Source: an optimization exercise on an open RTL-to-GDS flow (aim: small area). Production flows keep margins and buffers that such runs may drop. Where RTL was checked, it was by simulation tests only, not by an equivalence proof against the original. Not every run is shown, and edits may drop behaviour that the tests do not exercise. The RTL of runs 2 to 7 was laid out without a check of its function. Power is estimated from default activity; no workload was simulated.

### flow/config.mk
export PLATFORM = sky130hd
export DESIGN_NAME = dblcordicpll
export DESIGN_NICKNAME = dblcordicpll
export VERILOG_FILES = /design/flow/design.v
export SDC_FILE = /design/flow/constraint.sdc
export NUM_CORES = 4
export LEC_CHECK = 0
export ABC_AREA = 1
export CAP_MARGIN = 20
export CORE_MARGIN = 2
export CORE_UTILIZATION = 40
export SLEW_MARGIN = 20
### flow/run.sh
#!/bin/bash
# synth_recipe.tcl (not shown) runs the flow's synth.tcl, then flattens the netlist and writes it again
# the make line also repeats each setting of config.mk as NAME=value (left out here)
make -C /OpenROAD-flow-scripts/flow DESIGN_CONFIG=/design/flow/config.mk WORK_HOME=/design/flow/orfs CLKGATE_MAP_FILE= SYNTH_SCRIPT=/design/flow/synth_recipe.tcl finish
### flow/design.v
`default_nettype	none
module	seqcordic (
		input	wire			i_clk, i_reset, i_stb,
		input	wire	signed	[15:0]	i_yval,
		input	wire		[31:0]	i_nphase,	 
		output	reg			o_done,
		output	reg	[4:0]		o_cnt,
		output	reg	signed	[18:0]	o_xv, o_yv
	);
	reg	signed	[29:0]	ph;
	wire	[29:0]		cangle;
	wire			idle, load, dir;
	wire	[2:0]		q;
	wire			swap, neg;
	wire	[16:0]		ny;
	wire	[18:0]		ey, xs, ys, xn, yn;
	wire	[29:0]		phn;
	assign	idle = (o_cnt == 0);
	assign	load = i_stb && idle;
	assign	q    = i_nphase[31:29];
	assign	swap = q[1] ^ q[0];
	assign	neg  = q[2] ^ (q[1] | q[0]);
	cneg #(17) negy({ i_yval[15], i_yval }, neg, ny);
	assign	ey   = { ny, 2'b00 };
	assign	cangle =
		  ({(30){o_cnt == 5'd1}} & 30'h12e4051d)
		| ({(30){o_cnt == 5'd2}} & 30'h9fb385b)
		| ({(30){o_cnt == 5'd3}} & 30'h51111d4)
		| ({(30){o_cnt == 5'd4}} & 30'h28b0d43)
		| ({(30){o_cnt == 5'd5}} & 30'h145d7e1)
		| ({(30){o_cnt == 5'd6}} & 30'ha2f61e)
		| ({(30){o_cnt == 5'd7}} & 30'h517c55)
		| ({(30){o_cnt == 5'd8}} & 30'h28be53)
		| ({(30){o_cnt == 5'd9}} & 30'h145f2e)
		| ({(30){o_cnt == 5'd10}} & 30'ha2f98)
		| ({(30){o_cnt == 5'd11}} & 30'h517cc)
		| ({(30){o_cnt == 5'd12}} & 30'h28be6)
		| ({(30){o_cnt == 5'd13}} & 30'h145f3)
		| ({(30){o_cnt == 5'd14}} & 30'ha2f9)
		| ({(30){o_cnt == 5'd15}} & 30'h517c)
		| ({(30){o_cnt == 5'd16}} & 30'h28be)
		| ({(30){o_cnt == 5'd17}} & 30'h145f);
	assign	xs = o_xv >>> o_cnt;
	assign	ys = o_yv >>> o_cnt;
	assign	dir = ph[29];
	add_csel #(19, 10) ax(o_xv, ys ^ {(19){!dir}}, !dir, xn);
	add_csel #(19, 10) ay(o_yv, xs ^ {(19){ dir}},  dir, yn);
	add_bk #(30, 5) ap(ph, cangle ^ {(30){!dir}}, !dir, phn);
	always @(posedge i_clk)
	if (load)
	begin
		o_xv <= swap ? ey : 19'h0;
		o_yv <= swap ? 19'h0 : ey;
		ph   <= i_nphase[29:0];
	end else begin
		o_xv <= xn;
		o_yv <= yn;
		ph   <= phn;
	end
	always @(posedge i_clk)
	if (i_reset)
		o_cnt <= 0;
	else if (idle)
		o_cnt <= { 4'h0, i_stb };
	else if (o_cnt == 19)
		o_cnt <= 0;
	else
		o_cnt <= o_cnt + 1;
	always @(posedge i_clk)
	if (i_reset)
		o_done <= 1'b0;
	else
		o_done <= (o_cnt == 19);
endmodule
module	add_rip #(parameter N = 16) (
		input	wire	[N-1:0]	i_a, i_b,
		input	wire		i_c,
		output	wire	[N-1:0]	o_s,
		output	wire		o_c
	);
	wire	[N:0]	c;
	genvar	k;
	assign	c[0] = i_c;
	generate for(k=0; k<N; k=k+1)
	begin : CARRY
		assign	c[k+1] = (i_a[k] & i_b[k]) | (c[k] & (i_a[k] ^ i_b[k]));
	end endgenerate
	assign	o_s = i_a ^ i_b ^ c[N-1:0];
	assign	o_c = c[N];
endmodule
module	add_csel #(parameter N = 24, L = 12) (
		input	wire	[N-1:0]	i_a, i_b,
		input	wire		i_c,
		output	wire	[N-1:0]	o_s
	);
	wire	[L-1:0]		sl;
	wire	[N-L-1:0]	s0, s1;
	wire			cl, c0, c1;
	add_rip #(L)   lo(i_a[L-1:0], i_b[L-1:0], i_c,  sl, cl);
	add_rip #(N-L) h0(i_a[N-1:L], i_b[N-1:L], 1'b0, s0, c0);
	add_rip #(N-L) h1(i_a[N-1:L], i_b[N-1:L], 1'b1, s1, c1);
	assign	o_s = { cl ? s1 : s0, sl };
endmodule
module	cneg #(parameter N = 17) (
		input	wire	[N-1:0]	i_v,
		input	wire		i_n,
		output	wire	[N-1:0]	o_v
	);
	wire	[N-1:0]	p;
	wire	[N:0]	c;
	genvar	k;
	assign	p = i_v ^ {(N){i_n}};
	assign	c[0] = i_n;
	generate for(k=0; k<N; k=k+1)
	begin : CARRY
		assign	c[k+1] = c[k] & p[k];
	end endgenerate
	assign	o_v = p ^ c[N-1:0];
endmodule
module	add_bk #(parameter N = 32, L = 5) (
		input	wire	[N-1:0]	i_a, i_b,
		input	wire		i_c,
		output	wire	[N-1:0]	o_s
	);
	wire	[N-1:0]		g0, p0;
	genvar	l, k;
	assign	g0 = (i_a & i_b) | ({ {(N-1){1'b0}}, i_c } & (i_a ^ i_b));
	assign	p0 = i_a ^ i_b;
	generate for(l=0; l<2*L-1; l=l+1)
	begin : LVL
		localparam	D = (l < L) ? (1<<l) : (1<<(2*L-2-l));
		wire	[N-1:0]	gi, pi, g, p;
		if (l == 0)
		begin : FIRST
			assign	gi = g0;
			assign	pi = p0;
		end else begin : NEXT
			assign	gi = LVL[l-1].g;
			assign	pi = LVL[l-1].p;
		end
		for(k=0; k<N; k=k+1)
		begin : BIT
			if ((l < L) ? ((k % (2*D)) == (2*D-1))
				: ((k >= 3*D-1) && (((k - (3*D-1)) % (2*D)) == 0)))
			begin : NODE_G
				assign	g[k] = gi[k] | (pi[k] & gi[k-D]);
				assign	p[k] = pi[k] & pi[k-D];
			end else begin : PASS_G
				assign	g[k] = gi[k];
				assign	p[k] = pi[k];
			end
		end
	end endgenerate
	assign	o_s = p0 ^ { LVL[2*L-2].g[N-2:0], i_c };
endmodule
`default_nettype	none
module	seqpolar (
		input	wire			i_clk, i_reset, i_stb,
		input	wire	signed	[15:0]	i_xval, i_yval,
		output	reg			o_done,
		output	reg		[31:0]	o_phase
	);
	reg		[22:0]	xv;
	reg	signed	[23:0]	yv;
	reg		[31:0]	ph;
	wire		[31:0]	cangle;
	reg			idle, dir0, phc;
	reg		[4:0]	state;
	wire			pre_valid, last_state, below, nx, pm, cl, ch;
	wire		[16:0]	ax, ay;
	wire	signed	[23:0]	ys, xs, yn;
	wire		[22:0]	xn;
	wire		[15:0]	pl, phh;
	assign	pre_valid  = !idle && (state == 0);
	assign	last_state = (state >= 30);
	assign	nx = i_xval[15];
	cneg #(17) negx({ i_xval[15], i_xval }, nx, ax);
	cneg #(17) negy({ i_yval[15], i_yval }, nx, ay);
	always @(posedge i_clk)
	if (i_reset)
		idle <= 1'b1;
	else if ((i_stb)&&(idle))
		idle <= 1'b0;
	else if (last_state)
		idle <= 1'b1;
	always @(posedge i_clk)
	if (i_reset)
		state <= 0;
	else if (idle)
		state <= 0;
	else if (last_state)
		state <= 0;
	else
		state <= state + 1;
	assign	cangle =
		  ({(32){state == 5'd0}} & 32'h20000000)
		| ({(32){state == 5'd1}} & 32'h12e4051d)
		| ({(32){state == 5'd2}} & 32'h9fb385b)
		| ({(32){state == 5'd3}} & 32'h51111d4)
		| ({(32){state == 5'd4}} & 32'h28b0d43)
		| ({(32){state == 5'd5}} & 32'h145d7e1)
		| ({(32){state == 5'd6}} & 32'ha2f61e)
		| ({(32){state == 5'd7}} & 32'h517c55)
		| ({(32){state == 5'd8}} & 32'h28be53)
		| ({(32){state == 5'd9}} & 32'h145f2e)
		| ({(32){state == 5'd10}} & 32'ha2f98)
		| ({(32){state == 5'd11}} & 32'h517cc)
		| ({(32){state == 5'd12}} & 32'h28be6)
		| ({(32){state == 5'd13}} & 32'h145f3)
		| ({(32){state == 5'd14}} & 32'ha2f9)
		| ({(32){state == 5'd15}} & 32'h517c)
		| ({(32){state == 5'd16}} & 32'h28be)
		| ({(32){state == 5'd17}} & 32'h145f)
		| ({(32){state == 5'd18}} & 32'ha2f)
		| ({(32){state == 5'd19}} & 32'h517)
		| ({(32){state == 5'd20}} & 32'h28b)
		| ({(32){state == 5'd21}} & 32'h145)
		| ({(32){state == 5'd22}} & 32'ha2)
		| ({(32){state == 5'd23}} & 32'h51)
		| ({(32){state == 5'd24}} & 32'h28)
		| ({(32){state == 5'd25}} & 32'h14)
		| ({(32){state == 5'd26}} & 32'ha)
		| ({(32){state == 5'd27}} & 32'h5)
		| ({(32){state == 5'd28}} & 32'h2)
		| ({(32){state == 5'd29}} & 32'h1);
	assign	below = pre_valid ? dir0 : yv[23];
	assign	xs = { 1'b0, xv } >> state;
	assign	ys = yv >>> state;
	add_csel #(23, 12) axv(xv, ys[22:0] ^ {(23){ below}},  below, xn);
	add_csel #(24, 12) ayv(yv, xs ^ {(24){!below}}, !below, yn);
	assign	pm = below && !last_state;
	add_rip #(16) apl(ph[15:0],  cangle[15:0]  ^ {(16){pm}}, pm,  pl, cl);
	add_rip #(16) aph(ph[31:16], cangle[31:16] ^ {(16){pm}}, phc, phh, ch);
	always @(posedge i_clk)
	if ((i_stb)&&(idle))
	begin
		xv   <= { ax, 6'h0 };
		yv   <= { ay[16], ay, 6'h0 };
		ph   <= { nx, 31'h0 };
		phc  <= 1'b0;
		dir0 <= i_xval[15] ^ i_yval[15];
	end else begin
		xv  <= xn;
		yv  <= yn;
		ph  <= { phh, pl };
		phc <= cl;
	end
	always @(posedge i_clk)
	if (i_reset)
		o_done <= 1'b0;
	else
		o_done <= last_state;
	always @(posedge i_clk)
	if (i_reset)
		o_phase <= 0;
	else if (last_state)
		o_phase <= { phh, pl };
endmodule
`default_nettype	none
module	dblcordicpll (
		input	wire			i_clk,
		input	wire			i_reset,
		input	wire			i_ld,
		input	wire	[31:0]		i_step,
		input	wire			i_ce,
		input	wire	signed	[15:0]	i_input,
		input	wire	[4:0]		i_lgcoeff,
		output	wire	[15:0]		o_err
	);
	reg	[31:0]		r_phase, r_step;
	wire			pm_done;
	wire	[4:0]		pm_cnt;
	wire	[18:0]		pm_xv, pm_yv;
	reg	[15:0]		fil_sin, fil_cos, tripl_sin, tripl_cos;
	reg	[2:0]		shift_ce;
	wire			pd_done;
	wire	[31:0]		pd_phase;
	seqcordic
	phasemultiply(i_clk, i_reset, i_ce, i_input, ~r_phase,
			pm_done, pm_cnt, pm_xv, pm_yv);
	wire	[15:0]	ts, tc;
	tripler	tsin(pm_yv, fil_sin, ts);
	tripler	tcos(pm_xv, fil_cos, tc);
	always @(posedge i_clk)
	if (pm_cnt == 18)
	begin
		tripl_sin <= ts;
		tripl_cos <= tc;
	end
	always @(posedge i_clk)
	if (i_reset)
		shift_ce <= 0;
	else
		shift_ce <= { shift_ce[1:0], pm_done };
	wire		lsat = (i_lgcoeff == 0) || i_lgcoeff[4];
	wire	[16:0]	dsin = { tripl_sin, 1'b0 }, dcos = { tripl_cos, 1'b0 };
	wire	[16:0]	hsin = $signed(dsin) >>> i_lgcoeff[3:0];
	wire	[16:0]	hcos = $signed(dcos) >>> i_lgcoeff[3:0];
	wire	[15:0]	usin = lsat ? {(16){tripl_sin[15]}} : hsin[15:0];
	wire	[15:0]	ucos = lsat ? {(16){tripl_cos[15]}} : hcos[15:0];
	wire	[15:0]	nfsin, nfcos;
	add_csel #(16, 8) afs(fil_sin, usin, 1'b0, nfsin);
	add_csel #(16, 8) afc(fil_cos, ucos, 1'b0, nfcos);
	always @(posedge i_clk)
	if (i_reset)
	begin
		fil_sin <= 0;
		fil_cos <= 0;
	end else if (shift_ce[1])
	begin
		fil_sin <= nfsin;
		fil_cos <= nfcos;
	end
	seqpolar
	phasedet(i_clk, i_reset, shift_ce[2], fil_cos, fil_sin,
			pd_done, pd_phase);
	wire	[5:0]	log_beta = { i_lgcoeff, 1'b0 } + 6'd2;
	reg	[5:0]	sj;
	reg	[4:0]	scnt;
	reg		sact, sb;
	wire	[5:0]	sidx = sact ? sj : log_beta;
	wire		sf = sidx[5] ? pd_phase[31] : pd_phase[sidx[4:0]];
	wire		sbin = sact && sb;
	wire		sdiff = r_step[0] ^ sf ^ sbin;
	wire		sbout = (!r_step[0] && (sf || sbin)) || (sf && sbin);
	always @(posedge i_clk)
	if (i_reset)
		r_step <= 0;
	else if (i_ld)
		r_step <= i_step;
	else if (pd_done || sact)
		r_step <= { sdiff, r_step[31:1] };
	always @(posedge i_clk)
	if (i_reset || i_ld)
		sact <= 1'b0;
	else if (pd_done)
		sact <= 1'b1;
	else if (scnt == 31)
		sact <= 1'b0;
	always @(posedge i_clk)
	begin
		sb <= sbout;
		sj <= (sidx[5]) ? sidx : (sidx + 1);
		scnt <= (sact) ? (scnt + 1) : 5'd1;
	end
	wire	signed	[31:0]	phase_correction;
	wire	[31:0]		npc, csa_s, pnew;
	wire	[32:0]		csa_c;
	assign	phase_correction = $signed(pd_phase) >>> i_lgcoeff;
	assign	npc   = ~phase_correction;
	assign	csa_s = r_phase ^ r_step ^ npc;
	assign	csa_c = { (r_phase & r_step) | (r_phase & npc) | (r_step & npc), 1'b1 };
	assign	pnew = csa_s + csa_c[31:0];
	always @(posedge i_clk)
	if (i_reset)
		r_phase <= 0;
	else if (pd_done)
		r_phase <= pnew;
	assign	o_err = pd_phase[31:16];
endmodule
module	tripler (
		input	wire	[18:0]	i_v,
		input	wire	[15:0]	i_f,
		output	wire	[15:0]	o_t
	);
	wire	[15:0]	r, d;
	wire		c0, c1, c2;
	add_rip #(16) ar(i_v[18:3], 16'h0, i_v[2] & (i_v[3] | i_v[1] | i_v[0]),
			r, c0);
	add_rip #(16) ad(r, ~i_f, 1'b1, d, c1);
	add_rip #(16) at(d, { d[15], d[15:1] }, 1'b0, o_t, c2);
endmodule
module	add_csel4 #(parameter N = 32, B = 8) (
		input	wire	[N-1:0]	i_a, i_b,
		output	wire	[N-1:0]	o_s
	);
	wire	[B-1:0]	s0, s1a, s1b, s2a, s2b, s3a, s3b;
	wire		c0, c1a, c1b, c2a, c2b, c3a, c3b, c1, c2;
	add_rip #(B) b0 (i_a[B-1:0],     i_b[B-1:0],     1'b0, s0,  c0);
	add_rip #(B) b1a(i_a[2*B-1:B],   i_b[2*B-1:B],   1'b0, s1a, c1a);
	add_rip #(B) b1b(i_a[2*B-1:B],   i_b[2*B-1:B],   1'b1, s1b, c1b);
	add_rip #(B) b2a(i_a[3*B-1:2*B], i_b[3*B-1:2*B], 1'b0, s2a, c2a);
	add_rip #(B) b2b(i_a[3*B-1:2*B], i_b[3*B-1:2*B], 1'b1, s2b, c2b);
	add_rip #(B) b3a(i_a[4*B-1:3*B], i_b[4*B-1:3*B], 1'b0, s3a, c3a);
	add_rip #(B) b3b(i_a[4*B-1:3*B], i_b[4*B-1:3*B], 1'b1, s3b, c3b);
	assign	c1 = c0 ? c1b : c1a;
	assign	c2 = c1 ? c2b : c2a;
	assign	o_s = { c2 ? s3b : s3a, c1 ? s2b : s2a, c0 ? s1b : s1a, s0 };
endmodule
### flow/constraint.sdc
create_clock -name core_clock -period 10.0 [get_ports {i_clk}]
set_input_delay 2.0000 -clock core_clock [delete_from_list [all_inputs] [get_ports {i_clk}]]
set_output_delay 2.0000 -clock core_clock [all_outputs]
set_load 0.01 [all_outputs]
**Run 1: PDN straps and rails**

Scale: 1.5 px per micron. Pins as bars on the die edge.
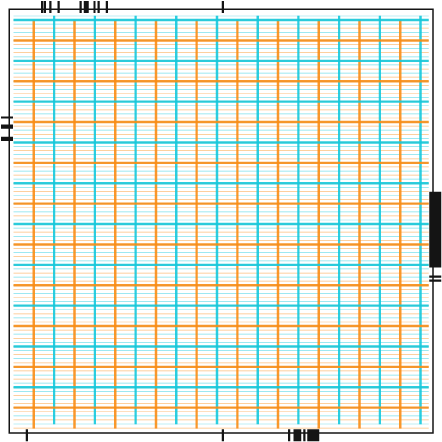
[orange] VSS
[cyan] VDD
met5 straps: 20
met1 rails: 102
signal pins: 73

**Run 1: placement by cell class**

Scale: 2 px per micron. Fill, decap, tap and diode cells in gray.
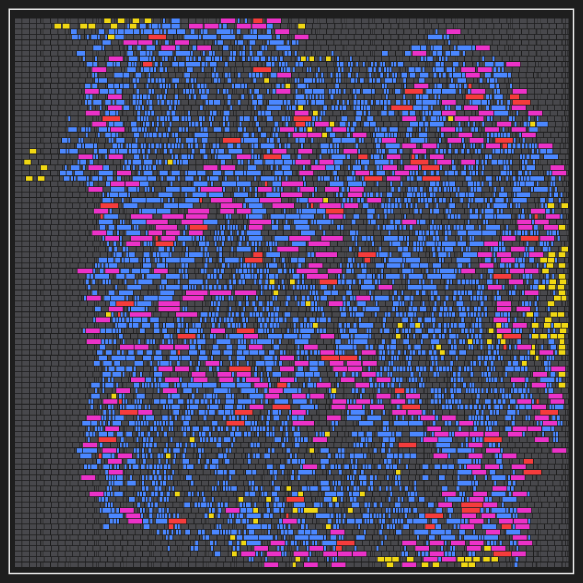
[magenta] registers | cells: 338
[blue] remaining logic cells | cells: 3680
[yellow] remaining buffers and delay cells | cells: 132
[red] clock drivers and dummy loads | cells: 78
standard-cell row count: 101
fraction of standard cell area that is sequential: 0.2108

==> summary.txt, run 1 <==
The via count of the first global-routing pass was 26230. The post-synthesis sequential area ratio is 0.2305. The maximum number of pins on one net before global-route repair is 76. The length in cells of the worst reg-to-reg path is 32.

The average cell area after synthesis is 7.263 sq um. The max-slew violation count came out at 0. The worst setup path is captured at a flip-flop. Across all hold checks on the routed design, the worst slack comes to 0.4054 ns. Data on the critical path arrives at its endpoint at 9.76 ns. The total number of yosys warnings came out at 3. Of the post-synthesis cell area, the dominant cell type holds 0.1983.

In this run the deepest clock path goes through 3 buffers. Setup total negative slack on the finished layout was measured at 0 ns. The most used standard cell by instance count after synthesis is sky130_fd_sc_hd__nand2_1.

The worst setup path is launched from a flip-flop. The actual slew at the worst max-slew pin is 1.017 ns. The finished layout holds 5258 standard cells, fillers aside.

The post-detailed-route count of antenna-violating nets came out at 0. In this run the critical register-to-register path is captured at phasedet.ph[31]. The clock tree from TritonCTS is yes.

The signed area change from the synthesized netlist to the final layout is 9.440%. In this run, synthesis inferred 33 flip-flops with an integrated enable. The number of I/O port buffers is 72. The post-route minimum period came out at 9.326 ns.

The cell count after placement is 5180. The number of gates given a new drive strength after cts came out at 0. Overall power consumption after layout is estimated at 9.401 mW.

For this run, the leading register cell type out of synthesis is sky130_fd_sc_hd__dfxtp_1. Clock-pin slew was measured on the worst setup and hold paths at 0.06 ns. The finished cells cover 33690 sq um. The DRC marker count from the first detailed-route iteration is 2066. The post-synthesis net count is 4696. The number of different library cells used by synthesis comes to 69. Ranked by total cell area, the synthesized netlist is headed by sky130_fd_sc_hd__dfxtp_1 20%, sky130_fd_sc_hd__fa_1 13%, sky130_fd_sc_hd__nand2_1 9.6%, sky130_fd_sc_hd__o21ai_0 9.0%, sky130_fd_sc_hd__ha_1 8.4%. For this design the top-level I/O count stands at 73. The maximum vdd drop is 0.0001171 V.

Synthesis produced 4239 cells. Detailed routing inserted a total of 27210 vias. The startpoint of the lowest-slack register-to-register path is phasedet.state[1]. The clock latency reported for the late side of the worst-skew pair is 0.59 ns.

The number of buffers created by CTS came out at 43. The number of remaining DRC errors came out at 0. Routability-driven placement finished with a final weighted congestion of 0.9367. The startpoint identified for the worst hold timing path is shift_ce[0].

The first-pass detailed-route iteration total came out at 6. The cell repeated most along the worst path is sky130_fd_sc_hd__fa_1. Data on the critical path is required at its endpoint by 10.43 ns. The total overflow left after global routing is 0. The initial cell density of the core came out at 0.4047. The register bit count reported by yosys is 338. Once detailed placement completed, the half-perimeter wirelength came to 73.27 mm. The total wire length after detailed routing came out at 93.21 mm.

The global-route wire length before repair is 147.4 mm. The largest individual stage delay along the critical path comes from the cell sky130_fd_sc_hd__fa_1. The number of fill cells in the layout is 7895. The quantity of hold-fixing buffers added after cts is 0. In this run the clock root is driven by a sky130_fd_sc_hd__clkbuf_16.

The total power per unit cell area came out at 279.0 nW/um^2. The clock skew is 0.02890 ns. After synthesis, the most frequently instantiated cells are 786 x sky130_fd_sc_hd__nand2_1, 618 x sky130_fd_sc_hd__inv_1, 553 x sky130_fd_sc_hd__o21ai_0.

The number of setup buffers added after CTS is 0. The worst hold path stage count came out at 2. After synthesis, the share of flip-flops with an asynchronous set or reset is 0.

The fmax came out at 107.2 MHz. The setup slack of the worst register-to-register path came out at 0.67 ns. The die covers 79210 sq um.

The area after detailed placement came out at 32230 sq um. The setup violation total in the final timing report came out at 0. The via-per-instance ratio is 5.174. The global-route usage over all layers is 0.2370. The largest area contributor in the netlist is sky130_fd_sc_hd__dfxtp_1. The top fanout value on the critical path is 44. The detailed-route wire length per cell is 17.73 microns.

For hold timing, the worst endpoint is shift_ce[1]. The synthesized cell area is 30790 sq um. The repair_antennas step left the layout with diodes totalling 0. In this run the horizontal extent of the chip is 281.4 microns. The final-stage net count is 4652.

The count of maximum capacitance violations came out at 0. The number of endpoints with negative hold slack in the final report was 0. The leakage power of the design is 16.39 nW. The fraction of final layout cells with drive strength greater than 1 is 0.05203. The number of clock sinks seen by CTS came out at 338. The ratio of final minimum period to clock period is 0.9326.

The number of antenna violations at the first check in global routing was 1. The flow ran to the end and the layout has no timing, DRC or antenna violations. On the worst path, the slowest cell contributes a delay of 0.46 ns. The min-delay analysis places its worst path in the category flip-flop to flip-flop. The worst slew margin relative to its limit came out at 0.3218. The standard cell core area is 76080 sq um. The setup path with the least slack is of type flip-flop to flip-flop. Setup repair after global routing left no endpoint under its margin. CTS built an H-tree with a depth of 2.

The die boundary height is 281.4 microns.
**Run 1: routed clock nets over the placement**

Scale: 1.5 px per micron.
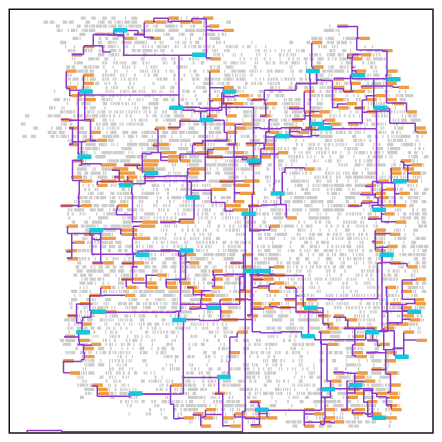
[orange] flip-flops | count: 338
[cyan] clock-net drivers | count: 43
[purple] clock wires | length: 5870 microns
flops lie: widely spread
routed clock nets: 44

[run 1: final cells by class]
| class | instances | area, sq um | share of cell area |
|---|---|---|---|
| multi-input cells | 3031 | 20230 | 0.6003 |
| flip-flops and latches | 338 | 7102 | 0.2108 |
| inverters | 649 | 2444 | 0.07252 |
| clock buffers | 65 | 1311 | 0.03892 |
| well taps | 1030 | 1289 | 0.03825 |
| repair buffers | 132 | 1169 | 0.03468 |
| clock inverters | 13 | 152.6 | 0.004530 |
[run 1: routing by layer]
metal	GRT usage	vias to the layer above	wire length, microns
li1	-	13650	-
met1	0.3248	12660	42860
met2	0.3807	727	41780
met3	0.03571	160	5394
met4	0.08020	0	3175
met5	0	-	0
[run 1: registers in the layout, summed over array words and instances, names as in the netlist, 19 cells and up]
signal and count:
phasedet.ph 32, phasemultiply.o_yv 19, r_phase 32, r_step 32
phasedet.yv 24, phasemultiply.o_xv 19, phasedet.o_phase 32, phasedet.xv 23
phasemultiply.ph 30
[run 1: worst max-delay path: cells and delay by family (launching register included)]
family                     cells  cell delay, ns
DFF                            1            0.34
buffers and inverters          6            0.88
xor gates and xnor gates       3            0.56
and+or+nand+nor                6            1.03
adders and majority gates     16            6.28
AOI/OAI and AO/OA              1            0.07
[run 1: stage by stage]
step | util | worst slack [ns]
3_3_place_gp | 0.4237 | 0.8011
4_1_cts | 0.4429 | 0.6529
2_1_floorplan | - | 1.082
6_report | 0.4429 | 0.6742
3_5_place_dp | 0.4237 | 0.7260
5_1_grt | 0.4429 | 0.1420
[run 1: power breakdown]
part	switching, mW	internal (mW)	total [mW]
sequential	0.259	1.87	2.13
combinational	3.28	2.35	5.64
clock	0.651	0.981	1.63
total	4.19	5.21	9.40
[run 1: placed cells by master (no fill, tap or decap), types with 14 or more instances in the layout]
| cell type | n |
|---|---|
| sky130_fd_sc_hd__a211oi_1 | 16 |
| sky130_fd_sc_hd__a21o_1 | 15 |
| sky130_fd_sc_hd__a21oi_1 | 202 |
| sky130_fd_sc_hd__a31oi_1 | 33 |
| sky130_fd_sc_hd__buf_4 | 59 |
| sky130_fd_sc_hd__clkbuf_16 | 45 |
| sky130_fd_sc_hd__clkdlybuf4s50_1 | 69 |
| sky130_fd_sc_hd__dfxtp_1 | 301 |
| sky130_fd_sc_hd__edfxtp_1 | 33 |
| sky130_fd_sc_hd__fa_1 | 194 |
| sky130_fd_sc_hd__ha_1 | 206 |
| sky130_fd_sc_hd__inv_1 | 617 |
| sky130_fd_sc_hd__inv_2 | 28 |
| sky130_fd_sc_hd__mux2i_1 | 36 |
| sky130_fd_sc_hd__nand2_1 | 786 |
| sky130_fd_sc_hd__nand3_1 | 129 |
| sky130_fd_sc_hd__nand4_1 | 19 |
| sky130_fd_sc_hd__nor2_1 | 287 |
| sky130_fd_sc_hd__nor2_2 | 14 |
| sky130_fd_sc_hd__nor3_1 | 49 |
| sky130_fd_sc_hd__o211ai_1 | 20 |
| sky130_fd_sc_hd__o21ai_0 | 553 |
| sky130_fd_sc_hd__o21ai_1 | 16 |
| sky130_fd_sc_hd__o22ai_1 | 54 |
| sky130_fd_sc_hd__xnor2_1 | 68 |
| sky130_fd_sc_hd__xor2_1 | 191 |
[run 1: how the worst max path moves through the flow]
stage / slack [ns] / start / endpoint / depth (start not counted)
floorplan: 1.08 / phasedet.state[1] / phasedet.xv[22] / 48
global placement: 0.80 / phasedet.state[1] / phasedet.ph[31] / 32
detailed placement: 0.73 / phasedet.state[1] / phasedet.ph[31] / 32
CTS: 0.65 / phasedet.state[1] / phasedet.ph[31] / 32
global route: 0.14 / phasedet.state[1] / phasedet.ph[31] / 32
finish: 0.67 / phasedet.state[1] / phasedet.ph[31] / 32
[run 1: kinds of logic (layout without fill, tap and decap cells)]
kind of cell,after synthesis,after routing,synth area share
simple gates,1340,1340,0.1811
mux,36,36,0.01170
compound gates,993,993,0.1785
flops,338,338,0.2305
fa+ha+maj,400,400,0.2099
buf+inv,870,859,0.1133
xor+xnor,262,262,0.07502
**Run 1: routed metal, one color a layer**

Scale: 2 px per micron. Only two layers are drawn.
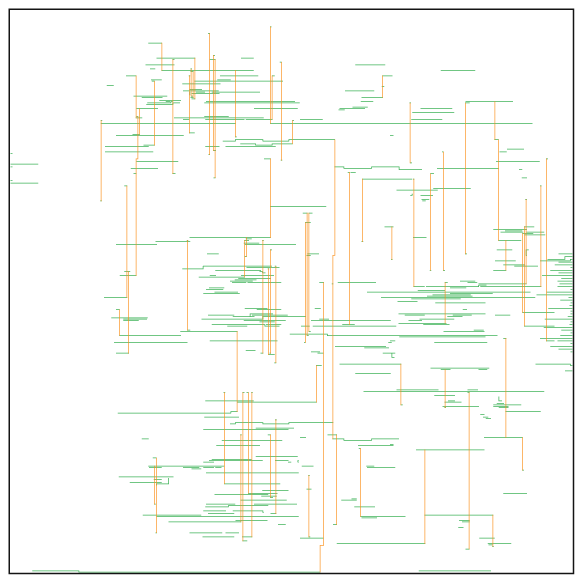

==> run 2: changes to the inputs <==
--- a/flow/design.v
+++ b/flow/design.v
@@ -45,7 +45,7 @@
 	assign	dir = ph[29];
 	add_csel #(19, 10) ax(o_xv, ys ^ {(19){!dir}}, !dir, xn);
 	add_csel #(19, 10) ay(o_yv, xs ^ {(19){ dir}},  dir, yn);
-	add_bk #(30, 5) ap(ph, cangle ^ {(30){!dir}}, !dir, phn);
+	add_bk #(30) ap(ph, cangle ^ {(30){!dir}}, !dir, phn);
 	always @(posedge i_clk)
 	if (load)
 	begin
@@ -117,11 +117,12 @@
 	end endgenerate
 	assign	o_v = p ^ c[N-1:0];
 endmodule
-module	add_bk #(parameter N = 32, L = 5) (
+module	add_bk #(parameter N = 32) (
 		input	wire	[N-1:0]	i_a, i_b,
 		input	wire		i_c,
 		output	wire	[N-1:0]	o_s
 	);
+	localparam	L = $clog2(N);
 	wire	[N-1:0]		g0, p0;
 	genvar	l, k;
 	assign	g0 = (i_a & i_b) | ({ {(N-1){1'b0}}, i_c } & (i_a ^ i_b));
--- a/flow/config.mk
+++ b/flow/config.mk
@@ -5,7 +5,6 @@
 export SDC_FILE = /design/flow/constraint.sdc
 export NUM_CORES = 4
 export LEC_CHECK = 0
-export ABC_AREA = 1
 export CAP_MARGIN = 20
 export CORE_MARGIN = 2
 export CORE_UTILIZATION = 40
**Run 2: routed metal, one color a layer**

Scale: 2 px per micron. Only two layers are drawn.
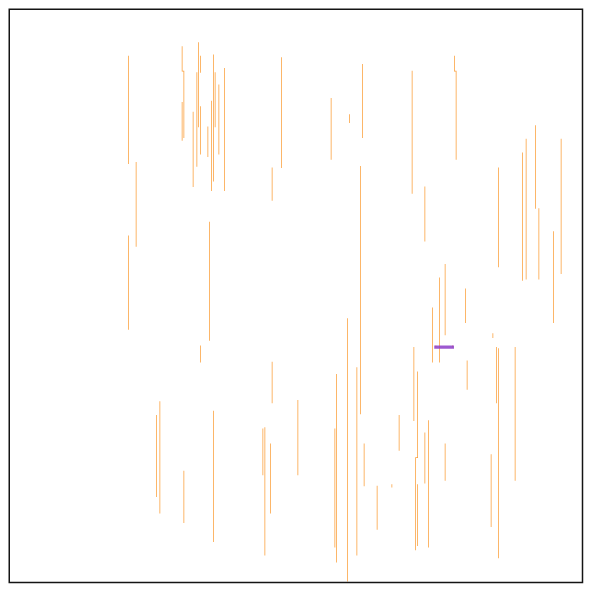
[purple] M5 | wire length: 8.30 microns
[orange] M4 | wire length: 2910 microns
Total Wirelength: 87.24 mm
vias post-DR: 25990
GR Util All Layers: 0.2142
final routed wire length divided by cell count: 18.11 microns

==> summary.txt, run 2 <==
The number of I/O port buffers came out at 72. The signed area change from the synthesized netlist to the final layout came out at 8.966%. In the layout the commonest cells are 386 x sky130_fd_sc_hd__nor2_1, 365 x sky130_fd_sc_hd__inv_1, 363 x sky130_fd_sc_hd__a21oi_1. The share of total power dissipated in sequential elements is 0.225. The count of maximum capacitance violations came out at 0. In the synthesized netlist the dominant register cell turns out to be sky130_fd_sc_hd__dfxtp_1. The fmax is 107.3 MHz. The total power per unit cell area is 286.2 nW/um^2. The total power came out at 9.914 mW. The number of setup buffers added after CTS came out at 0. The clock-pin slew on the worst setup and hold paths came out at 0.06 ns. The fraction of final layout cells with drive strength greater than 1 is 0.07676.

The average cell area after synthesis came out at 8.319 sq um. The via count of the first global-routing pass was 25460. From bottom edge to top edge, the die measures 285.9 microns. The met3 global-route usage is 0.02799. The cell count after placement is 4740.

After synthesis, the most frequently instantiated cells are 388 x sky130_fd_sc_hd__nor2_1, 366 x sky130_fd_sc_hd__inv_1, 363 x sky130_fd_sc_hd__a21oi_1. Counting stages on the worst path, the most repeated cell is sky130_fd_sc_hd__fa_1. Summed over all layers, the global routing overflow is 0. The I/O pin total is 73.

Prior to clock tree synthesis, the placed netlist has a worst setup slack of 0.5723 ns. The proportion of register bits with asynchronous set or reset after synthesis came out at 0. The depth of the CTS H-tree came out at 2. The share of total power dissipated in the clock network is 0.156. The Yosys step of the flow raised 3 warnings. The top fanout value on the critical path is 15.

After global routing, the most crowded layer is met2. The proportion of power drawn by combinational gates is 0.619. Of the available clock period, the critical path in the final layout requires 0.9317. The horizontal extent of the die is 285.9 microns. Among all cell types in the netlist, the one instantiated most often is sky130_fd_sc_hd__nor2_1. TritonCTS built the clock tree. The clock latency reported for the late side of the worst-skew pair is 0.59 ns. The kind of end point of the critical path is a flip-flop. The post-synthesis net count is 4278. The largest area contributor in the netlist is sky130_fd_sc_hd__dfxtp_1. The nature of the critical path startpoint is a flip-flop. The number of endpoints with negative hold slack in the final report came out at 0. The post-synthesis sequential area ratio is 0.2233. The worst pin sits at a relative slew slack of 0.3052. The number of buffers created by CTS came out at 42. In this run, synthesis produced a sequential element count of 338. The die covers 81740 sq um. The post-route minimum period is 9.317 ns. The max-slew violation count is 0. The final core utilization is 0.4392. The number of antenna violations at the first check in global routing came out at 2. The setup violation total in the final timing report is 0. The run finished with no timing, DRC or antenna violations. The worst path arrival time came out at 9.81 ns. The largest single stage delay on the critical path is 0.61 ns. For this run, the post-layout net count is 4191. The area after detailed placement is 33250 sq um. The last weighted congestion value of the routability-driven placer is 0.9060.

Setup repair after global routing left no endpoint under its margin. The final HPWL from detailed placement is 66.03 mm. The quantity of hold-fixing buffers added after cts is 0. The distinct cell type count after synthesis came out at 77. The post-detailed-route count of antenna-violating nets came out at 0. The number of remaining DRC errors is 0. The floorplan step defined a core boundary enclosing 78870 sq um.

The global routing met2 resource utilization is 0.3535. After floorplanning, the core was divided into 103 placement rows. The share of synthesized area in the top cell type comes to 0.1921. The DRC marker count from the first detailed-route iteration is 2076. The maximum number of buffers from clock root to sink came out at 3.

The worst hold path belongs to the class flip-flop to flip-flop. The number of clock sinks seen by CTS came out at 338. Leaving out fill and tap cells, the most frequent cell in the layout is sky130_fd_sc_hd__nor2_1. Entering global routing, the biggest net connects 79 pins. The net switching power is 4.292 mW. The clock arrives with 0.03242 ns of skew. The aggregate negative setup slack came out at 0 ns. The switching portion of total power came out at 0.4330. The number of instances in the synthesized netlist came out at 3821. The internal power of the cells totals 5.621 mW.

Yosys mapped a number of flops with a built-in enable equal to 33. Data on the critical path is required at its endpoint by 10.49 ns. The via-per-instance ratio came out at 5.397. The actual slew at the worst max-slew pin came out at 1.042 ns.

The CTS root buffer is sky130_fd_sc_hd__clkbuf_16. For this design, the slowest cell found on the critical path is sky130_fd_sc_hd__mux2i_4. The fraction of met1 tracks used by global routing came out at 0.2900. The kind of critical path is flip-flop to flip-flop. The synthesized netlist occupies a cell area of 31790 sq um. The global-route wire length before repair came out at 140.7 mm.

The minimum setup slack in the final design is 0.6831 ns. The leakage power of the design came out at 14.88 nW. The pre-antenna-repair detailed-routing pass consisted of 7 iterations. The worst hold slack across all endpoints came out at 0.4154 ns. For this configuration, the core starts out at a cell density of 0.4030. IR analysis of the VDD net gives a maximum drop of 0.0001417 V. The finished cells cover 34640 sq um.

The final non-filler cell total came out at 4816. By area the synthesized netlist is led by sky130_fd_sc_hd__dfxtp_1 19%, sky130_fd_sc_hd__fa_1 12%, sky130_fd_sc_hd__ha_1 8.1%, sky130_fd_sc_hd__mux2i_1 5.9%, sky130_fd_sc_hd__a21oi_1 5.7%.
**Run 2: routing view**

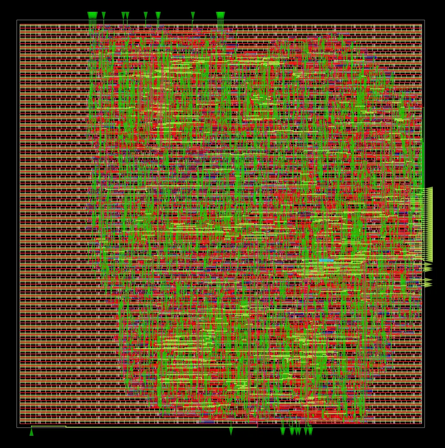
detailed-routing wirelength on met1: 38.70 mm
top layer reached by signal wires: met5
met2 routed WL: 40.80 mm
Met3 Wirelength: 4.823 mm

## run 2: cell types whose count changed after synthesis, sizes merged, moves of 71 or more
cell	previous run	this run
mux2i	36	187
nor2	310	389
nand3	129	50
xnor2	68	184
inv	647	370
xor2	194	111
nand2	788	333
a21oi	203	363
a211oi	16	87
o21ai	571	248
## run 2: layout make-up
cell class	instances	area (sq um)
fillers	7977	44230
flip-flops and latches	338	7114
inverters	375	1408
well taps	1050	1314
multi-input cells	2838	22230
repair buffers	139	1199
clock buffers	57	1177
diodes	1	2.502
clock inverters	18	197.7
## run 2: power by group through the flow
| stage | combinational (mW) | sequential (mW) | clock, mW |
|---|---|---|---|
| 6_report | 6.13 | 2.23 | 1.55 |
| 5_1_grt | 7.10 | 2.27 | 1.64 |
| 4_1_cts | 6.20 | 2.22 | 1.59 |
| 3_5_place_dp | 6.16 | 2.25 | 0 |
| 3_3_place_gp | 6.01 | 2.25 | 0 |
| 2_1_floorplan | 4.90 | 2.09 | 0 |
## run 2: final timing paths
path | to | slack, ns | cells after the start | start
max reg2reg | phasedet.yv[22] | 0.68 | 30 | phasedet.state[3]
min reg2reg | scnt[0] | 0.42 | 1 | scnt[0]
max | phasedet.yv[22] | 0.68 | 30 | phasedet.state[3]
min | scnt[0] | 0.42 | 1 | scnt[0]
## run 2: cells by family after synthesis
logic type                 count (synthesis)  synth area share
muxes                                    293            0.1180
and+or+nand+nor                          953            0.1287
AOI/OAI and AO/OA                        897            0.1663
adders and majority gates                400            0.2033
xor gates and xnor gates                 295           0.08128
DFF                                      338            0.2233
buffers and inverters                    645           0.07908
## run 2: per-layer routing
layer | share of wire | vias to the layer above
met5 | 0.000092 | -
met4 | 0.033 | 2
li1 | - | 12730
met3 | 0.055 | 157
met2 | 0.47 | 736
met1 | 0.44 | 12370
## run 2: critical path: cells and delay by family (launching register included)
kind            cells  cell delay [ns]
buf+inv             3             0.44
simple gates        5             0.82
mux                 2             0.90
fa+ha+maj          12             5.01
compound gates      8             1.71
flops               1             0.31
## run 2: timing repair
item | in CTS | in global routing
resized for setup | 0 | 1
endpoints found under the setup margin | 0 | 3
endpoints found under the hold margin | 0 | 0
**Run 2: placement by cell class**

Scale: 2 px per micron. Fill, decap, tap and diode cells in gray.
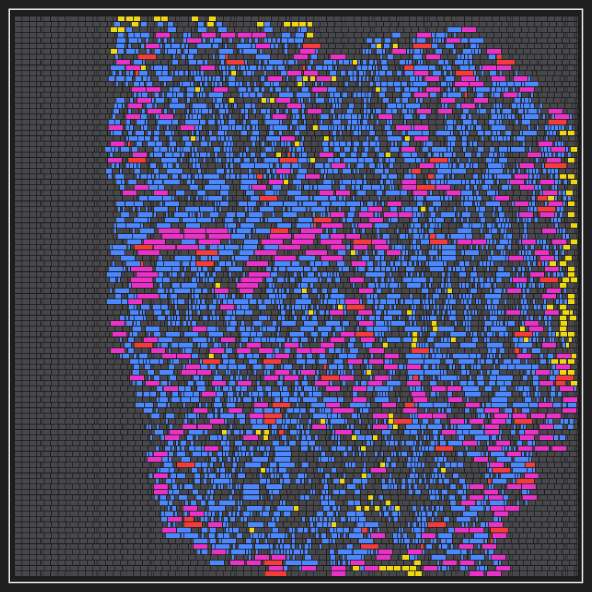

==> run 3: changes to the inputs <==
--- a/flow/design.v
+++ b/flow/design.v
@@ -40,12 +40,12 @@
 		| ({(30){o_cnt == 5'd15}} & 30'h517c)
 		| ({(30){o_cnt == 5'd16}} & 30'h28be)
 		| ({(30){o_cnt == 5'd17}} & 30'h145f);
-	assign	xs = o_xv >>> o_cnt;
+	assign	xs = (o_cnt == 18) ? 19'sh0 : (o_xv >>> o_cnt);
 	assign	ys = o_yv >>> o_cnt;
 	assign	dir = ph[29];
 	add_csel #(19, 10) ax(o_xv, ys ^ {(19){!dir}}, !dir, xn);
 	add_csel #(19, 10) ay(o_yv, xs ^ {(19){ dir}},  dir, yn);
-	add_bk #(30) ap(ph, cangle ^ {(30){!dir}}, !dir, phn);
+	add_bk #(30, 5) ap(ph, cangle ^ {(30){!dir}}, !dir, phn);
 	always @(posedge i_clk)
 	if (load)
 	begin
@@ -117,12 +117,11 @@
 	end endgenerate
 	assign	o_v = p ^ c[N-1:0];
 endmodule
-module	add_bk #(parameter N = 32) (
+module	add_bk #(parameter N = 32, L = 5) (
 		input	wire	[N-1:0]	i_a, i_b,
 		input	wire		i_c,
 		output	wire	[N-1:0]	o_s
 	);
-	localparam	L = $clog2(N);
 	wire	[N-1:0]		g0, p0;
 	genvar	l, k;
 	assign	g0 = (i_a & i_b) | ({ {(N-1){1'b0}}, i_c } & (i_a ^ i_b));
@@ -162,14 +161,16 @@
 		output	reg		[31:0]	o_phase
 	);
 	reg		[22:0]	xv;
-	reg	signed	[23:0]	yv;
+	reg		[27:0]	yh;
 	reg		[31:0]	ph;
 	wire		[31:0]	cangle;
 	reg			idle, dir0, phc;
 	reg		[4:0]	state;
 	wire			pre_valid, last_state, below, nx, pm, cl, ch;
 	wire		[16:0]	ax, ay;
-	wire	signed	[23:0]	ys, xs, yn;
+	wire		[27:0]	ys, yr, xm;
+	wire		[22:0]	tmask;
+	genvar			k;
 	wire		[22:0]	xn;
 	wire		[15:0]	pl, phh;
 	assign	pre_valid  = !idle && (state == 0);
@@ -224,11 +225,15 @@
 		| ({(32){state == 5'd27}} & 32'h5)
 		| ({(32){state == 5'd28}} & 32'h2)
 		| ({(32){state == 5'd29}} & 32'h1);
-	assign	below = pre_valid ? dir0 : yv[23];
-	assign	xs = { 1'b0, xv } >> state;
-	assign	ys = yv >>> state;
+	assign	below = pre_valid ? dir0 : yh[27];
+	assign	ys = $signed(yh) >>> { state, 1'b0 };
+	generate for(k=0; k<23; k=k+1)
+	begin : TMASK
+		assign	tmask[k] = (state <= k);
+	end endgenerate
+	assign	xm = { 5'h0, xv & tmask };
 	add_csel #(23, 12) axv(xv, ys[22:0] ^ {(23){ below}},  below, xn);
-	add_csel #(24, 12) ayv(yv, xs ^ {(24){!below}}, !below, yn);
+	add_csel #(28, 14) ayv(yh, xm ^ {(28){!below}}, !below, yr);
 	assign	pm = below && !last_state;
 	add_rip #(16) apl(ph[15:0],  cangle[15:0]  ^ {(16){pm}}, pm,  pl, cl);
 	add_rip #(16) aph(ph[31:16], cangle[31:16] ^ {(16){pm}}, phc, phh, ch);
@@ -236,13 +241,13 @@
 	if ((i_stb)&&(idle))
 	begin
 		xv   <= { ax, 6'h0 };
-		yv   <= { ay[16], ay, 6'h0 };
+		yh   <= { {(5){ay[16]}}, ay, 6'h0 };
 		ph   <= { nx, 31'h0 };
 		phc  <= 1'b0;
 		dir0 <= i_xval[15] ^ i_yval[15];
 	end else begin
 		xv  <= xn;
-		yv  <= yn;
+		yh  <= { yr[27], yr[25:0], 1'b0 };
 		ph  <= { phh, pl };
 		phc <= cl;
 	end
@@ -279,41 +284,43 @@
 	seqcordic
 	phasemultiply(i_clk, i_reset, i_ce, i_input, ~r_phase,
 			pm_done, pm_cnt, pm_xv, pm_yv);
-	wire	[15:0]	ts, tc;
-	tripler	tsin(pm_yv, fil_sin, ts);
-	tripler	tcos(pm_xv, fil_cos, tc);
+	wire		tsel = (pm_cnt == 19);
+	wire	[15:0]	tr;
+	tripler	trip(tsel ? pm_yv : pm_xv, tsel ? fil_sin : fil_cos, tr);
 	always @(posedge i_clk)
 	if (pm_cnt == 18)
-	begin
-		tripl_sin <= ts;
-		tripl_cos <= tc;
-	end
+		tripl_cos <= tr;
+	always @(posedge i_clk)
+	if (tsel)
+		tripl_sin <= tr;
 	always @(posedge i_clk)
 	if (i_reset)
 		shift_ce <= 0;
 	else
 		shift_ce <= { shift_ce[1:0], pm_done };
-	wire		lsat = (i_lgcoeff == 0) || i_lgcoeff[4];
-	wire	[16:0]	dsin = { tripl_sin, 1'b0 }, dcos = { tripl_cos, 1'b0 };
-	wire	[16:0]	hsin = $signed(dsin) >>> i_lgcoeff[3:0];
-	wire	[16:0]	hcos = $signed(dcos) >>> i_lgcoeff[3:0];
-	wire	[15:0]	usin = lsat ? {(16){tripl_sin[15]}} : hsin[15:0];
-	wire	[15:0]	ucos = lsat ? {(16){tripl_cos[15]}} : hcos[15:0];
-	wire	[15:0]	nfsin, nfcos;
-	add_csel #(16, 8) afs(fil_sin, usin, 1'b0, nfsin);
-	add_csel #(16, 8) afc(fil_cos, ucos, 1'b0, nfcos);
+	reg	[4:0]	lg_d;
+	always @(posedge i_clk)
+		lg_d <= i_lgcoeff;
+	wire	[4:0]	lgf = shift_ce[1] ? i_lgcoeff : lg_d;
+	wire	[15:0]	tsrc = shift_ce[1] ? tripl_cos : tripl_sin;
+	wire	[15:0]	fsrc = shift_ce[1] ? fil_cos : fil_sin;
+	wire		lsat = (lgf == 0) || lgf[4];
+	wire	[16:0]	hsrc = $signed({ tsrc, 1'b0 }) >>> lgf[3:0];
+	wire	[15:0]	usrc = lsat ? {(16){tsrc[15]}} : hsrc[15:0];
+	wire	[15:0]	nfil;
+	add_csel #(16, 8) afil(fsrc, usrc, 1'b0, nfil);
 	always @(posedge i_clk)
 	if (i_reset)
-	begin
-		fil_sin <= 0;
 		fil_cos <= 0;
-	end else if (shift_ce[1])
-	begin
-		fil_sin <= nfsin;
-		fil_cos <= nfcos;
-	end
+	else if (shift_ce[1])
+		fil_cos <= nfil;
+	always @(posedge i_clk)
+	if (i_reset)
+		fil_sin <= 0;
+	else if (shift_ce[2])
+		fil_sin <= nfil;
 	seqpolar
-	phasedet(i_clk, i_reset, shift_ce[2], fil_cos, fil_sin,
+	phasedet(i_clk, i_reset, shift_ce[2], fil_cos, nfil,
 			pd_done, pd_phase);
 	wire	[5:0]	log_beta = { i_lgcoeff, 1'b0 } + 6'd2;
 	reg	[5:0]	sj;
@@ -351,7 +358,7 @@
 	assign	npc   = ~phase_correction;
 	assign	csa_s = r_phase ^ r_step ^ npc;
 	assign	csa_c = { (r_phase & r_step) | (r_phase & npc) | (r_step & npc), 1'b1 };
-	assign	pnew = csa_s + csa_c[31:0];
+	add_bk #(32, 5) aph(csa_s, csa_c[31:0], 1'b0, pnew);
 	always @(posedge i_clk)
 	if (i_reset)
 		r_phase <= 0;
--- a/flow/config.mk
+++ b/flow/config.mk
@@ -5,6 +5,7 @@
 export SDC_FILE = /design/flow/constraint.sdc
 export NUM_CORES = 4
 export LEC_CHECK = 0
+export ABC_AREA = 1
 export CAP_MARGIN = 20
 export CORE_MARGIN = 2
 export CORE_UTILIZATION = 40
**Run 3: placement by cell class**

Scale: 2 px per micron. Fill, decap, tap and diode cells in gray.
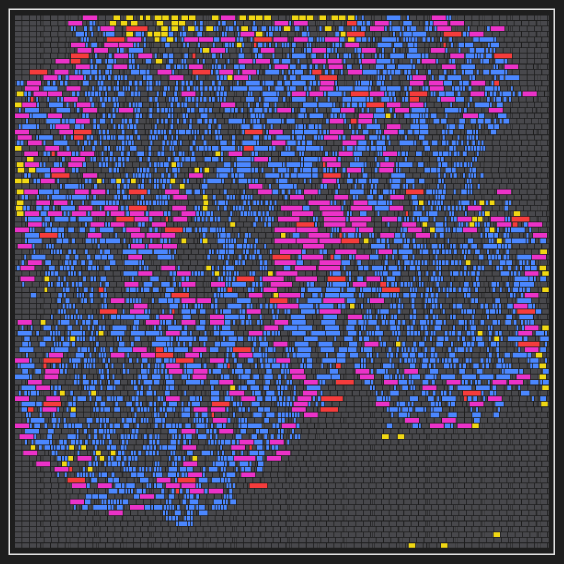
[magenta] registers | cells: 346
[red] clock drivers and dummy loads | cells: 81
[blue] remaining logic cells | cells: 3336
[yellow] remaining buffers and delay cells | cells: 134

**Run 3: routed clock nets over the placement**

Scale: 1.5 px per micron.
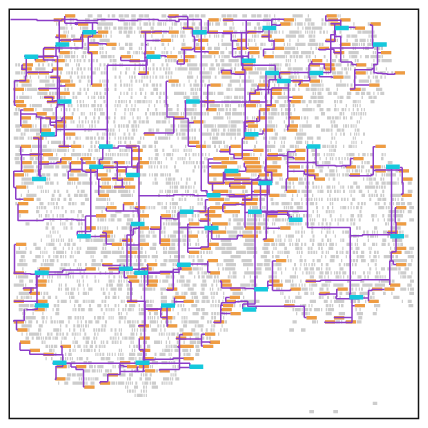
[purple] clock wires | length: 5680 microns
[cyan] clock-net drivers | count: 44
[orange] flip-flops | count: 346
flops lie: widely spread
routed clock nets: 45
power dissipated in the clock network: 1.61 mW
latest clock arrival within the worst-skew pair: 0.59 ns

==> summary.txt, run 3 <==
The most used standard cell by instance count after synthesis is sky130_fd_sc_hd__nand2_1. Setup violations remaining at the end of the flow were counted as 0. The worst pin sits at a relative slew slack of 0.4404. The number of instances in the synthesized netlist is 3889. The analysis attributes to cell leakage a power of 14.75 nW. The depth of the critical timing path with buffers and inverters included came out at 34. Clock tree synthesis inserted a total of 44 buffers. Entering global routing, the biggest net connects 85 pins. On the final layout, the worst clock skew is 0.03238 ns. The cell family contributing the most delay on the critical path is adder cells. The final core utilization came out at 0.4438. The flow ran to the end and the layout has no timing, DRC or antenna violations. Of the synthesized area, sequential elements account for 0.2530.

The quantity of hold-fixing buffers added after cts came out at 0. The total power per unit cell area came out at 294.8 nW/um^2. The synthesized cell area came out at 28690 sq um. From synthesis to final layout, the design area changed by 10.21%. In the layout the commonest cells are 720 x sky130_fd_sc_hd__nand2_1, 554 x sky130_fd_sc_hd__inv_1, 543 x sky130_fd_sc_hd__o21ai_0. The standard cell core area came out at 71240 sq um.

Setup repair after global routing left no endpoint under its margin. sky130_fd_sc_hd__dfxtp_1 takes more of the synthesized area than any other cell. The number of nets handed over by synthesis was 4301. The distinct cell type count after synthesis came out at 61. After clock tree synthesis, the clock-pin slew on the worst setup and hold paths is 0.06 ns. The average cell area after synthesis is 7.377 sq um.

The fraction of final layout cells with drive strength greater than 1 came out at 0.05517. The total wire length after detailed routing is 83.16 mm. The ratio of final minimum period to clock period is 0.9207. The proportion of register bits with asynchronous set or reset after synthesis came out at 0. The setup slack of the worst register-to-register path is 0.82 ns. CTS saw 346 sinks. Counting both buffers and inverters, the worst setup path holds a total of 8. The nature of the critical path startpoint is an input port. The detailed router placed 24960 vias in this run. The number of gates given a new drive strength after cts came out at 0. The slowest stage of the critical path belongs to the cell sky130_fd_sc_hd__clkdlybuf4s50_1.

For hold timing, the worst endpoint is shift_ce[0]. The final HPWL from detailed placement came out at 64.73 mm. The worst path arrival time came out at 9.66 ns. The final non-filler cell total came out at 4847. The I/O pin total came out at 73. The hold path startpoint is phasemultiply.o_done. The fmax is 108.6 MHz. The die boundary height came out at 271.8 microns.

By instance count, the cell type seen most on the critical path is sky130_fd_sc_hd__fa_1. The leading register cell type out of synthesis is sky130_fd_sc_hd__dfxtp_1. The critical path is of the input port to flip-flop type. The total inserted antenna cells came out at 0. For the worst flop-to-flop path, the logic depth is 38. Yosys printed 3 warnings.

For this run, design rule violations remaining after detail routing come to 0. The post-route minimum period is 9.207 ns. Input and output buffers added on the ports amount to 72. The register bit count reported by yosys is 346. After detailed placement, the design holds a cell count of 4766. The destination of the worst register-to-register timing path is phasedet.xv[22]. The worst setup path is captured at a flip-flop. The worst hold path stage count came out at 2. By area the synthesized netlist is led by sky130_fd_sc_hd__dfxtp_1 22%, sky130_fd_sc_hd__fa_1 12%, sky130_fd_sc_hd__o21ai_0 9.5%, sky130_fd_sc_hd__nand2_1 9.4%, sky130_fd_sc_hd__ha_1 7.9%. The via-per-instance ratio is 5.150. The actual slew at the worst max-slew pin is 0.8394 ns.

The startpoint of the lowest-slack register-to-register path is phasedet.state[0]. The number of cell rows is 98. The number of antenna violations at the first check in global routing is 0. The global-route wire length before repair came out at 133.5 mm.

The worst min-delay path class is flip-flop to flip-flop. The depth of the CTS H-tree is 2. The initial cell density of the core is 0.4027. The post-detailed-route count of antenna-violating nets came out at 0. The clock tree from TritonCTS is yes. The maximum vdd drop came out at 0.0002177 V. The DRC marker count from the first detailed-route iteration is 2084. Routability-driven placement finished with a final weighted congestion of 0.9725.

The count of maximum capacitance violations is 0. After layout, the worst setup slack is 0.7931 ns. The global-route usage over all layers came out at 0.2247. On the worst path, the slowest cell contributes a delay of 0.52 ns. The via count of the first global-routing pass is 24300. The portion of synthesized cell area occupied by the leading cell type is 0.2184. Tracing the worst setup path back leads to its startpoint at i_lgcoeff[3]. The post-place setup slack came out at 0.2300 ns.

The max-slew violation count came to 0. The die area is 73880 sq um. The commonest cells after synthesis are 720 x sky130_fd_sc_hd__nand2_1, 557 x sky130_fd_sc_hd__inv_1, 543 x sky130_fd_sc_hd__o21ai_0. The CTS root buffer is sky130_fd_sc_hd__clkbuf_16.

The horizontal extent of the die is 271.8 microns. The number of flops mapped to enable cells by yosys is 33. The critical path data required time is 10.45 ns. The detailed-route wire length per cell came out at 17.16 microns. The number of setup buffers added after CTS is 0. The overflow left after global routing is 0. The number of fill cells in the layout is 7280. The first-pass detailed-route iteration total came out at 5. The final-stage net count is 4274. Setup total negative slack on the finished layout was measured at 0 ns. The maximum number of buffers from clock root to sink is 3. The library cell used most frequently in the layout, excluding fill and tap cells, is sky130_fd_sc_hd__nand2_1. The top fanout value on the critical path is 12. The number of endpoints with negative hold slack in the final report came out at 0.
## run 3: cell count changes after synthesis, sizes merged, moves of 45 or more
cell	delta
xor2	+83
mux4	-61
nand3	+55
clkbuf	-53
a211oi	-57
nand2	+390
mux2	-45
nor2	-130
o21ai	+314
a21oi	-185
xnor2	-121
inv	+207
mux2i	-157
## run 3: per-layer routing
| layer | vias to the layer above | GRT usage | part of all wire |
|---|---|---|---|
| li1 | 12570 | - | - |
| met1 | 11600 | 0.3219 | 0.48 |
| met2 | 680 | 0.3600 | 0.45 |
| met3 | 115 | 0.02310 | 0.052 |
| met4 | 0 | 0.06116 | 0.024 |
| met5 | - | 0 | 0 |
## run 3: final cells by class
type                       count  area [sq um]  area share
multi-input combinational   2756         18360      0.5807
sequential                   346          7262      0.2297
inverter                     580          2178     0.06890
clock buffer                  56          1227     0.03882
tap                          950          1189     0.03760
timing repair buffer         134          1176     0.03720
clock inverter                25         224.0    0.007084
## run 3: cells by family (layout without fill, tap and decap cells)
kind of cell    count (synthesis)  count (layout)  share of synthesized area
compound gates                932             932                     0.1816
xor+xnor                      257             257                    0.07846
fa+ha+maj                     355             355                     0.2004
buf+inv                       787             795                     0.1079
flops                         346             346                     0.2530
mux                            30              30                    0.01047
simple gates                 1182            1182                     0.1683
## run 3: tightest hold or removal path, cell delays in order, from the launching register on
cell                      delay, ns
sky130_fd_sc_hd__dfxtp_1       0.29
sky130_fd_sc_hd__inv_1         0.04
sky130_fd_sc_hd__nor2_1        0.03
## run 3: worst max-delay path by stage
stage                                         to  slack, ns
after floorplan                  phasedet.xv[22]       0.92
after global placement           phasedet.yh[22]       0.27
after detailed placement         phasedet.yh[26]       0.23
after CTS                        phasedet.xv[22]       0.81
after global routing      phasemultiply.o_yv[18]       0.14
final                            phasedet.yh[25]       0.79
## run 3: per-stage QoR
stage | hold WS, ns | total power, mW | cell area [sq um]
finish | 0.4016 | 9.320 | 31620
global route | 0.4351 | 10.38 | 31620
CTS | 0.4034 | 9.431 | 31620
detailed placement | 0.3920 | 7.747 | 30170
global placement | 0.3825 | 7.671 | 30160
floorplan | 0.3834 | 6.448 | 28690
## run 3: report_power, final
part	internal, mW	switching [mW]	leakage [nW]
combinational	2.35	3.21	11.2
clock	0.947	0.666	0.705
sequential	1.91	0.235	2.89
total	5.21	4.11	14.7
**Run 3: routed metal, one color a layer**

Scale: 2 px per micron. Only two layers are drawn.
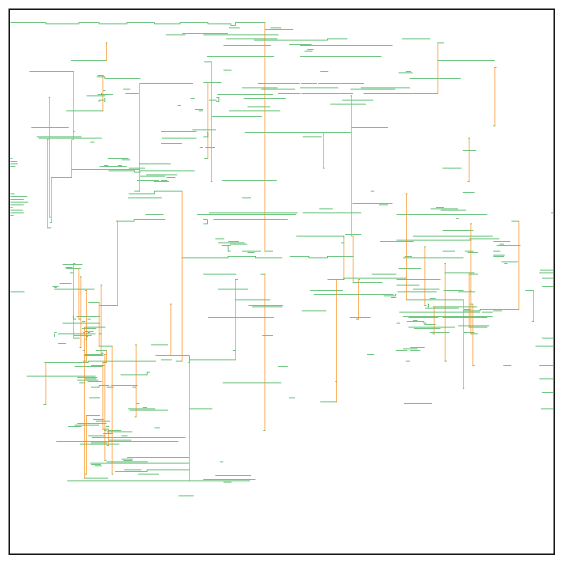

==> run 4: changes to the inputs <==
--- a/flow/config.mk
+++ b/flow/config.mk
@@ -8,5 +8,5 @@
 export ABC_AREA = 1
 export CAP_MARGIN = 20
 export CORE_MARGIN = 2
-export CORE_UTILIZATION = 40
+export CORE_UTILIZATION = 65
 export SLEW_MARGIN = 20
**Run 4: routed metal, one color a layer**

Scale: 3 px per micron. Only two layers are drawn.
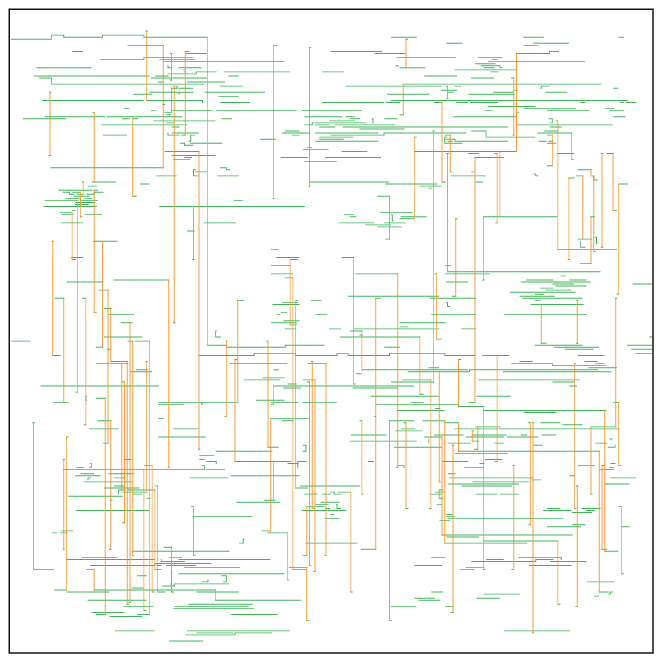
[orange] M4 | wire length: 4480 microns
[green] M3 | wire length: 5830 microns
vias post-DR: 26540
Total Wirelength: 85.72 mm
GR Util All Layers: 0.3705

**Run 4: routed clock nets over the placement**

Scale: 1.5 px per micron.
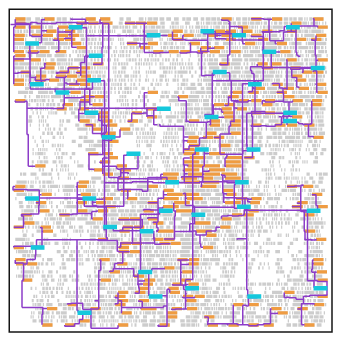
[orange] flip-flops | count: 346
[purple] clock wires | length: 5100 microns
[cyan] clock-net drivers | count: 40
flops lie: widely spread
routed clock nets: 41

==> summary.txt, run 4 <==
The net switching power is 4.319 mW. The worst setup path is launched from a flip-flop. The worst stage delay on the critical path came out at 0.54 ns. The count of maximum capacitance violations is 0. The first-pass detailed-route iteration total came out at 8.

The maximum number of buffers from clock root to sink is 3. The signed area change from the synthesized netlist to the final layout came out at 8.313%. The last weighted congestion value of the routability-driven placer came out at 0.9655. The total internal power is 5.227 mW. The setup slack of the worst register-to-register path came out at 0.54 ns. In this run the worst setup path terminates at tripl_sin[14]. The number of endpoints with negative hold slack in the final report came out at 0. Summed over all nets, the half-perimeter wirelength after detailed placement is 64.96 mm. Yosys mapped a number of flops with a built-in enable equal to 33. The number of cell rows came out at 76.

Summed over all cells, the static leakage comes to 14.67 nW. The initial cell density of the core is 0.6616. The floorplan step set the die height to 214.1 microns. The total number of yosys warnings is 3.

The number of antenna violations at the first check in global routing came out at 1. The worst pin sits at a relative slew slack of 0.3965. The largest individual stage delay along the critical path comes from the cell sky130_fd_sc_hd__fa_1. Tracing the worst setup path back leads to its startpoint at phasemultiply.o_cnt[2]. The setup path with the least slack is of type flip-flop to flip-flop. The worst path arrival time came out at 9.91 ns. The H-tree generated during clock tree synthesis spans 2 levels.

The synthesized design spends more area on one cell type than any other, namely sky130_fd_sc_hd__dfxtp_1. The standard cell core area came out at 43360 sq um. Measured in cells, the most critical reg-to-reg path has a length of 31. The top cell types in the final layout, fill and taps aside, are 720 x sky130_fd_sc_hd__nand2_1, 554 x sky130_fd_sc_hd__inv_1, 543 x sky130_fd_sc_hd__o21ai_0.

The maximum vdd drop is 0.0003356 V. After clock tree synthesis, the clock-pin slew on the worst setup and hold paths is 0.06 ns. The via count of the first global-routing pass was 26640. Of the total power, combinational logic draws 0.612. Global routing finished with a remaining overflow of 0. In this design, the largest share of critical-path delay is due to adder cells. The quantity of hold-fixing buffers added after cts came out at 0. The clock group share of total power is 0.164. After detailed routing, the number of vias per cell comes to 5.938.

TritonCTS built the clock tree. 0 antenna diodes ended up in the layout. The post-detailed-route count of antenna-violating nets came out at 0. In this run the cell area of the synthesized design comes to 28690 sq um.

The run finished with no timing, DRC or antenna violations. For the final routed database, the setup TNS stands at 0 ns. The global-route wire length before repair came out at 137.6 mm. The I/O pin total is 73.

The top fanout value on the critical path came out at 18. The critical path data required time is 10.45 ns. The final core utilization is 0.7166. The number of remaining DRC errors came out at 0.

The number of instances in the synthesized netlist is 3889. The worst hold slack across all endpoints is 0.3990 ns. The final-stage net count is 4264.

At the pin with the least slew margin, the transition time is 0.9052 ns. The setup violation total in the final timing report is 0. In this run the clock root is driven by a sky130_fd_sc_hd__clkbuf_16. The most common cell in the synthesized netlist is sky130_fd_sc_hd__nand2_1.

The cell repeated most along the worst path is sky130_fd_sc_hd__fa_1. The max-slew violation count was 0. Each instance of the synthesized netlist takes up on average 7.377 sq um. The depth of the critical timing path with buffers and inverters included came out at 31. The portion of synthesized cell area occupied by the leading cell type is 0.2184. In the final layout, the share of cells above drive strength 1 is 0.05201. Counting flops and latches in the post-synthesis netlist gives 346.

The clock skew came out at 0.02495 ns. The worst path needs 9.459 ns of the cycle, external delays included. The horizontal extent of the die is 214.1 microns. The proportion of register bits with asynchronous set or reset after synthesis came out at 0. The clock latency reported for the late side of the worst-skew pair is 0.58 ns. The destination of the worst register-to-register timing path is tripl_sin[14].

The startpoint of the lowest-slack register-to-register path is phasemultiply.o_cnt[2]. The maximum number of pins on one net before global-route repair came out at 92.
[run 4: kinds of logic (layout without fill, tap and decap cells)]
logic type	Yosys count	count (layout)	synth area share
muxes	30	30	0.01047
and+or+nand+nor	1182	1182	0.1683
xor gates and xnor gates	257	257	0.07846
DFF	346	346	0.2530
AOI/OAI and AO/OA	932	932	0.1816
buffers and inverters	787	782	0.1079
adders and majority gates	355	355	0.2004
[run 4: per-stage QoR]
stage / power (mW) / instances / setup slack (ns) / cell area, sq um
5_1_grt: 10.40 / 4469 / 0.1026 / 31070
3_5_place_dp: 7.882 / 4394 / 0.02143 / 29680
3_3_place_gp: 7.422 / 4393 / 0.2175 / 29660
2_1_floorplan: 6.448 / 3889 / 0.9249 / 28690
4_1_cts: 9.518 / 4468 / 0.5847 / 31060
6_report: 9.546 / 4469 / 0.5409 / 31070
[run 4: what timing repair did]
item / 4_1_cts / 5_1_grt
gates resized for setup: 0 / 1
endpoints found under the setup margin: 0 / 1
setup buffers: 0 / 0
[run 4: cell type report]
class                      count  area (sq um)
multi-input combinational   2756         18360
tap                          585         732.0
timing repair buffer         128          1165
sequential                   346          7262
fill                        3367         12290
inverter                     580          2177
clock buffer                  54          1146
clock inverter                20         231.5
[run 4: worst reg2reg max path: cells and delay by family (launching register included)]
kind	cells	cell delay, ns
AO/OA/AOI/OAI	2	0.51
AND/OR/NAND/NOR	5	0.89
flip-flops	1	0.34
adder cells (fa/ha/maj)	18	7.06
buffers and inverters	6	0.53
[run 4: worst min-delay path by stage]
stage,startpoint,endpoint,slack (ns),cells past startpoint
3_5_place_dp,shift_ce[0],shift_ce[1],0.39,2
2_1_floorplan,scnt[0],scnt[0],0.38,1
5_1_grt,shift_ce[0],shift_ce[1],0.42,2
4_1_cts,shift_ce[0],shift_ce[1],0.40,2
6_report,shift_ce[0],shift_ce[1],0.40,2
3_3_place_gp,shift_ce[0],shift_ce[1],0.39,2
[run 4: layer usage]
layer,vias up,part of all wire,track usage
met4,0,0.052,0.1861
li1,12530,-,-
met2,1168,0.48,0.6348
met3,275,0.068,0.04965
met1,12570,0.40,0.4596
met5,-,0,0
[run 4: power groups by stage]
stage / clock (mW) / sequential [mW] / combinational (mW)
3_5_place_dp: 0 / 2.15 / 5.73
6_report: 1.56 / 2.14 / 5.84
5_1_grt: 1.63 / 2.16 / 6.61
3_3_place_gp: 0 / 2.14 / 5.28
2_1_floorplan: 0 / 2.06 / 4.39
4_1_cts: 1.57 / 2.13 / 5.81
**Run 4: placement by cell class**

Scale: 3 px per micron. Fill, decap, tap and diode cells in gray.
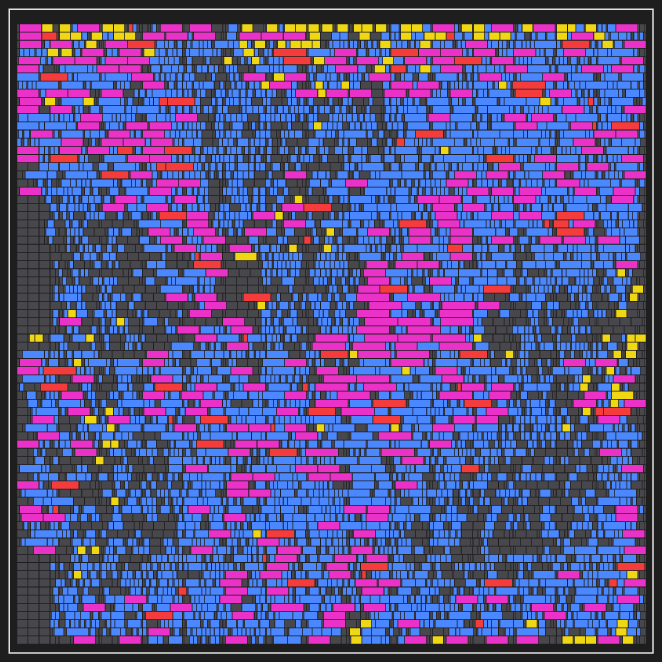

==> run 5: changes to the inputs <==
--- a/flow/design.v
+++ b/flow/design.v
@@ -161,14 +161,15 @@
 		output	reg		[31:0]	o_phase
 	);
 	reg		[22:0]	xv;
-	reg		[27:0]	yh;
+	reg		[27:4]	yh;
 	reg		[31:0]	ph;
 	wire		[31:0]	cangle;
 	reg			idle, dir0, phc;
 	reg		[4:0]	state;
 	wire			pre_valid, last_state, below, nx, pm, cl, ch;
 	wire		[16:0]	ax, ay;
-	wire		[27:0]	ys, yr, xm;
+	wire		[27:0]	ys, xm;
+	wire		[27:3]	yr;
 	wire		[22:0]	tmask;
 	genvar			k;
 	wire		[22:0]	xn;
@@ -226,14 +227,14 @@
 		| ({(32){state == 5'd28}} & 32'h2)
 		| ({(32){state == 5'd29}} & 32'h1);
 	assign	below = pre_valid ? dir0 : yh[27];
-	assign	ys = $signed(yh) >>> { state, 1'b0 };
+	assign	ys = $signed({ yh, 4'h0 }) >>> { state, 1'b0 };
 	generate for(k=0; k<23; k=k+1)
 	begin : TMASK
 		assign	tmask[k] = (state <= k);
 	end endgenerate
 	assign	xm = { 5'h0, xv & tmask };
 	add_csel #(23, 12) axv(xv, ys[22:0] ^ {(23){ below}},  below, xn);
-	add_csel #(28, 14) ayv(yh, xm ^ {(28){!below}}, !below, yr);
+	add_csel #(25, 12) ayv({ yh, 1'b0 }, xm[27:3] ^ {(25){!below}}, !below, yr);
 	assign	pm = below && !last_state;
 	add_rip #(16) apl(ph[15:0],  cangle[15:0]  ^ {(16){pm}}, pm,  pl, cl);
 	add_rip #(16) aph(ph[31:16], cangle[31:16] ^ {(16){pm}}, phc, phh, ch);
@@ -241,13 +242,13 @@
 	if ((i_stb)&&(idle))
 	begin
 		xv   <= { ax, 6'h0 };
-		yh   <= { {(5){ay[16]}}, ay, 6'h0 };
+		yh   <= { {(5){ay[16]}}, ay, 2'h0 };
 		ph   <= { nx, 31'h0 };
 		phc  <= 1'b0;
 		dir0 <= i_xval[15] ^ i_yval[15];
 	end else begin
 		xv  <= xn;
-		yh  <= { yr[27], yr[25:0], 1'b0 };
+		yh  <= { yr[27], yr[25:3] };
 		ph  <= { phh, pl };
 		phc <= cl;
 	end
--- a/flow/config.mk
+++ b/flow/config.mk
@@ -8,5 +8,7 @@
 export ABC_AREA = 1
 export CAP_MARGIN = 20
 export CORE_MARGIN = 2
-export CORE_UTILIZATION = 65
+export CORE_UTILIZATION = 40
+export CTS_BUF_LIST = sky130_fd_sc_hd__clkbuf_2 sky130_fd_sc_hd__clkbuf_4
+export CTS_CLUSTER_SIZE = 30
 export SLEW_MARGIN = 20
**Run 5: placement by cell class**

Scale: 2 px per micron. Fill, decap, tap and diode cells in gray.
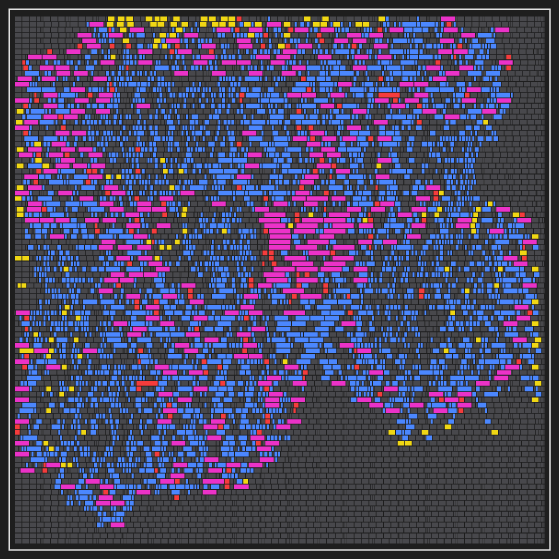
[magenta] registers | cells: 343
[blue] remaining logic cells | cells: 3261
[yellow] remaining buffers and delay cells | cells: 137
[red] clock drivers and dummy loads | cells: 174
final instance area: 31000 sq um
standard-cell row count: 97
utilization of the core after routing: 0.4434

**Run 5: routed metal, one color a layer**

Scale: 2 px per micron. Only two layers are drawn.
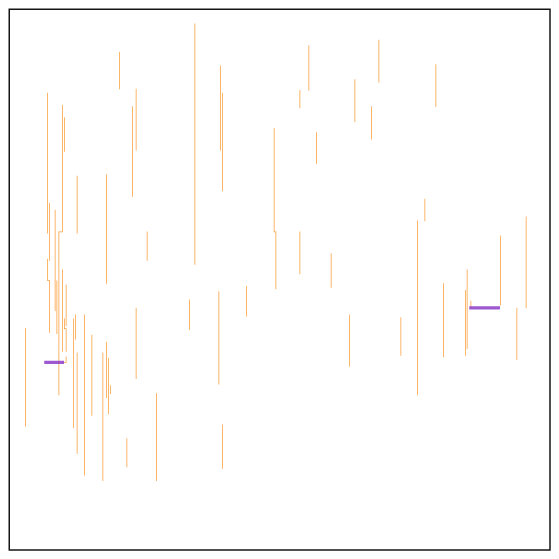
[orange] M4 | wire length: 2070 microns
[purple] M5 | wire length: 22.1 microns
vias post-DR: 24860
GR Util All Layers: 0.2238
Total Wirelength: 81.89 mm
final routed wire length divided by cell count: 16.86 microns

==> summary.txt, run 5 <==
The run finished with no timing, DRC or antenna violations. For the final database, setup skew stands at 0.07222 ns. The ratio of final minimum period to clock period came out at 0.9381. The number of I/O port buffers came out at 72.

Prior to clock tree synthesis, the placed netlist has a worst setup slack of 0.3099 ns. Synthesis handed over a netlist of 3812 instances. The die area is 72720 sq um. The cell count after placement is 4681. Ranked by instance count, the synthesized netlist is headed by 657 x sky130_fd_sc_hd__nand2_1, 561 x sky130_fd_sc_hd__o21ai_0, 557 x sky130_fd_sc_hd__inv_1. CTS placed an instance of sky130_fd_sc_hd__clkbuf_4 at the clock tree root.

The critical path data required time is 10.69 ns. Along the worst hold path, the cell count comes to 2. The worst path arrival time is 10.07 ns. The first-pass detailed-route iteration total is 7. The proportion of register bits with asynchronous set or reset after synthesis is 0. In the post-synthesis netlist, the biggest area contributors are sky130_fd_sc_hd__dfxtp_1 22%, sky130_fd_sc_hd__fa_1 12%, sky130_fd_sc_hd__o21ai_0 9.9%, sky130_fd_sc_hd__nand2_1 8.7%, sky130_fd_sc_hd__ha_1 8.0%. The standard cell core area is 69910 sq um.

The setup check on the worst reg-to-reg path leaves a slack of 0.62 ns. For this run, the slowest stage of the critical path takes 0.56 ns. In this run, post-CTS repair resized a total of 0 instances.

The quantity of hold-fixing buffers added after cts is 0. The total power came out at 8.684 mW. In the layout the commonest cells are 657 x sky130_fd_sc_hd__nand2_1, 561 x sky130_fd_sc_hd__o21ai_0, 554 x sky130_fd_sc_hd__inv_1. The post-synthesis sequential area ratio is 0.2549. The via-per-instance ratio is 5.119. The DRC marker count from the first detailed-route iteration came out at 1947. The worst slew margin relative to its limit came out at 0.3352. The initial utilization of the core area, before any placement, comes to 0.4039. Setup violations remaining at the end of the flow were counted as 0. Leaving out fill and tap cells, the most frequent cell in the layout is sky130_fd_sc_hd__nand2_1. The total number of yosys warnings came out at 3.

The number of clock sinks seen by CTS is 343. The area after detailed placement came out at 29730 sq um. The leakage power of the design is 14.70 nW.

The actual slew at the worst max-slew pin came out at 0.9972 ns. The horizontal extent of the die came out at 269.7 microns. The number of antenna violations at the first check in global routing was 5.

The global-route wire length before repair came out at 131.5 mm. In the final layout, the share of cells above drive strength 1 is 0.07433. Summed over all nets, the half-perimeter wirelength after detailed placement is 62.98 mm. The clock period could shrink to 9.381 ns. The area occupied by multi-input gates came out at 17990 sq um. The register bit count reported by yosys came out at 343. The clock-pin slew on the worst setup and hold paths came out at 0.06 ns. The number of endpoints with negative hold slack in the final report is 0.

The aggregate negative setup slack is 0 ns. The nature of the critical path startpoint is a flip-flop. The slowest stage of the critical path is the sky130_fd_sc_hd__o32ai_1 cell. The final-stage net count is 4256. The post-detailed-route count of antenna-violating nets is 0. Setup repair after global routing left no endpoint under its margin. The length in cells of the worst reg-to-reg path came out at 30.

The final non-filler cell total is 4857. The depth of the CTS H-tree is 3. Along the worst path, the maximum fanout reaches 23.

The tool flagged a number of max-cap violations equal to 0. The die boundary height came out at 269.7 microns. In the routed design, unresolved DRC markers number 0. The largest area contributor in the netlist is sky130_fd_sc_hd__dfxtp_1. The critical path in this run is classified as flip-flop to flip-flop. The clock latency reported for the late side of the worst-skew pair is 0.89 ns. The worst setup path is captured at a flip-flop. A synthesized cell averages 7.406 sq um. The end point of the worst hold path is shift_ce[0]. The area occupied by registers is 7202 sq um. Of the post-synthesis cell area, the dominant cell type holds 0.2198. The worst hold path belongs to the class flip-flop to flip-flop. The clock tree from TritonCTS is yes.

The cell repeated most along the worst path is sky130_fd_sc_hd__fa_1. The minimum setup slack in the final design came out at 0.6192 ns. Relative to the synthesized area, the layout overhead comes to 9.803%. In this run the most critical hold path is launched from phasemultiply.o_done.

The distinct cell type count after synthesis is 57. The number of setup buffers added after CTS came out at 0. The number of flops mapped to enable cells by yosys is 33. The fmax is 106.6 MHz. Synthesis produced a netlist with a net count of 4222.

Buffers inserted during clock tree synthesis total 103. The max-slew violation count came to 0. The startpoint of the lowest-slack register-to-register path is phasemultiply.o_cnt[4].

The via count of the first global-routing pass came to 24000. The leading register cell type out of synthesis is sky130_fd_sc_hd__dfxtp_1. sky130_fd_sc_hd__nand2_1 is the most common cell in the netlist.

The maximum vdd drop is 0.0001626 V. Summed over all layers, the global routing overflow is 0. The I/O pin total came out at 73.

The endpoint identified for the worst register-to-register timing path is tripl_cos[14]. The maximum number of pins on one net before global-route repair is 98. The synthesized cell area came out at 28230 sq um. The total power per unit cell area is 280.1 nW/um^2. The last weighted congestion value of the routability-driven placer is 0.9487.

The maximum number of buffers from clock root to sink came out at 3. The number of fill cells in the layout is 7326.
[run 5: cell types whose count changed after synthesis, moves of 13 or more]
cell,delta
sky130_fd_sc_hd__nand2_2,+18
sky130_fd_sc_hd__buf_1,-18
sky130_fd_sc_hd__a211oi_1,-26
sky130_fd_sc_hd__nand2_1,-63
sky130_fd_sc_hd__o211ai_1,+13
sky130_fd_sc_hd__nand3_1,-13
sky130_fd_sc_hd__o21ai_0,+18
[run 5: worst max path at each step]
| stage | to | depth (start not counted) | from | slack (ns) |
|---|---|---|---|---|
| detailed placement | phasedet.yh[24] | 32 | i_lgcoeff[1] | 0.31 |
| global placement | phasedet.yh[26] | 32 | i_lgcoeff[1] | 0.30 |
| global route | tripl_sin[14] | 30 | phasemultiply.o_cnt[4] | 0.30 |
| CTS | tripl_sin[14] | 30 | phasemultiply.o_cnt[4] | 0.71 |
| finish | tripl_cos[14] | 30 | phasemultiply.o_cnt[4] | 0.62 |
| floorplan | phasedet.xv[22] | 42 | phasedet.state[0] | 1.06 |
[run 5: cells by family after synthesis]
group                    share of synthesized area
AND/OR/NAND/NOR                             0.1596
AO/OA/AOI/OAI                               0.1833
buffers and inverters                       0.1087
adder cells (fa/ha/maj)                     0.2022
flip-flops                                  0.2549
XOR/XNOR                                   0.07632
multiplexers                               0.01494
[run 5: stage by stage]
step	hold WS [ns]	util
after global routing	0.4209	0.4434
after global placement	0.3824	0.4253
final	0.4073	0.4434
after floorplan	0.3834	-
after CTS	0.4086	0.4434
after detailed placement	0.3886	0.4253
[run 5: cell type report]
cell class | instances | area share
multi-input cells | 2689 | 0.5804
clock buffers | 144 | 0.03487
diodes | 2 | 0.0001614
clock inverters | 30 | 0.005852
repair buffers | 137 | 0.03923
flip-flops and latches | 343 | 0.2323
well taps | 940 | 0.03794
inverters | 572 | 0.06926
[run 5: worst max-delay path: cells and delay by family (launching register included)]
kind	cells	cell delay, ns
simple gates	3	0.52
fa+ha+maj	18	6.75
buf+inv	7	1.00
flops	1	0.31
compound gates	2	0.64
[run 5: where the power goes]
part / leakage (nW) / internal (mW) / total [mW] / switching [mW]
logic: 11.1 / 2.22 / 5.22 / 3.00
registers: 2.86 / 1.88 / 2.11 / 0.230
clock network: 0.750 / 0.708 / 1.36 / 0.650
[run 5: layer usage]
metal,vias to the layer above,global-route usage,wire length (microns)
met5,-,0,22
li1,12490,-,-
met2,680,0.3576,36600
met1,11550,0.3144,39390
met4,4,0.06725,2070
met3,134,0.02966,3809
==> run 6: changes to the inputs <==
--- a/flow/config.mk
+++ b/flow/config.mk
@@ -9,6 +9,5 @@
 export CAP_MARGIN = 20
 export CORE_MARGIN = 2
 export CORE_UTILIZATION = 40
-export CTS_BUF_LIST = sky130_fd_sc_hd__clkbuf_2 sky130_fd_sc_hd__clkbuf_4
-export CTS_CLUSTER_SIZE = 30
+export CTS_BUF_LIST = sky130_fd_sc_hd__clkbuf_4
 export SLEW_MARGIN = 20
**Run 6: routed clock nets over the placement**

Scale: 1.5 px per micron.
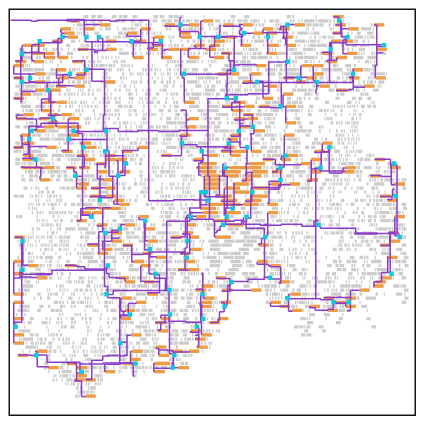
[orange] flip-flops | count: 343
[purple] clock wires | length: 5960 microns
[cyan] clock-net drivers | count: 103
routed clock nets: 104
flops lie: widely spread

==> summary.txt, run 6 <==
Input and output buffers added on the ports amount to 72. Post-CTS timing repair inserted 0 buffers for setup. The area occupied by registers came out at 7202 sq um. The area occupied by multi-input gates is 17990 sq um. For this run, the post-layout net count is 4256.

The maximum number of buffers from clock root to sink came out at 3. The max-slew violation count came out at 0. The final non-filler cell total is 4857.

The via count of the first global-routing pass is 24000. The destination of the worst register-to-register timing path is tripl_cos[14]. The number of cell rows is 97. The initial cell density of the core came out at 0.4039.

The post-synthesis sequential area ratio came out at 0.2549. The actual slew at the worst max-slew pin is 0.9972 ns. The region available for standard cell placement spans 69910 sq um. The area growth from synthesis to layout is 9.803%. The fraction of final layout cells with drive strength greater than 1 is 0.07433.

The worst slew margin relative to its limit is 0.3352. Summed over all layers, the global routing overflow is 0. The quantity of hold-fixing buffers added after cts is 0. The flow ran to the end and the layout has no timing, DRC or antenna violations. The worst setup path is launched from a flip-flop. The via-per-instance ratio is 5.119. The endpoint of the most critical setup path is tripl_cos[14].

The finished cells cover 31000 sq um. Entering global routing, the biggest net connects 98 pins. The later pin in the worst-skew pair is clocked with a latency of 0.89 ns. The number of fill cells in the layout came out at 7326.

The total number of vias came out at 24860. At the end of the flow the core is filled with cells to 0.4434. The final HPWL from detailed placement came out at 62.98 mm.

The aggregate negative setup slack is 0 ns. Synthesis handed over a netlist of 3812 instances. Once detail routing completed, the nets flagged for antenna violations numbered 0.

The post-synthesis net count came out at 4222. The fmax is 106.6 MHz. The worst stage delay on the critical path is 0.56 ns. The total number of yosys warnings came out at 3. The distinct cell type count after synthesis came out at 57. The area after detailed placement is 29730 sq um. The largest area contributor in the netlist is sky130_fd_sc_hd__dfxtp_1. The first-pass detailed-route iteration total is 7. The number of clock sinks seen by CTS is 343. The number of antenna violations at the first check in global routing came out at 5. In the synthesized netlist, the cells that appear most often are 657 x sky130_fd_sc_hd__nand2_1, 561 x sky130_fd_sc_hd__o21ai_0, 557 x sky130_fd_sc_hd__inv_1. The top cell types in the final layout, fill and taps aside, are 657 x sky130_fd_sc_hd__nand2_1, 561 x sky130_fd_sc_hd__o21ai_0, 554 x sky130_fd_sc_hd__inv_1.

The total wire length after detailed routing came out at 81.89 mm. The DRC marker count from the first detailed-route iteration is 1947. The worst path arrival time came out at 10.07 ns. The I/O pin total is 73.

In this run the critical register-to-register path is launched from phasemultiply.o_cnt[4]. OpenSTA, run right after detailed placement, puts the worst setup slack at 0.3099 ns. The minimum setup slack in the final design came out at 0.6192 ns.

The register bit count reported by yosys is 343. The clock skew is 0.07222 ns. The most used standard cell by instance count after synthesis is sky130_fd_sc_hd__nand2_1.

The design draws 8.684 mW. The commonest non-fill, non-tap cell in the layout is sky130_fd_sc_hd__nand2_1. For the worst setup path, the data required time is 10.69 ns.

The global-route usage over all layers came out at 0.2238. The die covers 72720 sq um. The first global-routing pass estimated 131.5 mm of wire. The kind of critical path is flip-flop to flip-flop. The synthesized cell area came out at 28230 sq um. The cell count after placement came out at 4681. The worst path in the final design needs a cycle of 9.381 ns, including I/O delays and setup.

In the routed design, unresolved DRC markers number 0. By instance count, the cell type seen most on the critical path is sky130_fd_sc_hd__fa_1. The CTS root buffer is sky130_fd_sc_hd__clkbuf_4. The depth of the CTS H-tree came out at 3. In this run the mean area of a mapped cell was 7.406 sq um.
**Run 6: PDN straps and rails**

Scale: 2 px per micron. Pins as bars on the die edge.
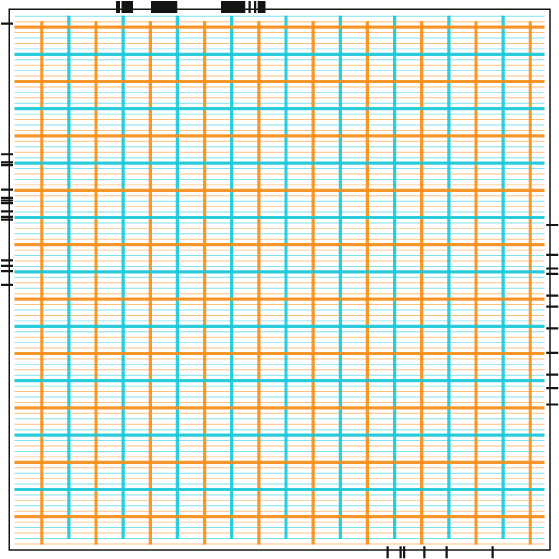
[orange] VSS
[cyan] VDD
rows: 97
met5 straps: 19
signal pins: 73

-- run 6: cell families after synthesis --
| group | synth area share |
|---|---|
| AOI/OAI and AO/OA | 0.1833 |
| xor gates and xnor gates | 0.07632 |
| adders and majority gates | 0.2022 |
| buffers and inverters | 0.1087 |
| DFF | 0.2549 |
| muxes | 0.01494 |
| and+or+nand+nor | 0.1596 |
-- run 6: worst min-delay path by stage --
stage                         start           to  slack (ns)  cells after the start
6_report       phasemultiply.o_done  shift_ce[0]        0.41                      2
5_1_grt        phasemultiply.o_done  shift_ce[0]        0.42                      2
3_3_place_gp            shift_ce[0]  shift_ce[1]        0.38                      2
3_5_place_dp            shift_ce[0]  shift_ce[1]        0.39                      2
2_1_floorplan               scnt[0]      scnt[0]        0.38                      1
4_1_cts        phasemultiply.o_done  shift_ce[0]        0.41                      2
-- run 6: cell type report --
type,count,share of cell area
timing repair buffer,137,0.03923
sequential,343,0.2323
clock buffer,144,0.03487
tap,940,0.03794
multi-input combinational,2689,0.5804
antenna,2,0.0001614
clock inverter,30,0.005852
inverter,572,0.06926
-- run 6: power breakdown --
group | internal [mW] | switching [mW]
clock network | 0.708 | 0.650
registers | 1.88 | 0.230
logic | 2.22 | 3.00
-- run 6: layer usage --
metal / global-route usage / wire [microns] / up-vias
li1: - / - / 12490
met1: 0.3144 / 39390 / 11550
met2: 0.3576 / 36600 / 680
met3: 0.02966 / 3809 / 134
met4: 0.06725 / 2070 / 4
met5: 0 / 22 / -
-- run 6: worst max-delay path, delay by kind of cell, from the launching register on --
family	cells	cell delay, ns
buf+inv	7	1.00
flops	1	0.31
simple gates	3	0.52
compound gates	2	0.64
fa+ha+maj	18	6.75
**Run 6: routing view**

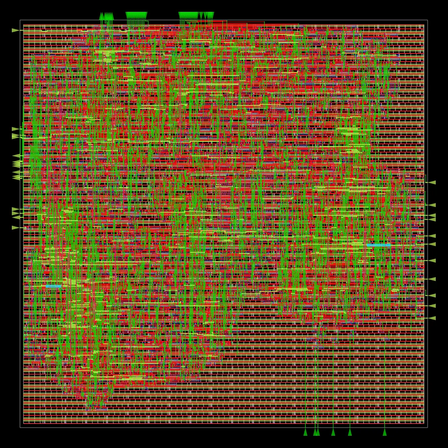

==> run 7: changes to the inputs <==
--- a/flow/config.mk
+++ b/flow/config.mk
@@ -9,5 +9,5 @@
 export CAP_MARGIN = 20
 export CORE_MARGIN = 2
 export CORE_UTILIZATION = 40
-export CTS_BUF_LIST = sky130_fd_sc_hd__clkbuf_4
+export CTS_BUF_LIST = sky130_fd_sc_hd__clkbuf_8
 export SLEW_MARGIN = 20
**Run 7: routing view**

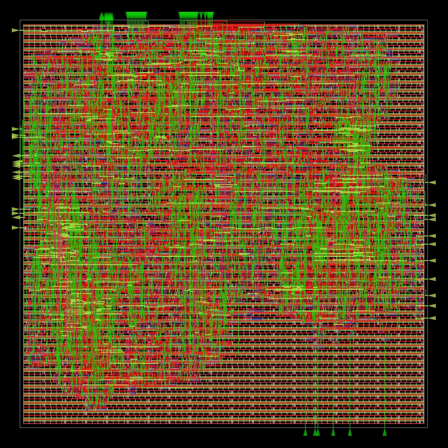
top layer reached by signal wires: met4
final routed wire length divided by cell count: 17.01 microns
met2 routed WL: 36.38 mm
vias post-DR: 24700
GR Util All Layers: 0.2238

**Run 7: routed clock nets over the placement**

Scale: 1.5 px per micron.
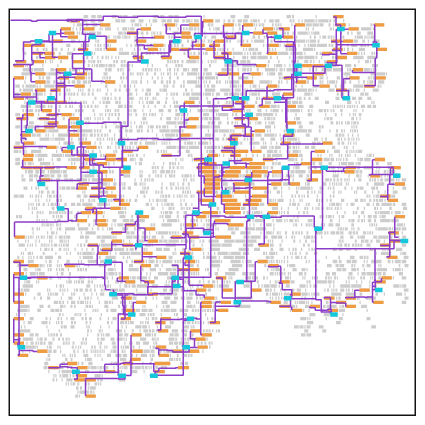
[orange] flip-flops | count: 343
[cyan] clock-net drivers | count: 70
[purple] clock wires | length: 6030 microns
routed clock nets: 71

==> summary.txt, run 7 <==
The post-synthesis sequential area ratio is 0.2549. The post-route minimum period is 9.315 ns. The final HPWL from detailed placement is 62.98 mm. The first global-routing pass estimated 131.5 mm of wire. The register bit count reported by yosys is 343.

The worst stage delay on the critical path came out at 0.55 ns. The critical path data required time came out at 10.52 ns. The number of gates given a new drive strength after cts came out at 0.

The initial utilization of the core area, before any placement, comes to 0.4039. The overflow left after global routing came out at 0. Counting tap cells, the placed design contains a total of 4681 instances.

After detailed routing, the number of remaining DRC violations is 0. The number of setup buffers added after CTS is 0. The number of I/O port buffers came out at 72. The synthesized netlist occupies a cell area of 28230 sq um. The clock-pin slew on the worst setup and hold paths came out at 0.06 ns. The flow ran to the end and the layout has no timing, DRC or antenna violations. The maximum number of buffers from clock root to sink is 3. The depth of the CTS H-tree came out at 3. Of the cells placed in the final design, the portion with a size suffix greater than 1 is 0.06203. The post-synthesis net count is 4222. The clock tree from TritonCTS is yes.

By instance count, the leading cell after synthesis is sky130_fd_sc_hd__nand2_1. After clock tree synthesis, the flow added hold-fix buffers numbering 0. The count of maximum capacitance violations is 0. The total number of yosys warnings is 3. The number of buffers created by CTS came out at 70. After synthesis, the netlist uses 57 different library cells. The kind of critical path is flip-flop to flip-flop.

The total wire length after detailed routing came out at 81.80 mm. The cell type of the slowest stage on the worst timing path is sky130_fd_sc_hd__o32ai_1. The standard cell core area came out at 69910 sq um. The top fanout value on the critical path came out at 23.

During I/O placement, the number of pins put on the boundary was 73. The library cell used most frequently in the layout, excluding fill and tap cells, is sky130_fd_sc_hd__nand2_1. After detailed routing, the wire length on met1 is 39.37 mm.

The proportion of register bits with asynchronous set or reset after synthesis came out at 0. The setup violation total in the final timing report came out at 0. The number of flops mapped to enable cells by yosys is 33. At the end of the flow, the number of nets in the layout was 4223. The worst path arrival time is 9.84 ns. Sorting the synthesized cells by area gives the leading types as sky130_fd_sc_hd__dfxtp_1 22%, sky130_fd_sc_hd__fa_1 12%, sky130_fd_sc_hd__o21ai_0 9.9%, sky130_fd_sc_hd__nand2_1 8.7%, sky130_fd_sc_hd__ha_1 8.0%.

The ratio of final minimum period to clock period came out at 0.9315. Clock tree synthesis selected as its root buffer the cell sky130_fd_sc_hd__clkbuf_8. The worst slew margin relative to its limit is 0.3454. The aggregate negative setup slack came out at 0 ns. The die area is 72720 sq um. The max-slew violation count is 0. The final non-filler cell total is 4810. Summed over all instances, the cell type with the most area after synthesis is sky130_fd_sc_hd__dfxtp_1. The number of antenna violations at the first check in global routing is 2. The number of buffer and inverter instances along the worst setup path came out at 7. The via count of the first global-routing pass is 23680. The library cells used most frequently in the layout, excluding fill and tap cells, are 657 x sky130_fd_sc_hd__nand2_1, 577 x sky130_fd_sc_hd__inv_1, 561 x sky130_fd_sc_hd__o21ai_0. The number of endpoints with negative hold slack in the final report is 0.

The detail route stage leaves a number of antenna-violating nets equal to 0. From bottom edge to top edge, the die measures 269.7 microns. On the critical path the largest part of the delay comes from adder cells.

Setup repair after global routing left no endpoint under its margin. The leading register cell type out of synthesis is sky130_fd_sc_hd__dfxtp_1. Entering global routing, the biggest net connects 98 pins.

The DRC marker count from the first detailed-route iteration came out at 2035. The via-per-instance ratio is 5.136. For this run, the detailed router's first-pass iteration total came to 6. The fmax came out at 107.4 MHz. In this design, the critical path's most frequently occurring cell is sky130_fd_sc_hd__fa_1. The number of clock sinks seen by CTS came out at 343. The number of cell rows came out at 97. The worst min-delay path class is flip-flop to flip-flop.
run 7: routing by layer:
layer  global-route usage  up-vias
met3              0.02868      142
met4              0.06374        0
li1                     -    12380
met1               0.3180    11530
met2               0.3554      658
met5                    0        -
run 7: cells by family (layout without fill, tap and decap cells):
family	after synthesis	in the layout	share of synthesized area
xor gates and xnor gates	246	246	0.07632
and+or+nand+nor	1101	1101	0.1596
AOI/OAI and AO/OA	947	947	0.1833
adders and majority gates	353	353	0.2022
muxes	42	42	0.01494
DFF	343	343	0.2549
other	0	1	0
buffers and inverters	780	837	0.1087
run 7: power by group:
part	internal [mW]	leakage, nW	switching (mW)
clock network	0.871	0.839	0.697
logic	2.22	11.1	2.99
registers	1.88	2.86	0.229
total	4.97	14.8	3.92
run 7: worst paths after layout:
path	from	to	slack (ns)	cells past startpoint
worst max register to register	phasemultiply.o_cnt[4]	tripl_cos[14]	0.69	30
worst min register to register	shift_ce[0]	shift_ce[1]	0.40	2
worst min-delay path	shift_ce[0]	shift_ce[1]	0.40	2
worst max-delay path	phasemultiply.o_cnt[4]	tripl_cos[14]	0.69	30
run 7: area by class of cell:
| cell class | count | area, sq um |
|---|---|---|
| Antenna cell | 1 | 2.502 |
| Clock buffer | 83 | 1142 |
| Fill cell | 7305 | 38670 |
| Tap cell | 940 | 1176 |
| Inverter | 572 | 2147 |
| Multi-Input combinational cell | 2689 | 17990 |
| Clock inverter | 45 | 355.3 |
| Timing Repair Buffer | 137 | 1216 |
| Sequential cell | 343 | 7202 |
run 7: worst reg2reg max path: cells and delay by family (launching register included):
kind | cells | cell delay, ns
fa+ha+maj | 18 | 6.75
buf+inv | 7 | 1.01
compound gates | 2 | 0.63
simple gates | 3 | 0.52
flops | 1 | 0.30
run 7: per-stage QoR:
stage               setup WS, ns  total power, mW  utilization  cell area (sq um)
floorplan                  1.061            6.132            -              28230
global placement          0.3004            7.264       0.4253              29730
CTS                       0.7400            8.994       0.4467              31230
global route              0.3038            9.912       0.4468              31230
finish                    0.6853            8.887       0.4468              31230
detailed placement        0.3099            7.369       0.4253              29730
**Run 7: routed metal, one color a layer**

Scale: 2 px per micron. Only two layers are drawn.
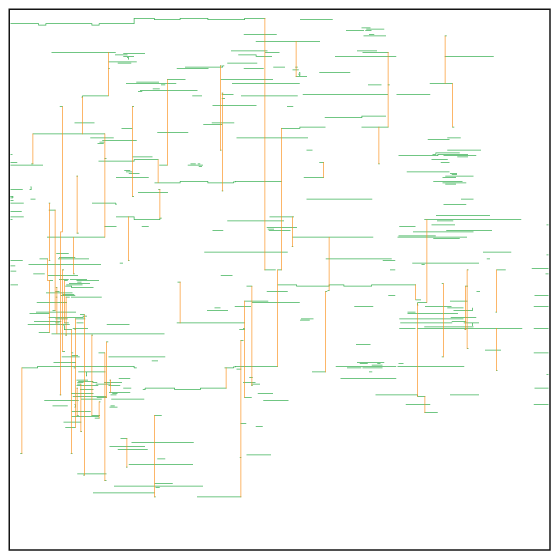

==> run 8: changes to the inputs <==
--- a/flow/design.v
+++ b/flow/design.v
@@ -8,6 +8,7 @@
 		output	reg	signed	[18:0]	o_xv, o_yv
 	);
 	reg	signed	[29:0]	ph;
+	reg			phc;
 	wire	[29:0]		cangle;
 	wire			idle, load, dir;
 	wire	[2:0]		q;
@@ -15,6 +16,7 @@
 	wire	[16:0]		ny;
 	wire	[18:0]		ey, xs, ys, xn, yn;
 	wire	[29:0]		phn;
+	wire			pcl, pch;
 	assign	idle = (o_cnt == 0);
 	assign	load = i_stb && idle;
 	assign	q    = i_nphase[31:29];
@@ -42,20 +44,23 @@
 		| ({(30){o_cnt == 5'd17}} & 30'h145f);
 	assign	xs = (o_cnt == 18) ? 19'sh0 : (o_xv >>> o_cnt);
 	assign	ys = o_yv >>> o_cnt;
-	assign	dir = ph[29];
+	assign	dir = ph[29] ^ (phc && (&ph[28:16]));
 	add_csel #(19, 10) ax(o_xv, ys ^ {(19){!dir}}, !dir, xn);
 	add_csel #(19, 10) ay(o_yv, xs ^ {(19){ dir}},  dir, yn);
-	add_bk #(30, 5) ap(ph, cangle ^ {(30){!dir}}, !dir, phn);
+	add_rip #(16) apl(ph[15:0],  cangle[15:0]  ^ {(16){!dir}}, !dir, phn[15:0],  pcl);
+	add_rip #(14) aph(ph[29:16], cangle[29:16] ^ {(14){!dir}}, phc,  phn[29:16], pch);
 	always @(posedge i_clk)
 	if (load)
 	begin
 		o_xv <= swap ? ey : 19'h0;
 		o_yv <= swap ? 19'h0 : ey;
 		ph   <= i_nphase[29:0];
+		phc  <= 1'b0;
 	end else begin
 		o_xv <= xn;
 		o_yv <= yn;
 		ph   <= phn;
+		phc  <= pcl;
 	end
 	always @(posedge i_clk)
 	if (i_reset)
--- a/flow/config.mk
+++ b/flow/config.mk
@@ -10,4 +10,6 @@
 export CORE_MARGIN = 2
 export CORE_UTILIZATION = 40
 export CTS_BUF_LIST = sky130_fd_sc_hd__clkbuf_8
+export CTS_CLUSTER_DIAMETER = 50
+export CTS_CLUSTER_SIZE = 12
 export SLEW_MARGIN = 20
**Run 8: routed metal, one color a layer**

Scale: 2 px per micron. Only two layers are drawn.
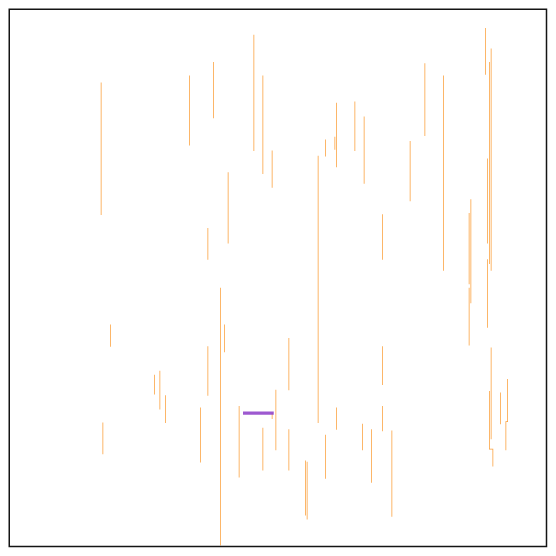
[purple] M5 | wire length: 13.8 microns
[orange] M4 | wire length: 1890 microns
GR Util All Layers: 0.2251
final routed wire length divided by cell count: 17.19 microns

==> summary.txt, run 8 <==
The via-per-instance ratio came out at 5.096. The number of flops mapped to enable cells by yosys came out at 33. Headroom to the max-slew limit came out at 0.3180.

The destination of the worst register-to-register timing path is tripl_sin[14]. The path with the worst hold slack has its endpoint at shift_ce[1]. Synthesis produced a netlist whose cell count is 3721. The post-detailed-route count of antenna-violating nets is 0. The number of buffer and inverter instances along the worst setup path came out at 8. The run finished with no timing, DRC or antenna violations.

The area after detailed placement came out at 29300 sq um. The first-pass detailed-route iteration total is 6. The largest area contributor in the netlist is sky130_fd_sc_hd__dfxtp_1. The clock passes through at most 3 buffers. The length in cells of the worst reg-to-reg path came out at 32. Dividing the final minimum period by the clock period gives 0.9453. The quantity of hold-fixing buffers added after cts is 0. The clock skew came out at 0.04786 ns. The synthesized cell area is 27860 sq um.

The max-slew violation count came out at 0. The die boundary height is 267.9 microns. The worst stage delay on the critical path came out at 0.47 ns.

The library cells used most frequently in the layout, excluding fill and tap cells, are 627 x sky130_fd_sc_hd__nand2_1, 509 x sky130_fd_sc_hd__o21ai_0, 503 x sky130_fd_sc_hd__inv_1. The setup slack of the worst register-to-register path came out at 0.55 ns. The die area is 71770 sq um. The most numerous cell type found on the critical path is sky130_fd_sc_hd__fa_1. The nature of the critical path startpoint is a flip-flop.

The number of endpoints with negative hold slack in the final report came out at 0. The hold path startpoint is shift_ce[0]. Timing analysis after detailed placement gives a worst setup slack of 0.5444 ns. Of the post-synthesis cell area, the dominant cell type holds 0.2235. CTS saw 344 sinks.

The worst min-delay path class is flip-flop to flip-flop. The startpoint identified for the worst register-to-register timing path is phasemultiply.o_cnt[3]. The horizontal extent of the die is 267.9 microns. The maximum vdd drop is 0.0001319 V.

Port buffering added 72 buffers. TritonCTS built the clock tree. The last weighted congestion value of the routability-driven placer is 0.9501. Summed over all cells, the static leakage comes to 14.04 nW. Setup repair after global routing left no endpoint under its margin. After detailed routing, the number of remaining DRC violations is 0. The critical path is of the flip-flop to flip-flop type. The proportion of register bits with asynchronous set or reset after synthesis is 0. The count of maximum capacitance violations is 0. The I/O pin total is 73. The number of antenna violations at the first check in global routing came out at 6. The number of buffers created by CTS is 50. The total number of vias is 23820.

The post-route minimum period is 9.453 ns. After the last flow step, the layout net total stands at 4095. The most common cell in the synthesized netlist is sky130_fd_sc_hd__nand2_1. The actual slew at the worst max-slew pin came out at 1.023 ns. The clock-pin slew on the worst setup and hold paths is 0.08 ns. In this run, synthesis produced a sequential element count of 344. The final HPWL from detailed placement came out at 62.26 mm. The signed area change from the synthesized netlist to the final layout is 9.410%. The overflow left after global routing came out at 0. Leaving out fill and tap cells, the most frequent cell in the layout is sky130_fd_sc_hd__nand2_1.

Overall power consumption after layout is estimated at 8.362 mW. The aggregate negative setup slack came out at 0 ns. The family of cells with the greatest summed delay on the critical path is adder cells. The number of gates given a new drive strength after cts came out at 0. In the synthesized netlist the dominant register cell turns out to be sky130_fd_sc_hd__dfxtp_1. The average cell area after synthesis is 7.486 sq um. The critical path data required time is 10.55 ns.

The minimum setup slack in the final design is 0.5467 ns. The fraction of final layout cells with drive strength greater than 1 came out at 0.06902. The depth of the CTS H-tree came out at 2. The distinct cell type count after synthesis came out at 62. The initial utilization of the core area, before any placement, comes to 0.4047.
**Run 8: routed clock nets over the placement**

Scale: 1.5 px per micron.
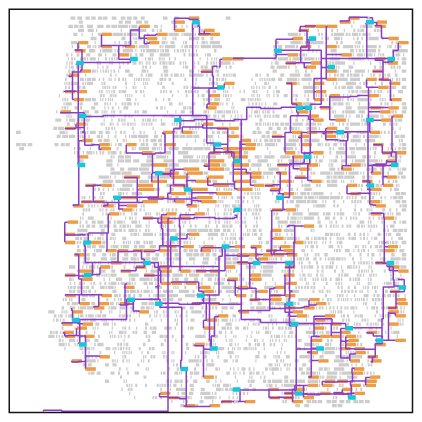
[purple] clock wires | length: 5640 microns
[orange] flip-flops | count: 344
[cyan] clock-net drivers | count: 50
flops lie: widely spread
routed clock nets: 51
power dissipated in the clock network: 1.35 mW
latest clock arrival within the worst-skew pair: 0.68 ns

[run 8: cell count changes after synthesis, moves of 26 or more]
cell | previous run | this run
sky130_fd_sc_hd__inv_1 | 557 | 501
sky130_fd_sc_hd__inv_2 | 10 | 46
sky130_fd_sc_hd__o21ai_1 | 15 | 42
sky130_fd_sc_hd__o21ai_0 | 561 | 509
sky130_fd_sc_hd__nand2_1 | 657 | 628
sky130_fd_sc_hd__ha_1 | 181 | 155
[run 8: power by group]
| group | switching (mW) | leakage, nW | internal, mW |
|---|---|---|---|
| Combinational | 2.84 | 10.6 | 2.08 |
| Clock | 0.658 | 0.604 | 0.690 |
| Sequential | 0.209 | 2.87 | 1.89 |
[run 8: final cells by class]
class | count | area, sq um | share of cell area
Timing Repair Buffer | 132 | 1166 | 0.03826
Sequential cell | 344 | 7219 | 0.2369
Tap cell | 931 | 1165 | 0.03822
Clock buffer | 55 | 757.0 | 0.02484
Multi-Input combinational cell | 2619 | 17680 | 0.5802
Antenna cell | 5 | 12.51 | 0.0004105
Inverter | 551 | 2068 | 0.06786
Clock inverter | 37 | 406.6 | 0.01334
[run 8: kinds of logic (layout without fill, tap and decap cells)]
logic type / after synthesis / count (layout) / synth area share
fa+ha+maj: 340 / 340 / 0.2026
buf+inv: 758 / 775 / 0.1071
xor+xnor: 236 / 236 / 0.07420
flops: 344 / 344 / 0.2591
other cells: 0 / 5 / 0
compound gates: 918 / 918 / 0.1786
simple gates: 1078 / 1078 / 0.1615
mux: 47 / 47 / 0.01689
[run 8: metal layers]
layer | global-route usage | wire [microns] | vias to the layer above
met1 | 0.3074 | 37810 | 11120
met5 | 0 | 13 | -
met3 | 0.02978 | 3878 | 123
met2 | 0.3714 | 36750 | 558
met4 | 0.06613 | 1890 | 2
li1 | - | - | 12010
[run 8: per-stage QoR]
stage,hold slack [ns],instances,util
after floorplan,0.3838,3721,-
after global placement,0.3824,4577,0.4257
after detailed placement,0.3853,4577,0.4257
after CTS,0.3979,4669,0.4426
after global routing,0.4154,4674,0.4428
final,0.3981,4674,0.4428
[run 8: worst min-delay path, stage by stage (launching register included)]
cell	delay, ns
sky130_fd_sc_hd__dfxtp_1	0.30
sky130_fd_sc_hd__inv_1	0.04
sky130_fd_sc_hd__nor2_1	0.03
[run 8: worst max-delay path by stage]
stage | slack, ns | startpoint | endpoint | cells after the start
2_1_floorplan | 1.01 | phasedet.state[0] | phasedet.ph[31] | 33
3_3_place_gp | 0.63 | phasemultiply.o_cnt[3] | tripl_sin[14] | 28
3_5_place_dp | 0.54 | phasemultiply.o_cnt[3] | tripl_sin[14] | 32
4_1_cts | 0.53 | phasemultiply.o_cnt[3] | tripl_cos[14] | 32
5_1_grt | 0.17 | phasedet.state[3] | phasedet.xv[22] | 41
6_report | 0.55 | phasemultiply.o_cnt[3] | tripl_sin[14] | 32
**Run 8: placement by cell class**

Scale: 2 px per micron. Fill, decap, tap and diode cells in gray.
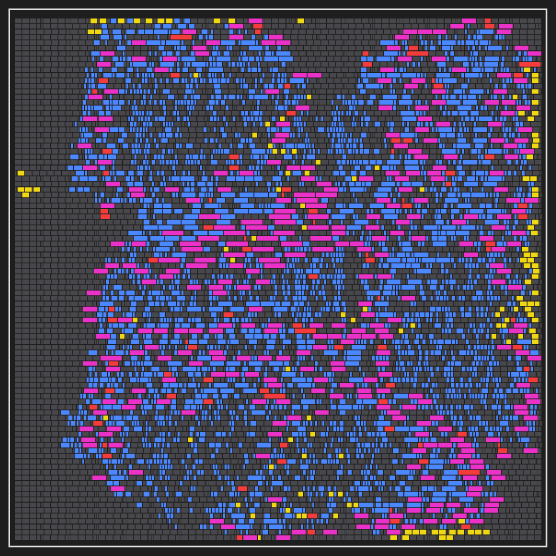

==> run 9: changes to the inputs <==
--- a/flow/config.mk
+++ b/flow/config.mk
@@ -9,7 +9,7 @@
 export CAP_MARGIN = 20
 export CORE_MARGIN = 2
 export CORE_UTILIZATION = 40
-export CTS_BUF_LIST = sky130_fd_sc_hd__clkbuf_8
-export CTS_CLUSTER_DIAMETER = 50
-export CTS_CLUSTER_SIZE = 12
+export CTS_BUF_LIST = sky130_fd_sc_hd__clkbuf_16
+export CTS_CLUSTER_DIAMETER = 60
+export CTS_CLUSTER_SIZE = 20
 export SLEW_MARGIN = 20
**Run 9: placement by cell class**

Scale: 2 px per micron. Fill, decap, tap and diode cells in gray.
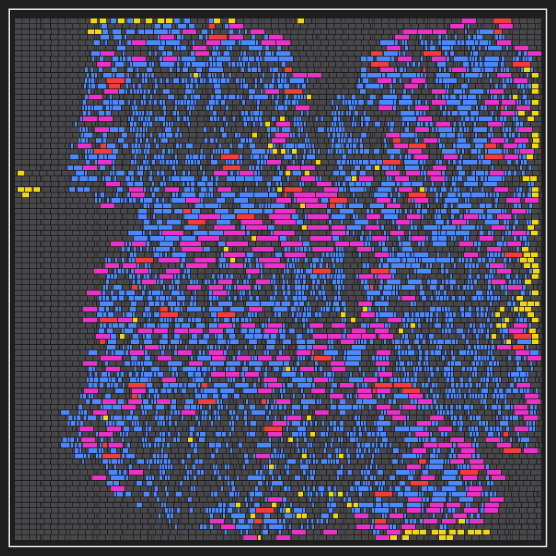
[magenta] registers | cells: 344
[blue] remaining logic cells | cells: 3170
[yellow] remaining buffers and delay cells | cells: 132
[red] clock drivers and dummy loads | cells: 68
core outline area: 68830 sq um
utilization of the core after routing: 0.4440
fraction of standard cell area that is sequential: 0.2362

**Run 9: routed clock nets over the placement**

Scale: 1.5 px per micron.
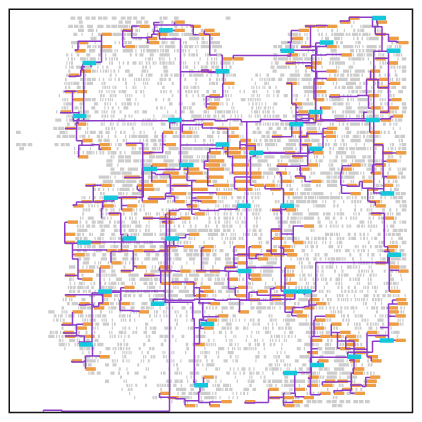
[cyan] clock-net drivers | count: 37
[orange] flip-flops | count: 344
[purple] clock wires | length: 5310 microns
flops lie: widely spread

==> summary.txt, run 9 <==
TritonCTS built the clock tree. The total number of vias came out at 23890. The DRC marker count from the first detailed-route iteration is 1615. The count of maximum capacitance violations came out at 0. The critical path data required time is 10.44 ns.

The global-route usage over all layers is 0.2240. The maximum number of pins on one net before global-route repair is 105. The Yosys step of the flow raised 3 warnings. The worst path arrival time is 9.91 ns. The die covers 71770 sq um.

Counting instances in the post-synthesis netlist gives the leading cell types as 628 x sky130_fd_sc_hd__nand2_1, 509 x sky130_fd_sc_hd__o21ai_0, 501 x sky130_fd_sc_hd__inv_1. The average cell area after synthesis is 7.486 sq um. The number of clock sinks seen by CTS is 344. At the placement stage, the worst setup path has a slack of 0.5444 ns. Measured against its own limit, the worst slew margin works out to 0.3183. The number of I/O port buffers came out at 72. The fraction of final layout cells with drive strength greater than 1 came out at 0.06354. The cell sitting at the root of the clock tree is a sky130_fd_sc_hd__clkbuf_16. The proportion of register bits with asynchronous set or reset after synthesis is 0. The final-stage net count came out at 4082. Leaving out fill and tap cells, the most frequent cell in the layout is sky130_fd_sc_hd__nand2_1. The number of flops mapped to enable cells by yosys is 33. The detailed-route wire length per cell came out at 17.23 microns. The cell count after synthesis came out at 3721. Summed over all instances, the cell type with the most area after synthesis is sky130_fd_sc_hd__dfxtp_1. The number of buffer and inverter instances along the worst setup path came out at 6. The top fanout value on the critical path came out at 14.

The number of setup buffers added after CTS came out at 0. The die is 267.9 microns wide. The later pin in the worst-skew pair is clocked with a latency of 0.58 ns. Setup repair after global routing left no endpoint under its margin. The depth of the CTS H-tree is 2. The last weighted congestion value of the routability-driven placer came out at 0.9501. Among all cell types in the netlist, the one instantiated most often is sky130_fd_sc_hd__nand2_1.

Of the synthesized area, sequential elements account for 0.2591. Sorting the synthesized cells by area gives the leading types as sky130_fd_sc_hd__dfxtp_1 22%, sky130_fd_sc_hd__fa_1 13%, sky130_fd_sc_hd__o21ai_0 9.1%, sky130_fd_sc_hd__nand2_1 8.5%, sky130_fd_sc_hd__ha_1 7.0%. The worst stage delay on the critical path came out at 0.52 ns. The number of endpoints with negative hold slack in the final report was 0. The die boundary height came out at 267.9 microns.

The aggregate negative setup slack came out at 0 ns. The post-synthesis net count came out at 4118. The number of buffers created by CTS is 37. The number of fill cells in the layout came out at 7093.

The netlist uses 62 different library cells. Between clock sinks in the finished design, the worst skew comes to 0.02521 ns. The routed design could run at a clock period as short as 9.464 ns. The kind of end point of the critical path is a flip-flop.

On the critical path, the stage with the largest delay is an instance of sky130_fd_sc_hd__fa_1. The total power per unit cell area came out at 276.1 nW/um^2. The clock-pin slew on the worst setup and hold paths is 0.07 ns. Final hold analysis gives a worst-case slack of 0.4051 ns.

The leakage power of the design is 14.05 nW. The minimum setup slack in the final design came out at 0.5362 ns. The fmax came out at 105.7 MHz. In the layout the commonest cells are 627 x sky130_fd_sc_hd__nand2_1, 509 x sky130_fd_sc_hd__o21ai_0, 499 x sky130_fd_sc_hd__inv_1.

The register bit count reported by yosys came out at 344. The max-slew violation count came out at 0. In the routed design, unresolved DRC markers number 0. The via-per-instance ratio came out at 5.140. The global-route wire length before repair came out at 127.5 mm.

The most used flip-flop cell after synthesis is sky130_fd_sc_hd__dfxtp_1. The most numerous cell type found on the critical path is sky130_fd_sc_hd__fa_1. The initial cell density of the core came out at 0.4047. The run finished with no timing, DRC or antenna violations.

The number of antenna violations at the first check in global routing is 4. The signed area change from the synthesized netlist to the final layout came out at 9.707%. The worst min-delay path class is flip-flop to flip-flop. The total power is 8.437 mW. The critical path in this run is classified as flip-flop to flip-flop. Tracing the worst setup path back leads to its startpoint at phasemultiply.o_cnt[3].
## run 9: cell counts after synthesis
No cell type changed its count.
## run 9: logic make-up after synthesis
logic type	share of synthesized area
DFF	0.2591
xor gates and xnor gates	0.07420
adders and majority gates	0.2026
buffers and inverters	0.1071
AOI/OAI and AO/OA	0.1786
and+or+nand+nor	0.1615
muxes	0.01689
## run 9: layout make-up
class                   count  area (sq um)  share of cell area
diodes                      3         7.507           0.0002457
flip-flops and latches    344          7219              0.2362
inverters                 551          2068             0.06768
repair buffers            132          1166             0.03816
clock buffers              39         975.9             0.03194
well taps                 931          1165             0.03812
multi-input cells        2619         17680              0.5786
clock inverters            29         275.3            0.009008
## run 9: final timing paths
path	endpoint	slack, ns	cells after the start
setup / recovery	tripl_cos[14]	0.54	31
hold / removal	shift_ce[1]	0.41	2
setup reg to reg	tripl_cos[14]	0.54	31
hold reg to reg	shift_ce[1]	0.41	2
## run 9: metal layers
metal | vias up | share of wire | global-route usage
met5 | - | 0.00016 | 0
met4 | 2 | 0.022 | 0.05949
met3 | 98 | 0.049 | 0.02602
met2 | 644 | 0.46 | 0.3724
met1 | 11150 | 0.47 | 0.3082
li1 | 11990 | - | -
## run 9: tightest hold or removal path, stage by stage (launching register included)
cell                      delay (ns)
sky130_fd_sc_hd__dfxtp_1        0.30
sky130_fd_sc_hd__inv_1          0.04
sky130_fd_sc_hd__nor2_1         0.03
## run 9: per-stage QoR
step	cell area, sq um	instances
final	30560	4648
after floorplan	27860	3721
after detailed placement	29300	4577
after CTS	30550	4645
after global routing	30560	4648
after global placement	29300	4577
## run 9: power by group
part	switching, mW	leakage [nW]	internal [mW]
clock	0.684	0.613	0.748
sequential	0.209	2.87	1.89
combinational	2.83	10.6	2.08
total	3.72	14.1	4.71
**Run 9: routed metal, one color a layer**

Scale: 2 px per micron. Only two layers are drawn.
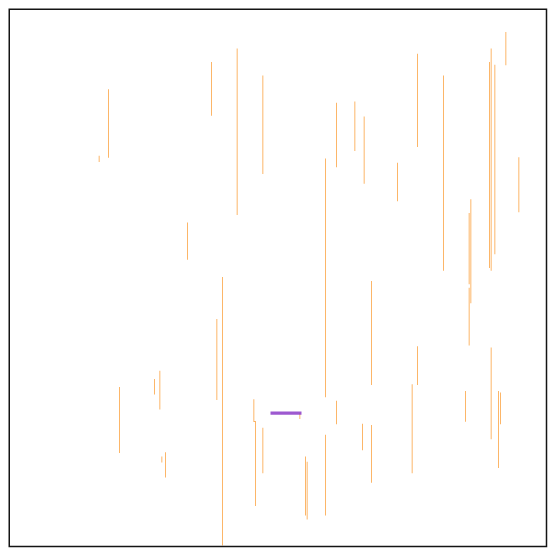

==> run 10: changes to the inputs <==
==> flow/flow/run.sh (new file) <==
#!/bin/bash
# Layout flow: the standard layout (standard.sh: ORFS's synthesis and
# layout, unchanged), except that the input and output port buffers that
# global placement inserts (buffer_ports) use sky130_fd_sc_hd__buf_1 instead
# of the cell buffer_ports would pick by itself.
#
# make's output goes to make.log in this folder; each ORFS step keeps its own
# full log under orfs/logs/.
set -euo pipefail
export BUFFER_PORTS_ARGS="-buffer_cell sky130_fd_sc_hd__buf_1"
bash standard.sh finish > make.log 2>&1
==> flow/standard.sh (new file) <==
#!/bin/bash
# synth_recipe.tcl (not shown) runs the flow's synth.tcl, then flattens the netlist and writes it again
# the make line also repeats each setting of config.mk as NAME=value (left out here)
make -C /OpenROAD-flow-scripts/flow DESIGN_CONFIG=/design/flow/config.mk WORK_HOME=/design/flow/orfs CLKGATE_MAP_FILE= SYNTH_SCRIPT=/design/flow/synth_recipe.tcl "${@:-finish}"
--- a/flow/config.mk
+++ b/flow/config.mk
@@ -9,7 +9,7 @@
 export CAP_MARGIN = 20
 export CORE_MARGIN = 2
 export CORE_UTILIZATION = 40
-export CTS_BUF_LIST = sky130_fd_sc_hd__clkbuf_16
-export CTS_CLUSTER_DIAMETER = 60
-export CTS_CLUSTER_SIZE = 20
+export CTS_BUF_LIST = sky130_fd_sc_hd__clkbuf_8
+export CTS_CLUSTER_DIAMETER = 50
+export CTS_CLUSTER_SIZE = 12
 export SLEW_MARGIN = 20
removed: flow/run.sh
**Run 10: routed metal, one color a layer**

Scale: 2 px per micron. Only two layers are drawn.
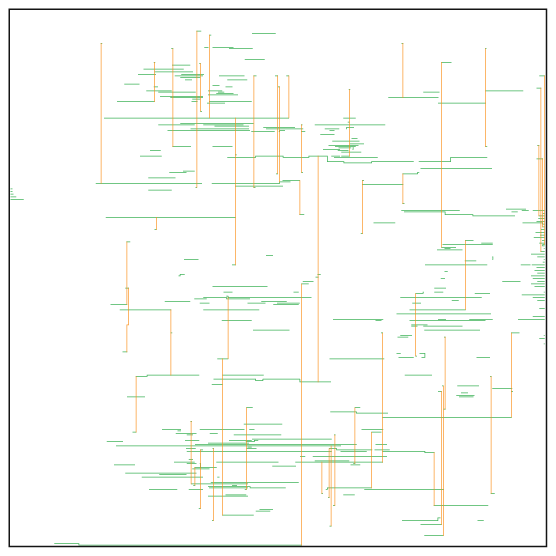
[green] M3 | wire length: 4000 microns
[orange] M4 | wire length: 2280 microns

==> summary.txt, run 10 <==
The final-stage net count came out at 4093. The worst hold path terminates at shift_ce[0]. In this run the critical register-to-register path is captured at tripl_cos[14]. The total power per unit cell area came out at 277.3 nW/um^2. The number of endpoints with negative hold slack in the final report is 0. The synthesized cell area came out at 27860 sq um. The global-route usage over all layers came out at 0.2220.

In the synthesized netlist the async set-or-reset flop fraction comes to 0. Clock tree synthesis selected as its root buffer the cell sky130_fd_sc_hd__clkbuf_8. Of the available clock period, the critical path in the final layout requires 0.9367.

The cell repeated most along the worst path is sky130_fd_sc_hd__fa_1. The leakage power of the design is 13.85 nW. The last weighted congestion value of the routability-driven placer came out at 0.9766. The internal power of the cells totals 4.645 mW.

The actual slew at the worst max-slew pin came out at 0.8887 ns. In this run the critical register-to-register path is launched from phasemultiply.o_cnt[3]. In the layout the commonest cells are 627 x sky130_fd_sc_hd__nand2_1, 509 x sky130_fd_sc_hd__o21ai_0, 501 x sky130_fd_sc_hd__inv_1. For the final routed database, the setup TNS stands at 0 ns.

The overflow left after global routing is 0. Of the post-synthesis cell area, the dominant cell type holds 0.2235. The maximum number of pins on one net before global-route repair is 85. Static timing analysis puts the maximum clock frequency at 106.8 MHz. The number of buffers created by CTS is 51. The count of nets left with antenna violations once routing finished came out at 0. The cell type of the slowest stage on the worst timing path is sky130_fd_sc_hd__dfxtp_1. The count of maximum capacitance violations came out at 0. In this run the count of I/O pins placed on the die edge is 73. The number of fill cells in the layout is 7241. Of all cell types, the one taking the most synthesized area is sky130_fd_sc_hd__dfxtp_1. The register bit count reported by yosys came out at 344.

Tracing the worst setup path back leads to its startpoint at phasemultiply.o_cnt[3]. The top fanout value on the critical path came out at 19. In this run the tool buffered the top-level ports with 72 buffer cells. The Yosys step of the flow raised 3 warnings. The detailed-route wire length per cell is 16.93 microns. Post-CTS timing repair inserted 0 buffers for setup.

The critical path data required time is 10.54 ns. By area the synthesized netlist is led by sky130_fd_sc_hd__dfxtp_1 22%, sky130_fd_sc_hd__fa_1 13%, sky130_fd_sc_hd__o21ai_0 9.1%, sky130_fd_sc_hd__nand2_1 8.5%, sky130_fd_sc_hd__ha_1 7.0%. In this run the most critical hold path is launched from phasemultiply.o_done. The number of remaining DRC errors is 0.

The library cell used most frequently in the layout, excluding fill and tap cells, is sky130_fd_sc_hd__nand2_1. The fraction of final layout cells with drive strength greater than 1 is 0.06936. The number of cell rows came out at 96. The clock passes through at most 3 buffers. The via count of the first global-routing pass came out at 22730. The initial cell density of the core came out at 0.4047.

The worst stage delay on the critical path is 0.52 ns. In this run the tightest slew margin relative to its limit is 0.4075. The average cell area after synthesis came out at 7.486 sq um. The die area is 71770 sq um.

The total number of vias came out at 23770. The flow ran to the end and the layout has no timing, DRC or antenna violations. The worst setup path is launched from a flip-flop.

The standard cell core area came out at 68830 sq um.
**Run 10: PDN straps and rails**

Scale: 2 px per micron. Pins as bars on the die edge.
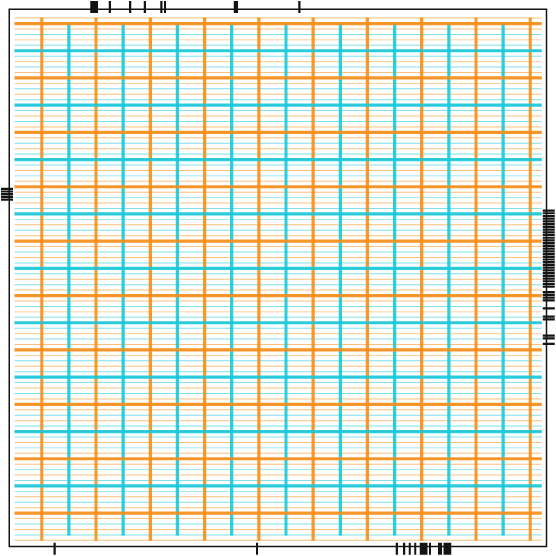
[cyan] VDD
[orange] VSS
signal pins: 73
met5 straps: 19
met1 rails: 97
rows: 96
height of the chip: 267.9 microns
maximum VDD drop: 0.0001306 V
die width: 267.9 microns

==> run 10: cell counts after synthesis <==
Identical to the previous run, type by type.
==> run 10: worst max-delay path by stage <==
stage,end,slack (ns)
2_1_floorplan,phasedet.ph[31],1.01
3_3_place_gp,phasedet.yh[26],0.78
3_5_place_dp,tripl_cos[14],0.65
4_1_cts,tripl_sin[14],0.65
5_1_grt,phasedet.xv[22],0.07
6_report,tripl_cos[14],0.63
==> run 10: logic make-up after synthesis <==
family | Yosys count | synth area share
and+or+nand+nor | 1078 | 0.1615
xor gates and xnor gates | 236 | 0.07420
buffers and inverters | 758 | 0.1071
AOI/OAI and AO/OA | 918 | 0.1786
adders and majority gates | 340 | 0.2026
muxes | 47 | 0.01689
DFF | 344 | 0.2591
==> run 10: metrics by stage <==
step / power (mW) / worst slack, ns / hold WS [ns] / area [sq um] / instances
after floorplan: 5.925 / 1.011 / 0.3838 / 27860 / 3721
after global placement: 6.949 / 0.7796 / 0.3867 / 28830 / 4573
after detailed placement: 7.035 / 0.6539 / 0.3904 / 28830 / 4573
after CTS: 8.447 / 0.6459 / 0.4100 / 29990 / 4664
after global routing: 9.295 / 0.06562 / 0.4359 / 30020 / 4673
final: 8.324 / 0.6329 / 0.4119 / 30020 / 4673
==> run 10: area by class of cell <==
| cell class | instances | area [sq um] | share of cell area |
|---|---|---|---|
| diodes | 8 | 20.02 | 0.0006669 |
| clock buffers | 55 | 757.0 | 0.02522 |
| clock inverters | 36 | 402.9 | 0.01342 |
| inverters | 551 | 2068 | 0.06890 |
| multi-input cells | 2619 | 17680 | 0.5891 |
| flip-flops and latches | 344 | 7219 | 0.2405 |
| well taps | 931 | 1165 | 0.03881 |
| repair buffers | 129 | 703.2 | 0.02343 |
==> run 10: metal layers <==
metal  GRT usage  wire, microns
met1      0.3082          36920
met2      0.3562          35910
met3     0.03079           3999
met4     0.07172           2284
met5           0              0
==> run 10: power groups by stage <==
stage | Clock, mW | Sequential (mW) | Combinational [mW]
after floorplan | 0 | 2.04 | 3.89
after CTS | 1.40 | 2.09 | 4.96
final | 1.35 | 2.09 | 4.89
after detailed placement | 0 | 2.12 | 4.92
after global placement | 0 | 2.12 | 4.83
after global routing | 1.45 | 2.13 | 5.72
==> run 10: critical path: cells and delay by family, from the launching register on <==
family                     cells  cell delay, ns
adders and majority gates     18            6.62
and+or+nand+nor                5            1.16
buffers and inverters          6            0.56
DFF                            1            0.52
AOI/OAI and AO/OA              2            0.41

==> notes/layouts.md <==
Pictures saved along the way, in no particular order.

PDN straps and rails.
image #1
Scale: 2 px per micron. Pins as bars on the die edge.
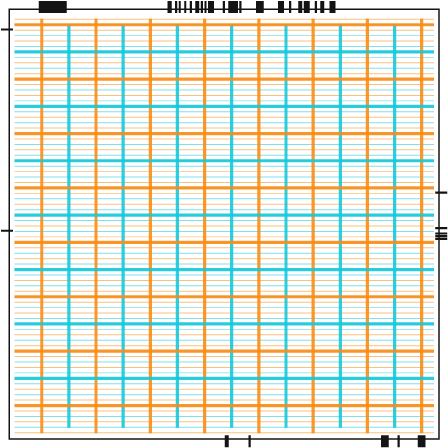
image #2
Scale: 1.5 px per micron. Pins as bars on the die edge.
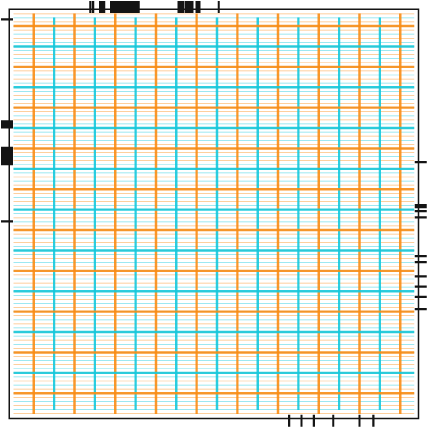
image #3
Scale: 1.5 px per micron. Pins as bars on the die edge.
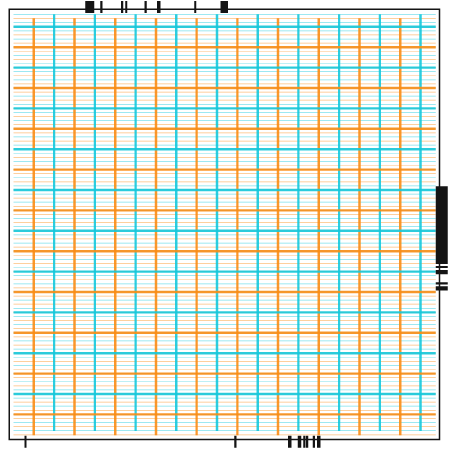
| picture | from |
|---|---|
| image #1 | run 4 |
| image #2 | run 3 |
| image #3 | run 2 |


==> gallery <==
Routing view.
panel A
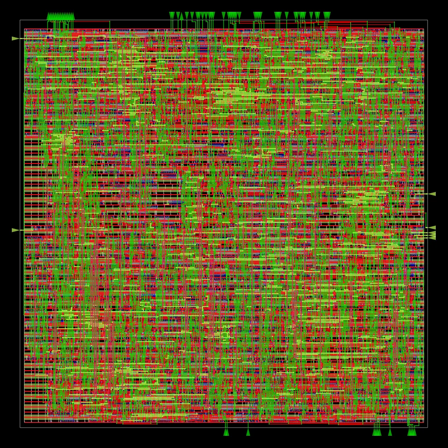
panel B
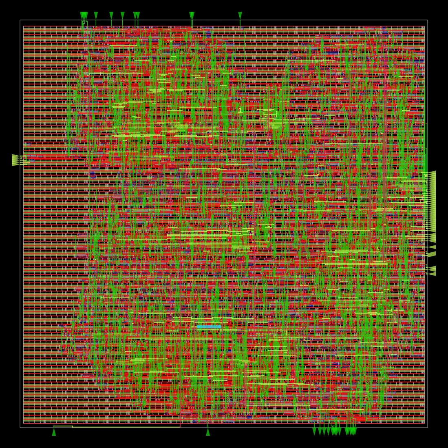
panel C
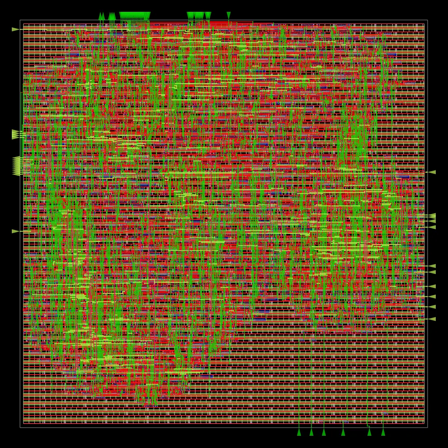
panel D
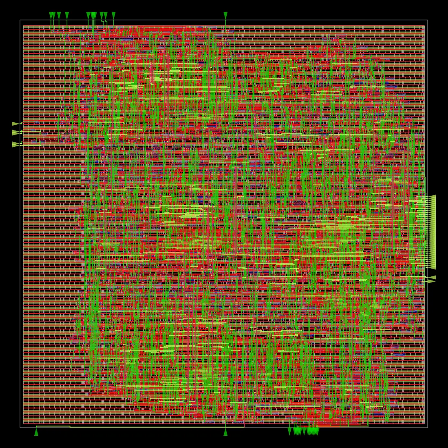
For run 3, see panel C.
For run 4, see panel A.
For run 1, see panel D.
For run 8, see panel B.
The one with the highest track usage is panel A.

afterwards: timing with drivers on the ports:
No port has a modelled driver above. Below, the same layouts with a new extraction and two added sets of constraints. Step 1 assumes that a clkbuf_16 drives the clock port and a buf_2 every other input. Step 2 times the ports against the registers' clock, not the clock port: input delays grow and output delays shrink by t, the midpoint of the rising clock arrivals with the driver on. a / b / c = no drivers / after step 1 / after step 2; a / b = the first two.
run	t (ns)	setup slack, ns	worst setup path at the end	slew at the worst register clock pin (ns)	pins driven straight from the clock port
run 1	0.637	0.674 / 0.674 / 0.674	register to register	0.07 / 0.07	1
run 2	0.633	0.683 / 0.683 / 0.683	register to register	0.07 / 0.07	1
run 3	0.639	0.793 / 0.823 / 0.195	input to register	0.07 / 0.07	1
run 4	0.634	0.541 / 0.541 / -0.028	input to register	0.07 / 0.07	1
run 5	0.914	0.619 / 0.619 / 0.293	input to register	0.07 / 0.07	1
run 6	0.914	0.619 / 0.619 / 0.293	input to register	0.07 / 0.07	1
run 7	0.716	0.685 / 0.685 / 0.243	input to register	0.06 / 0.06	1
run 8	0.716	0.547 / 0.547 / 0.547	register to register	0.09 / 0.09	1
run 9	0.629	0.536 / 0.536 / 0.536	register to register	0.08 / 0.08	1
run 10	0.712	0.633 / 0.633 / 0.633	register to register	0.08 / 0.08	1
With both steps, setup timing fails in run 4, where it was met with ideal ports. For run 3, which loses most, drivers alone change the setup slack by +0.030 ns; drivers and shift together by -0.598 ns.
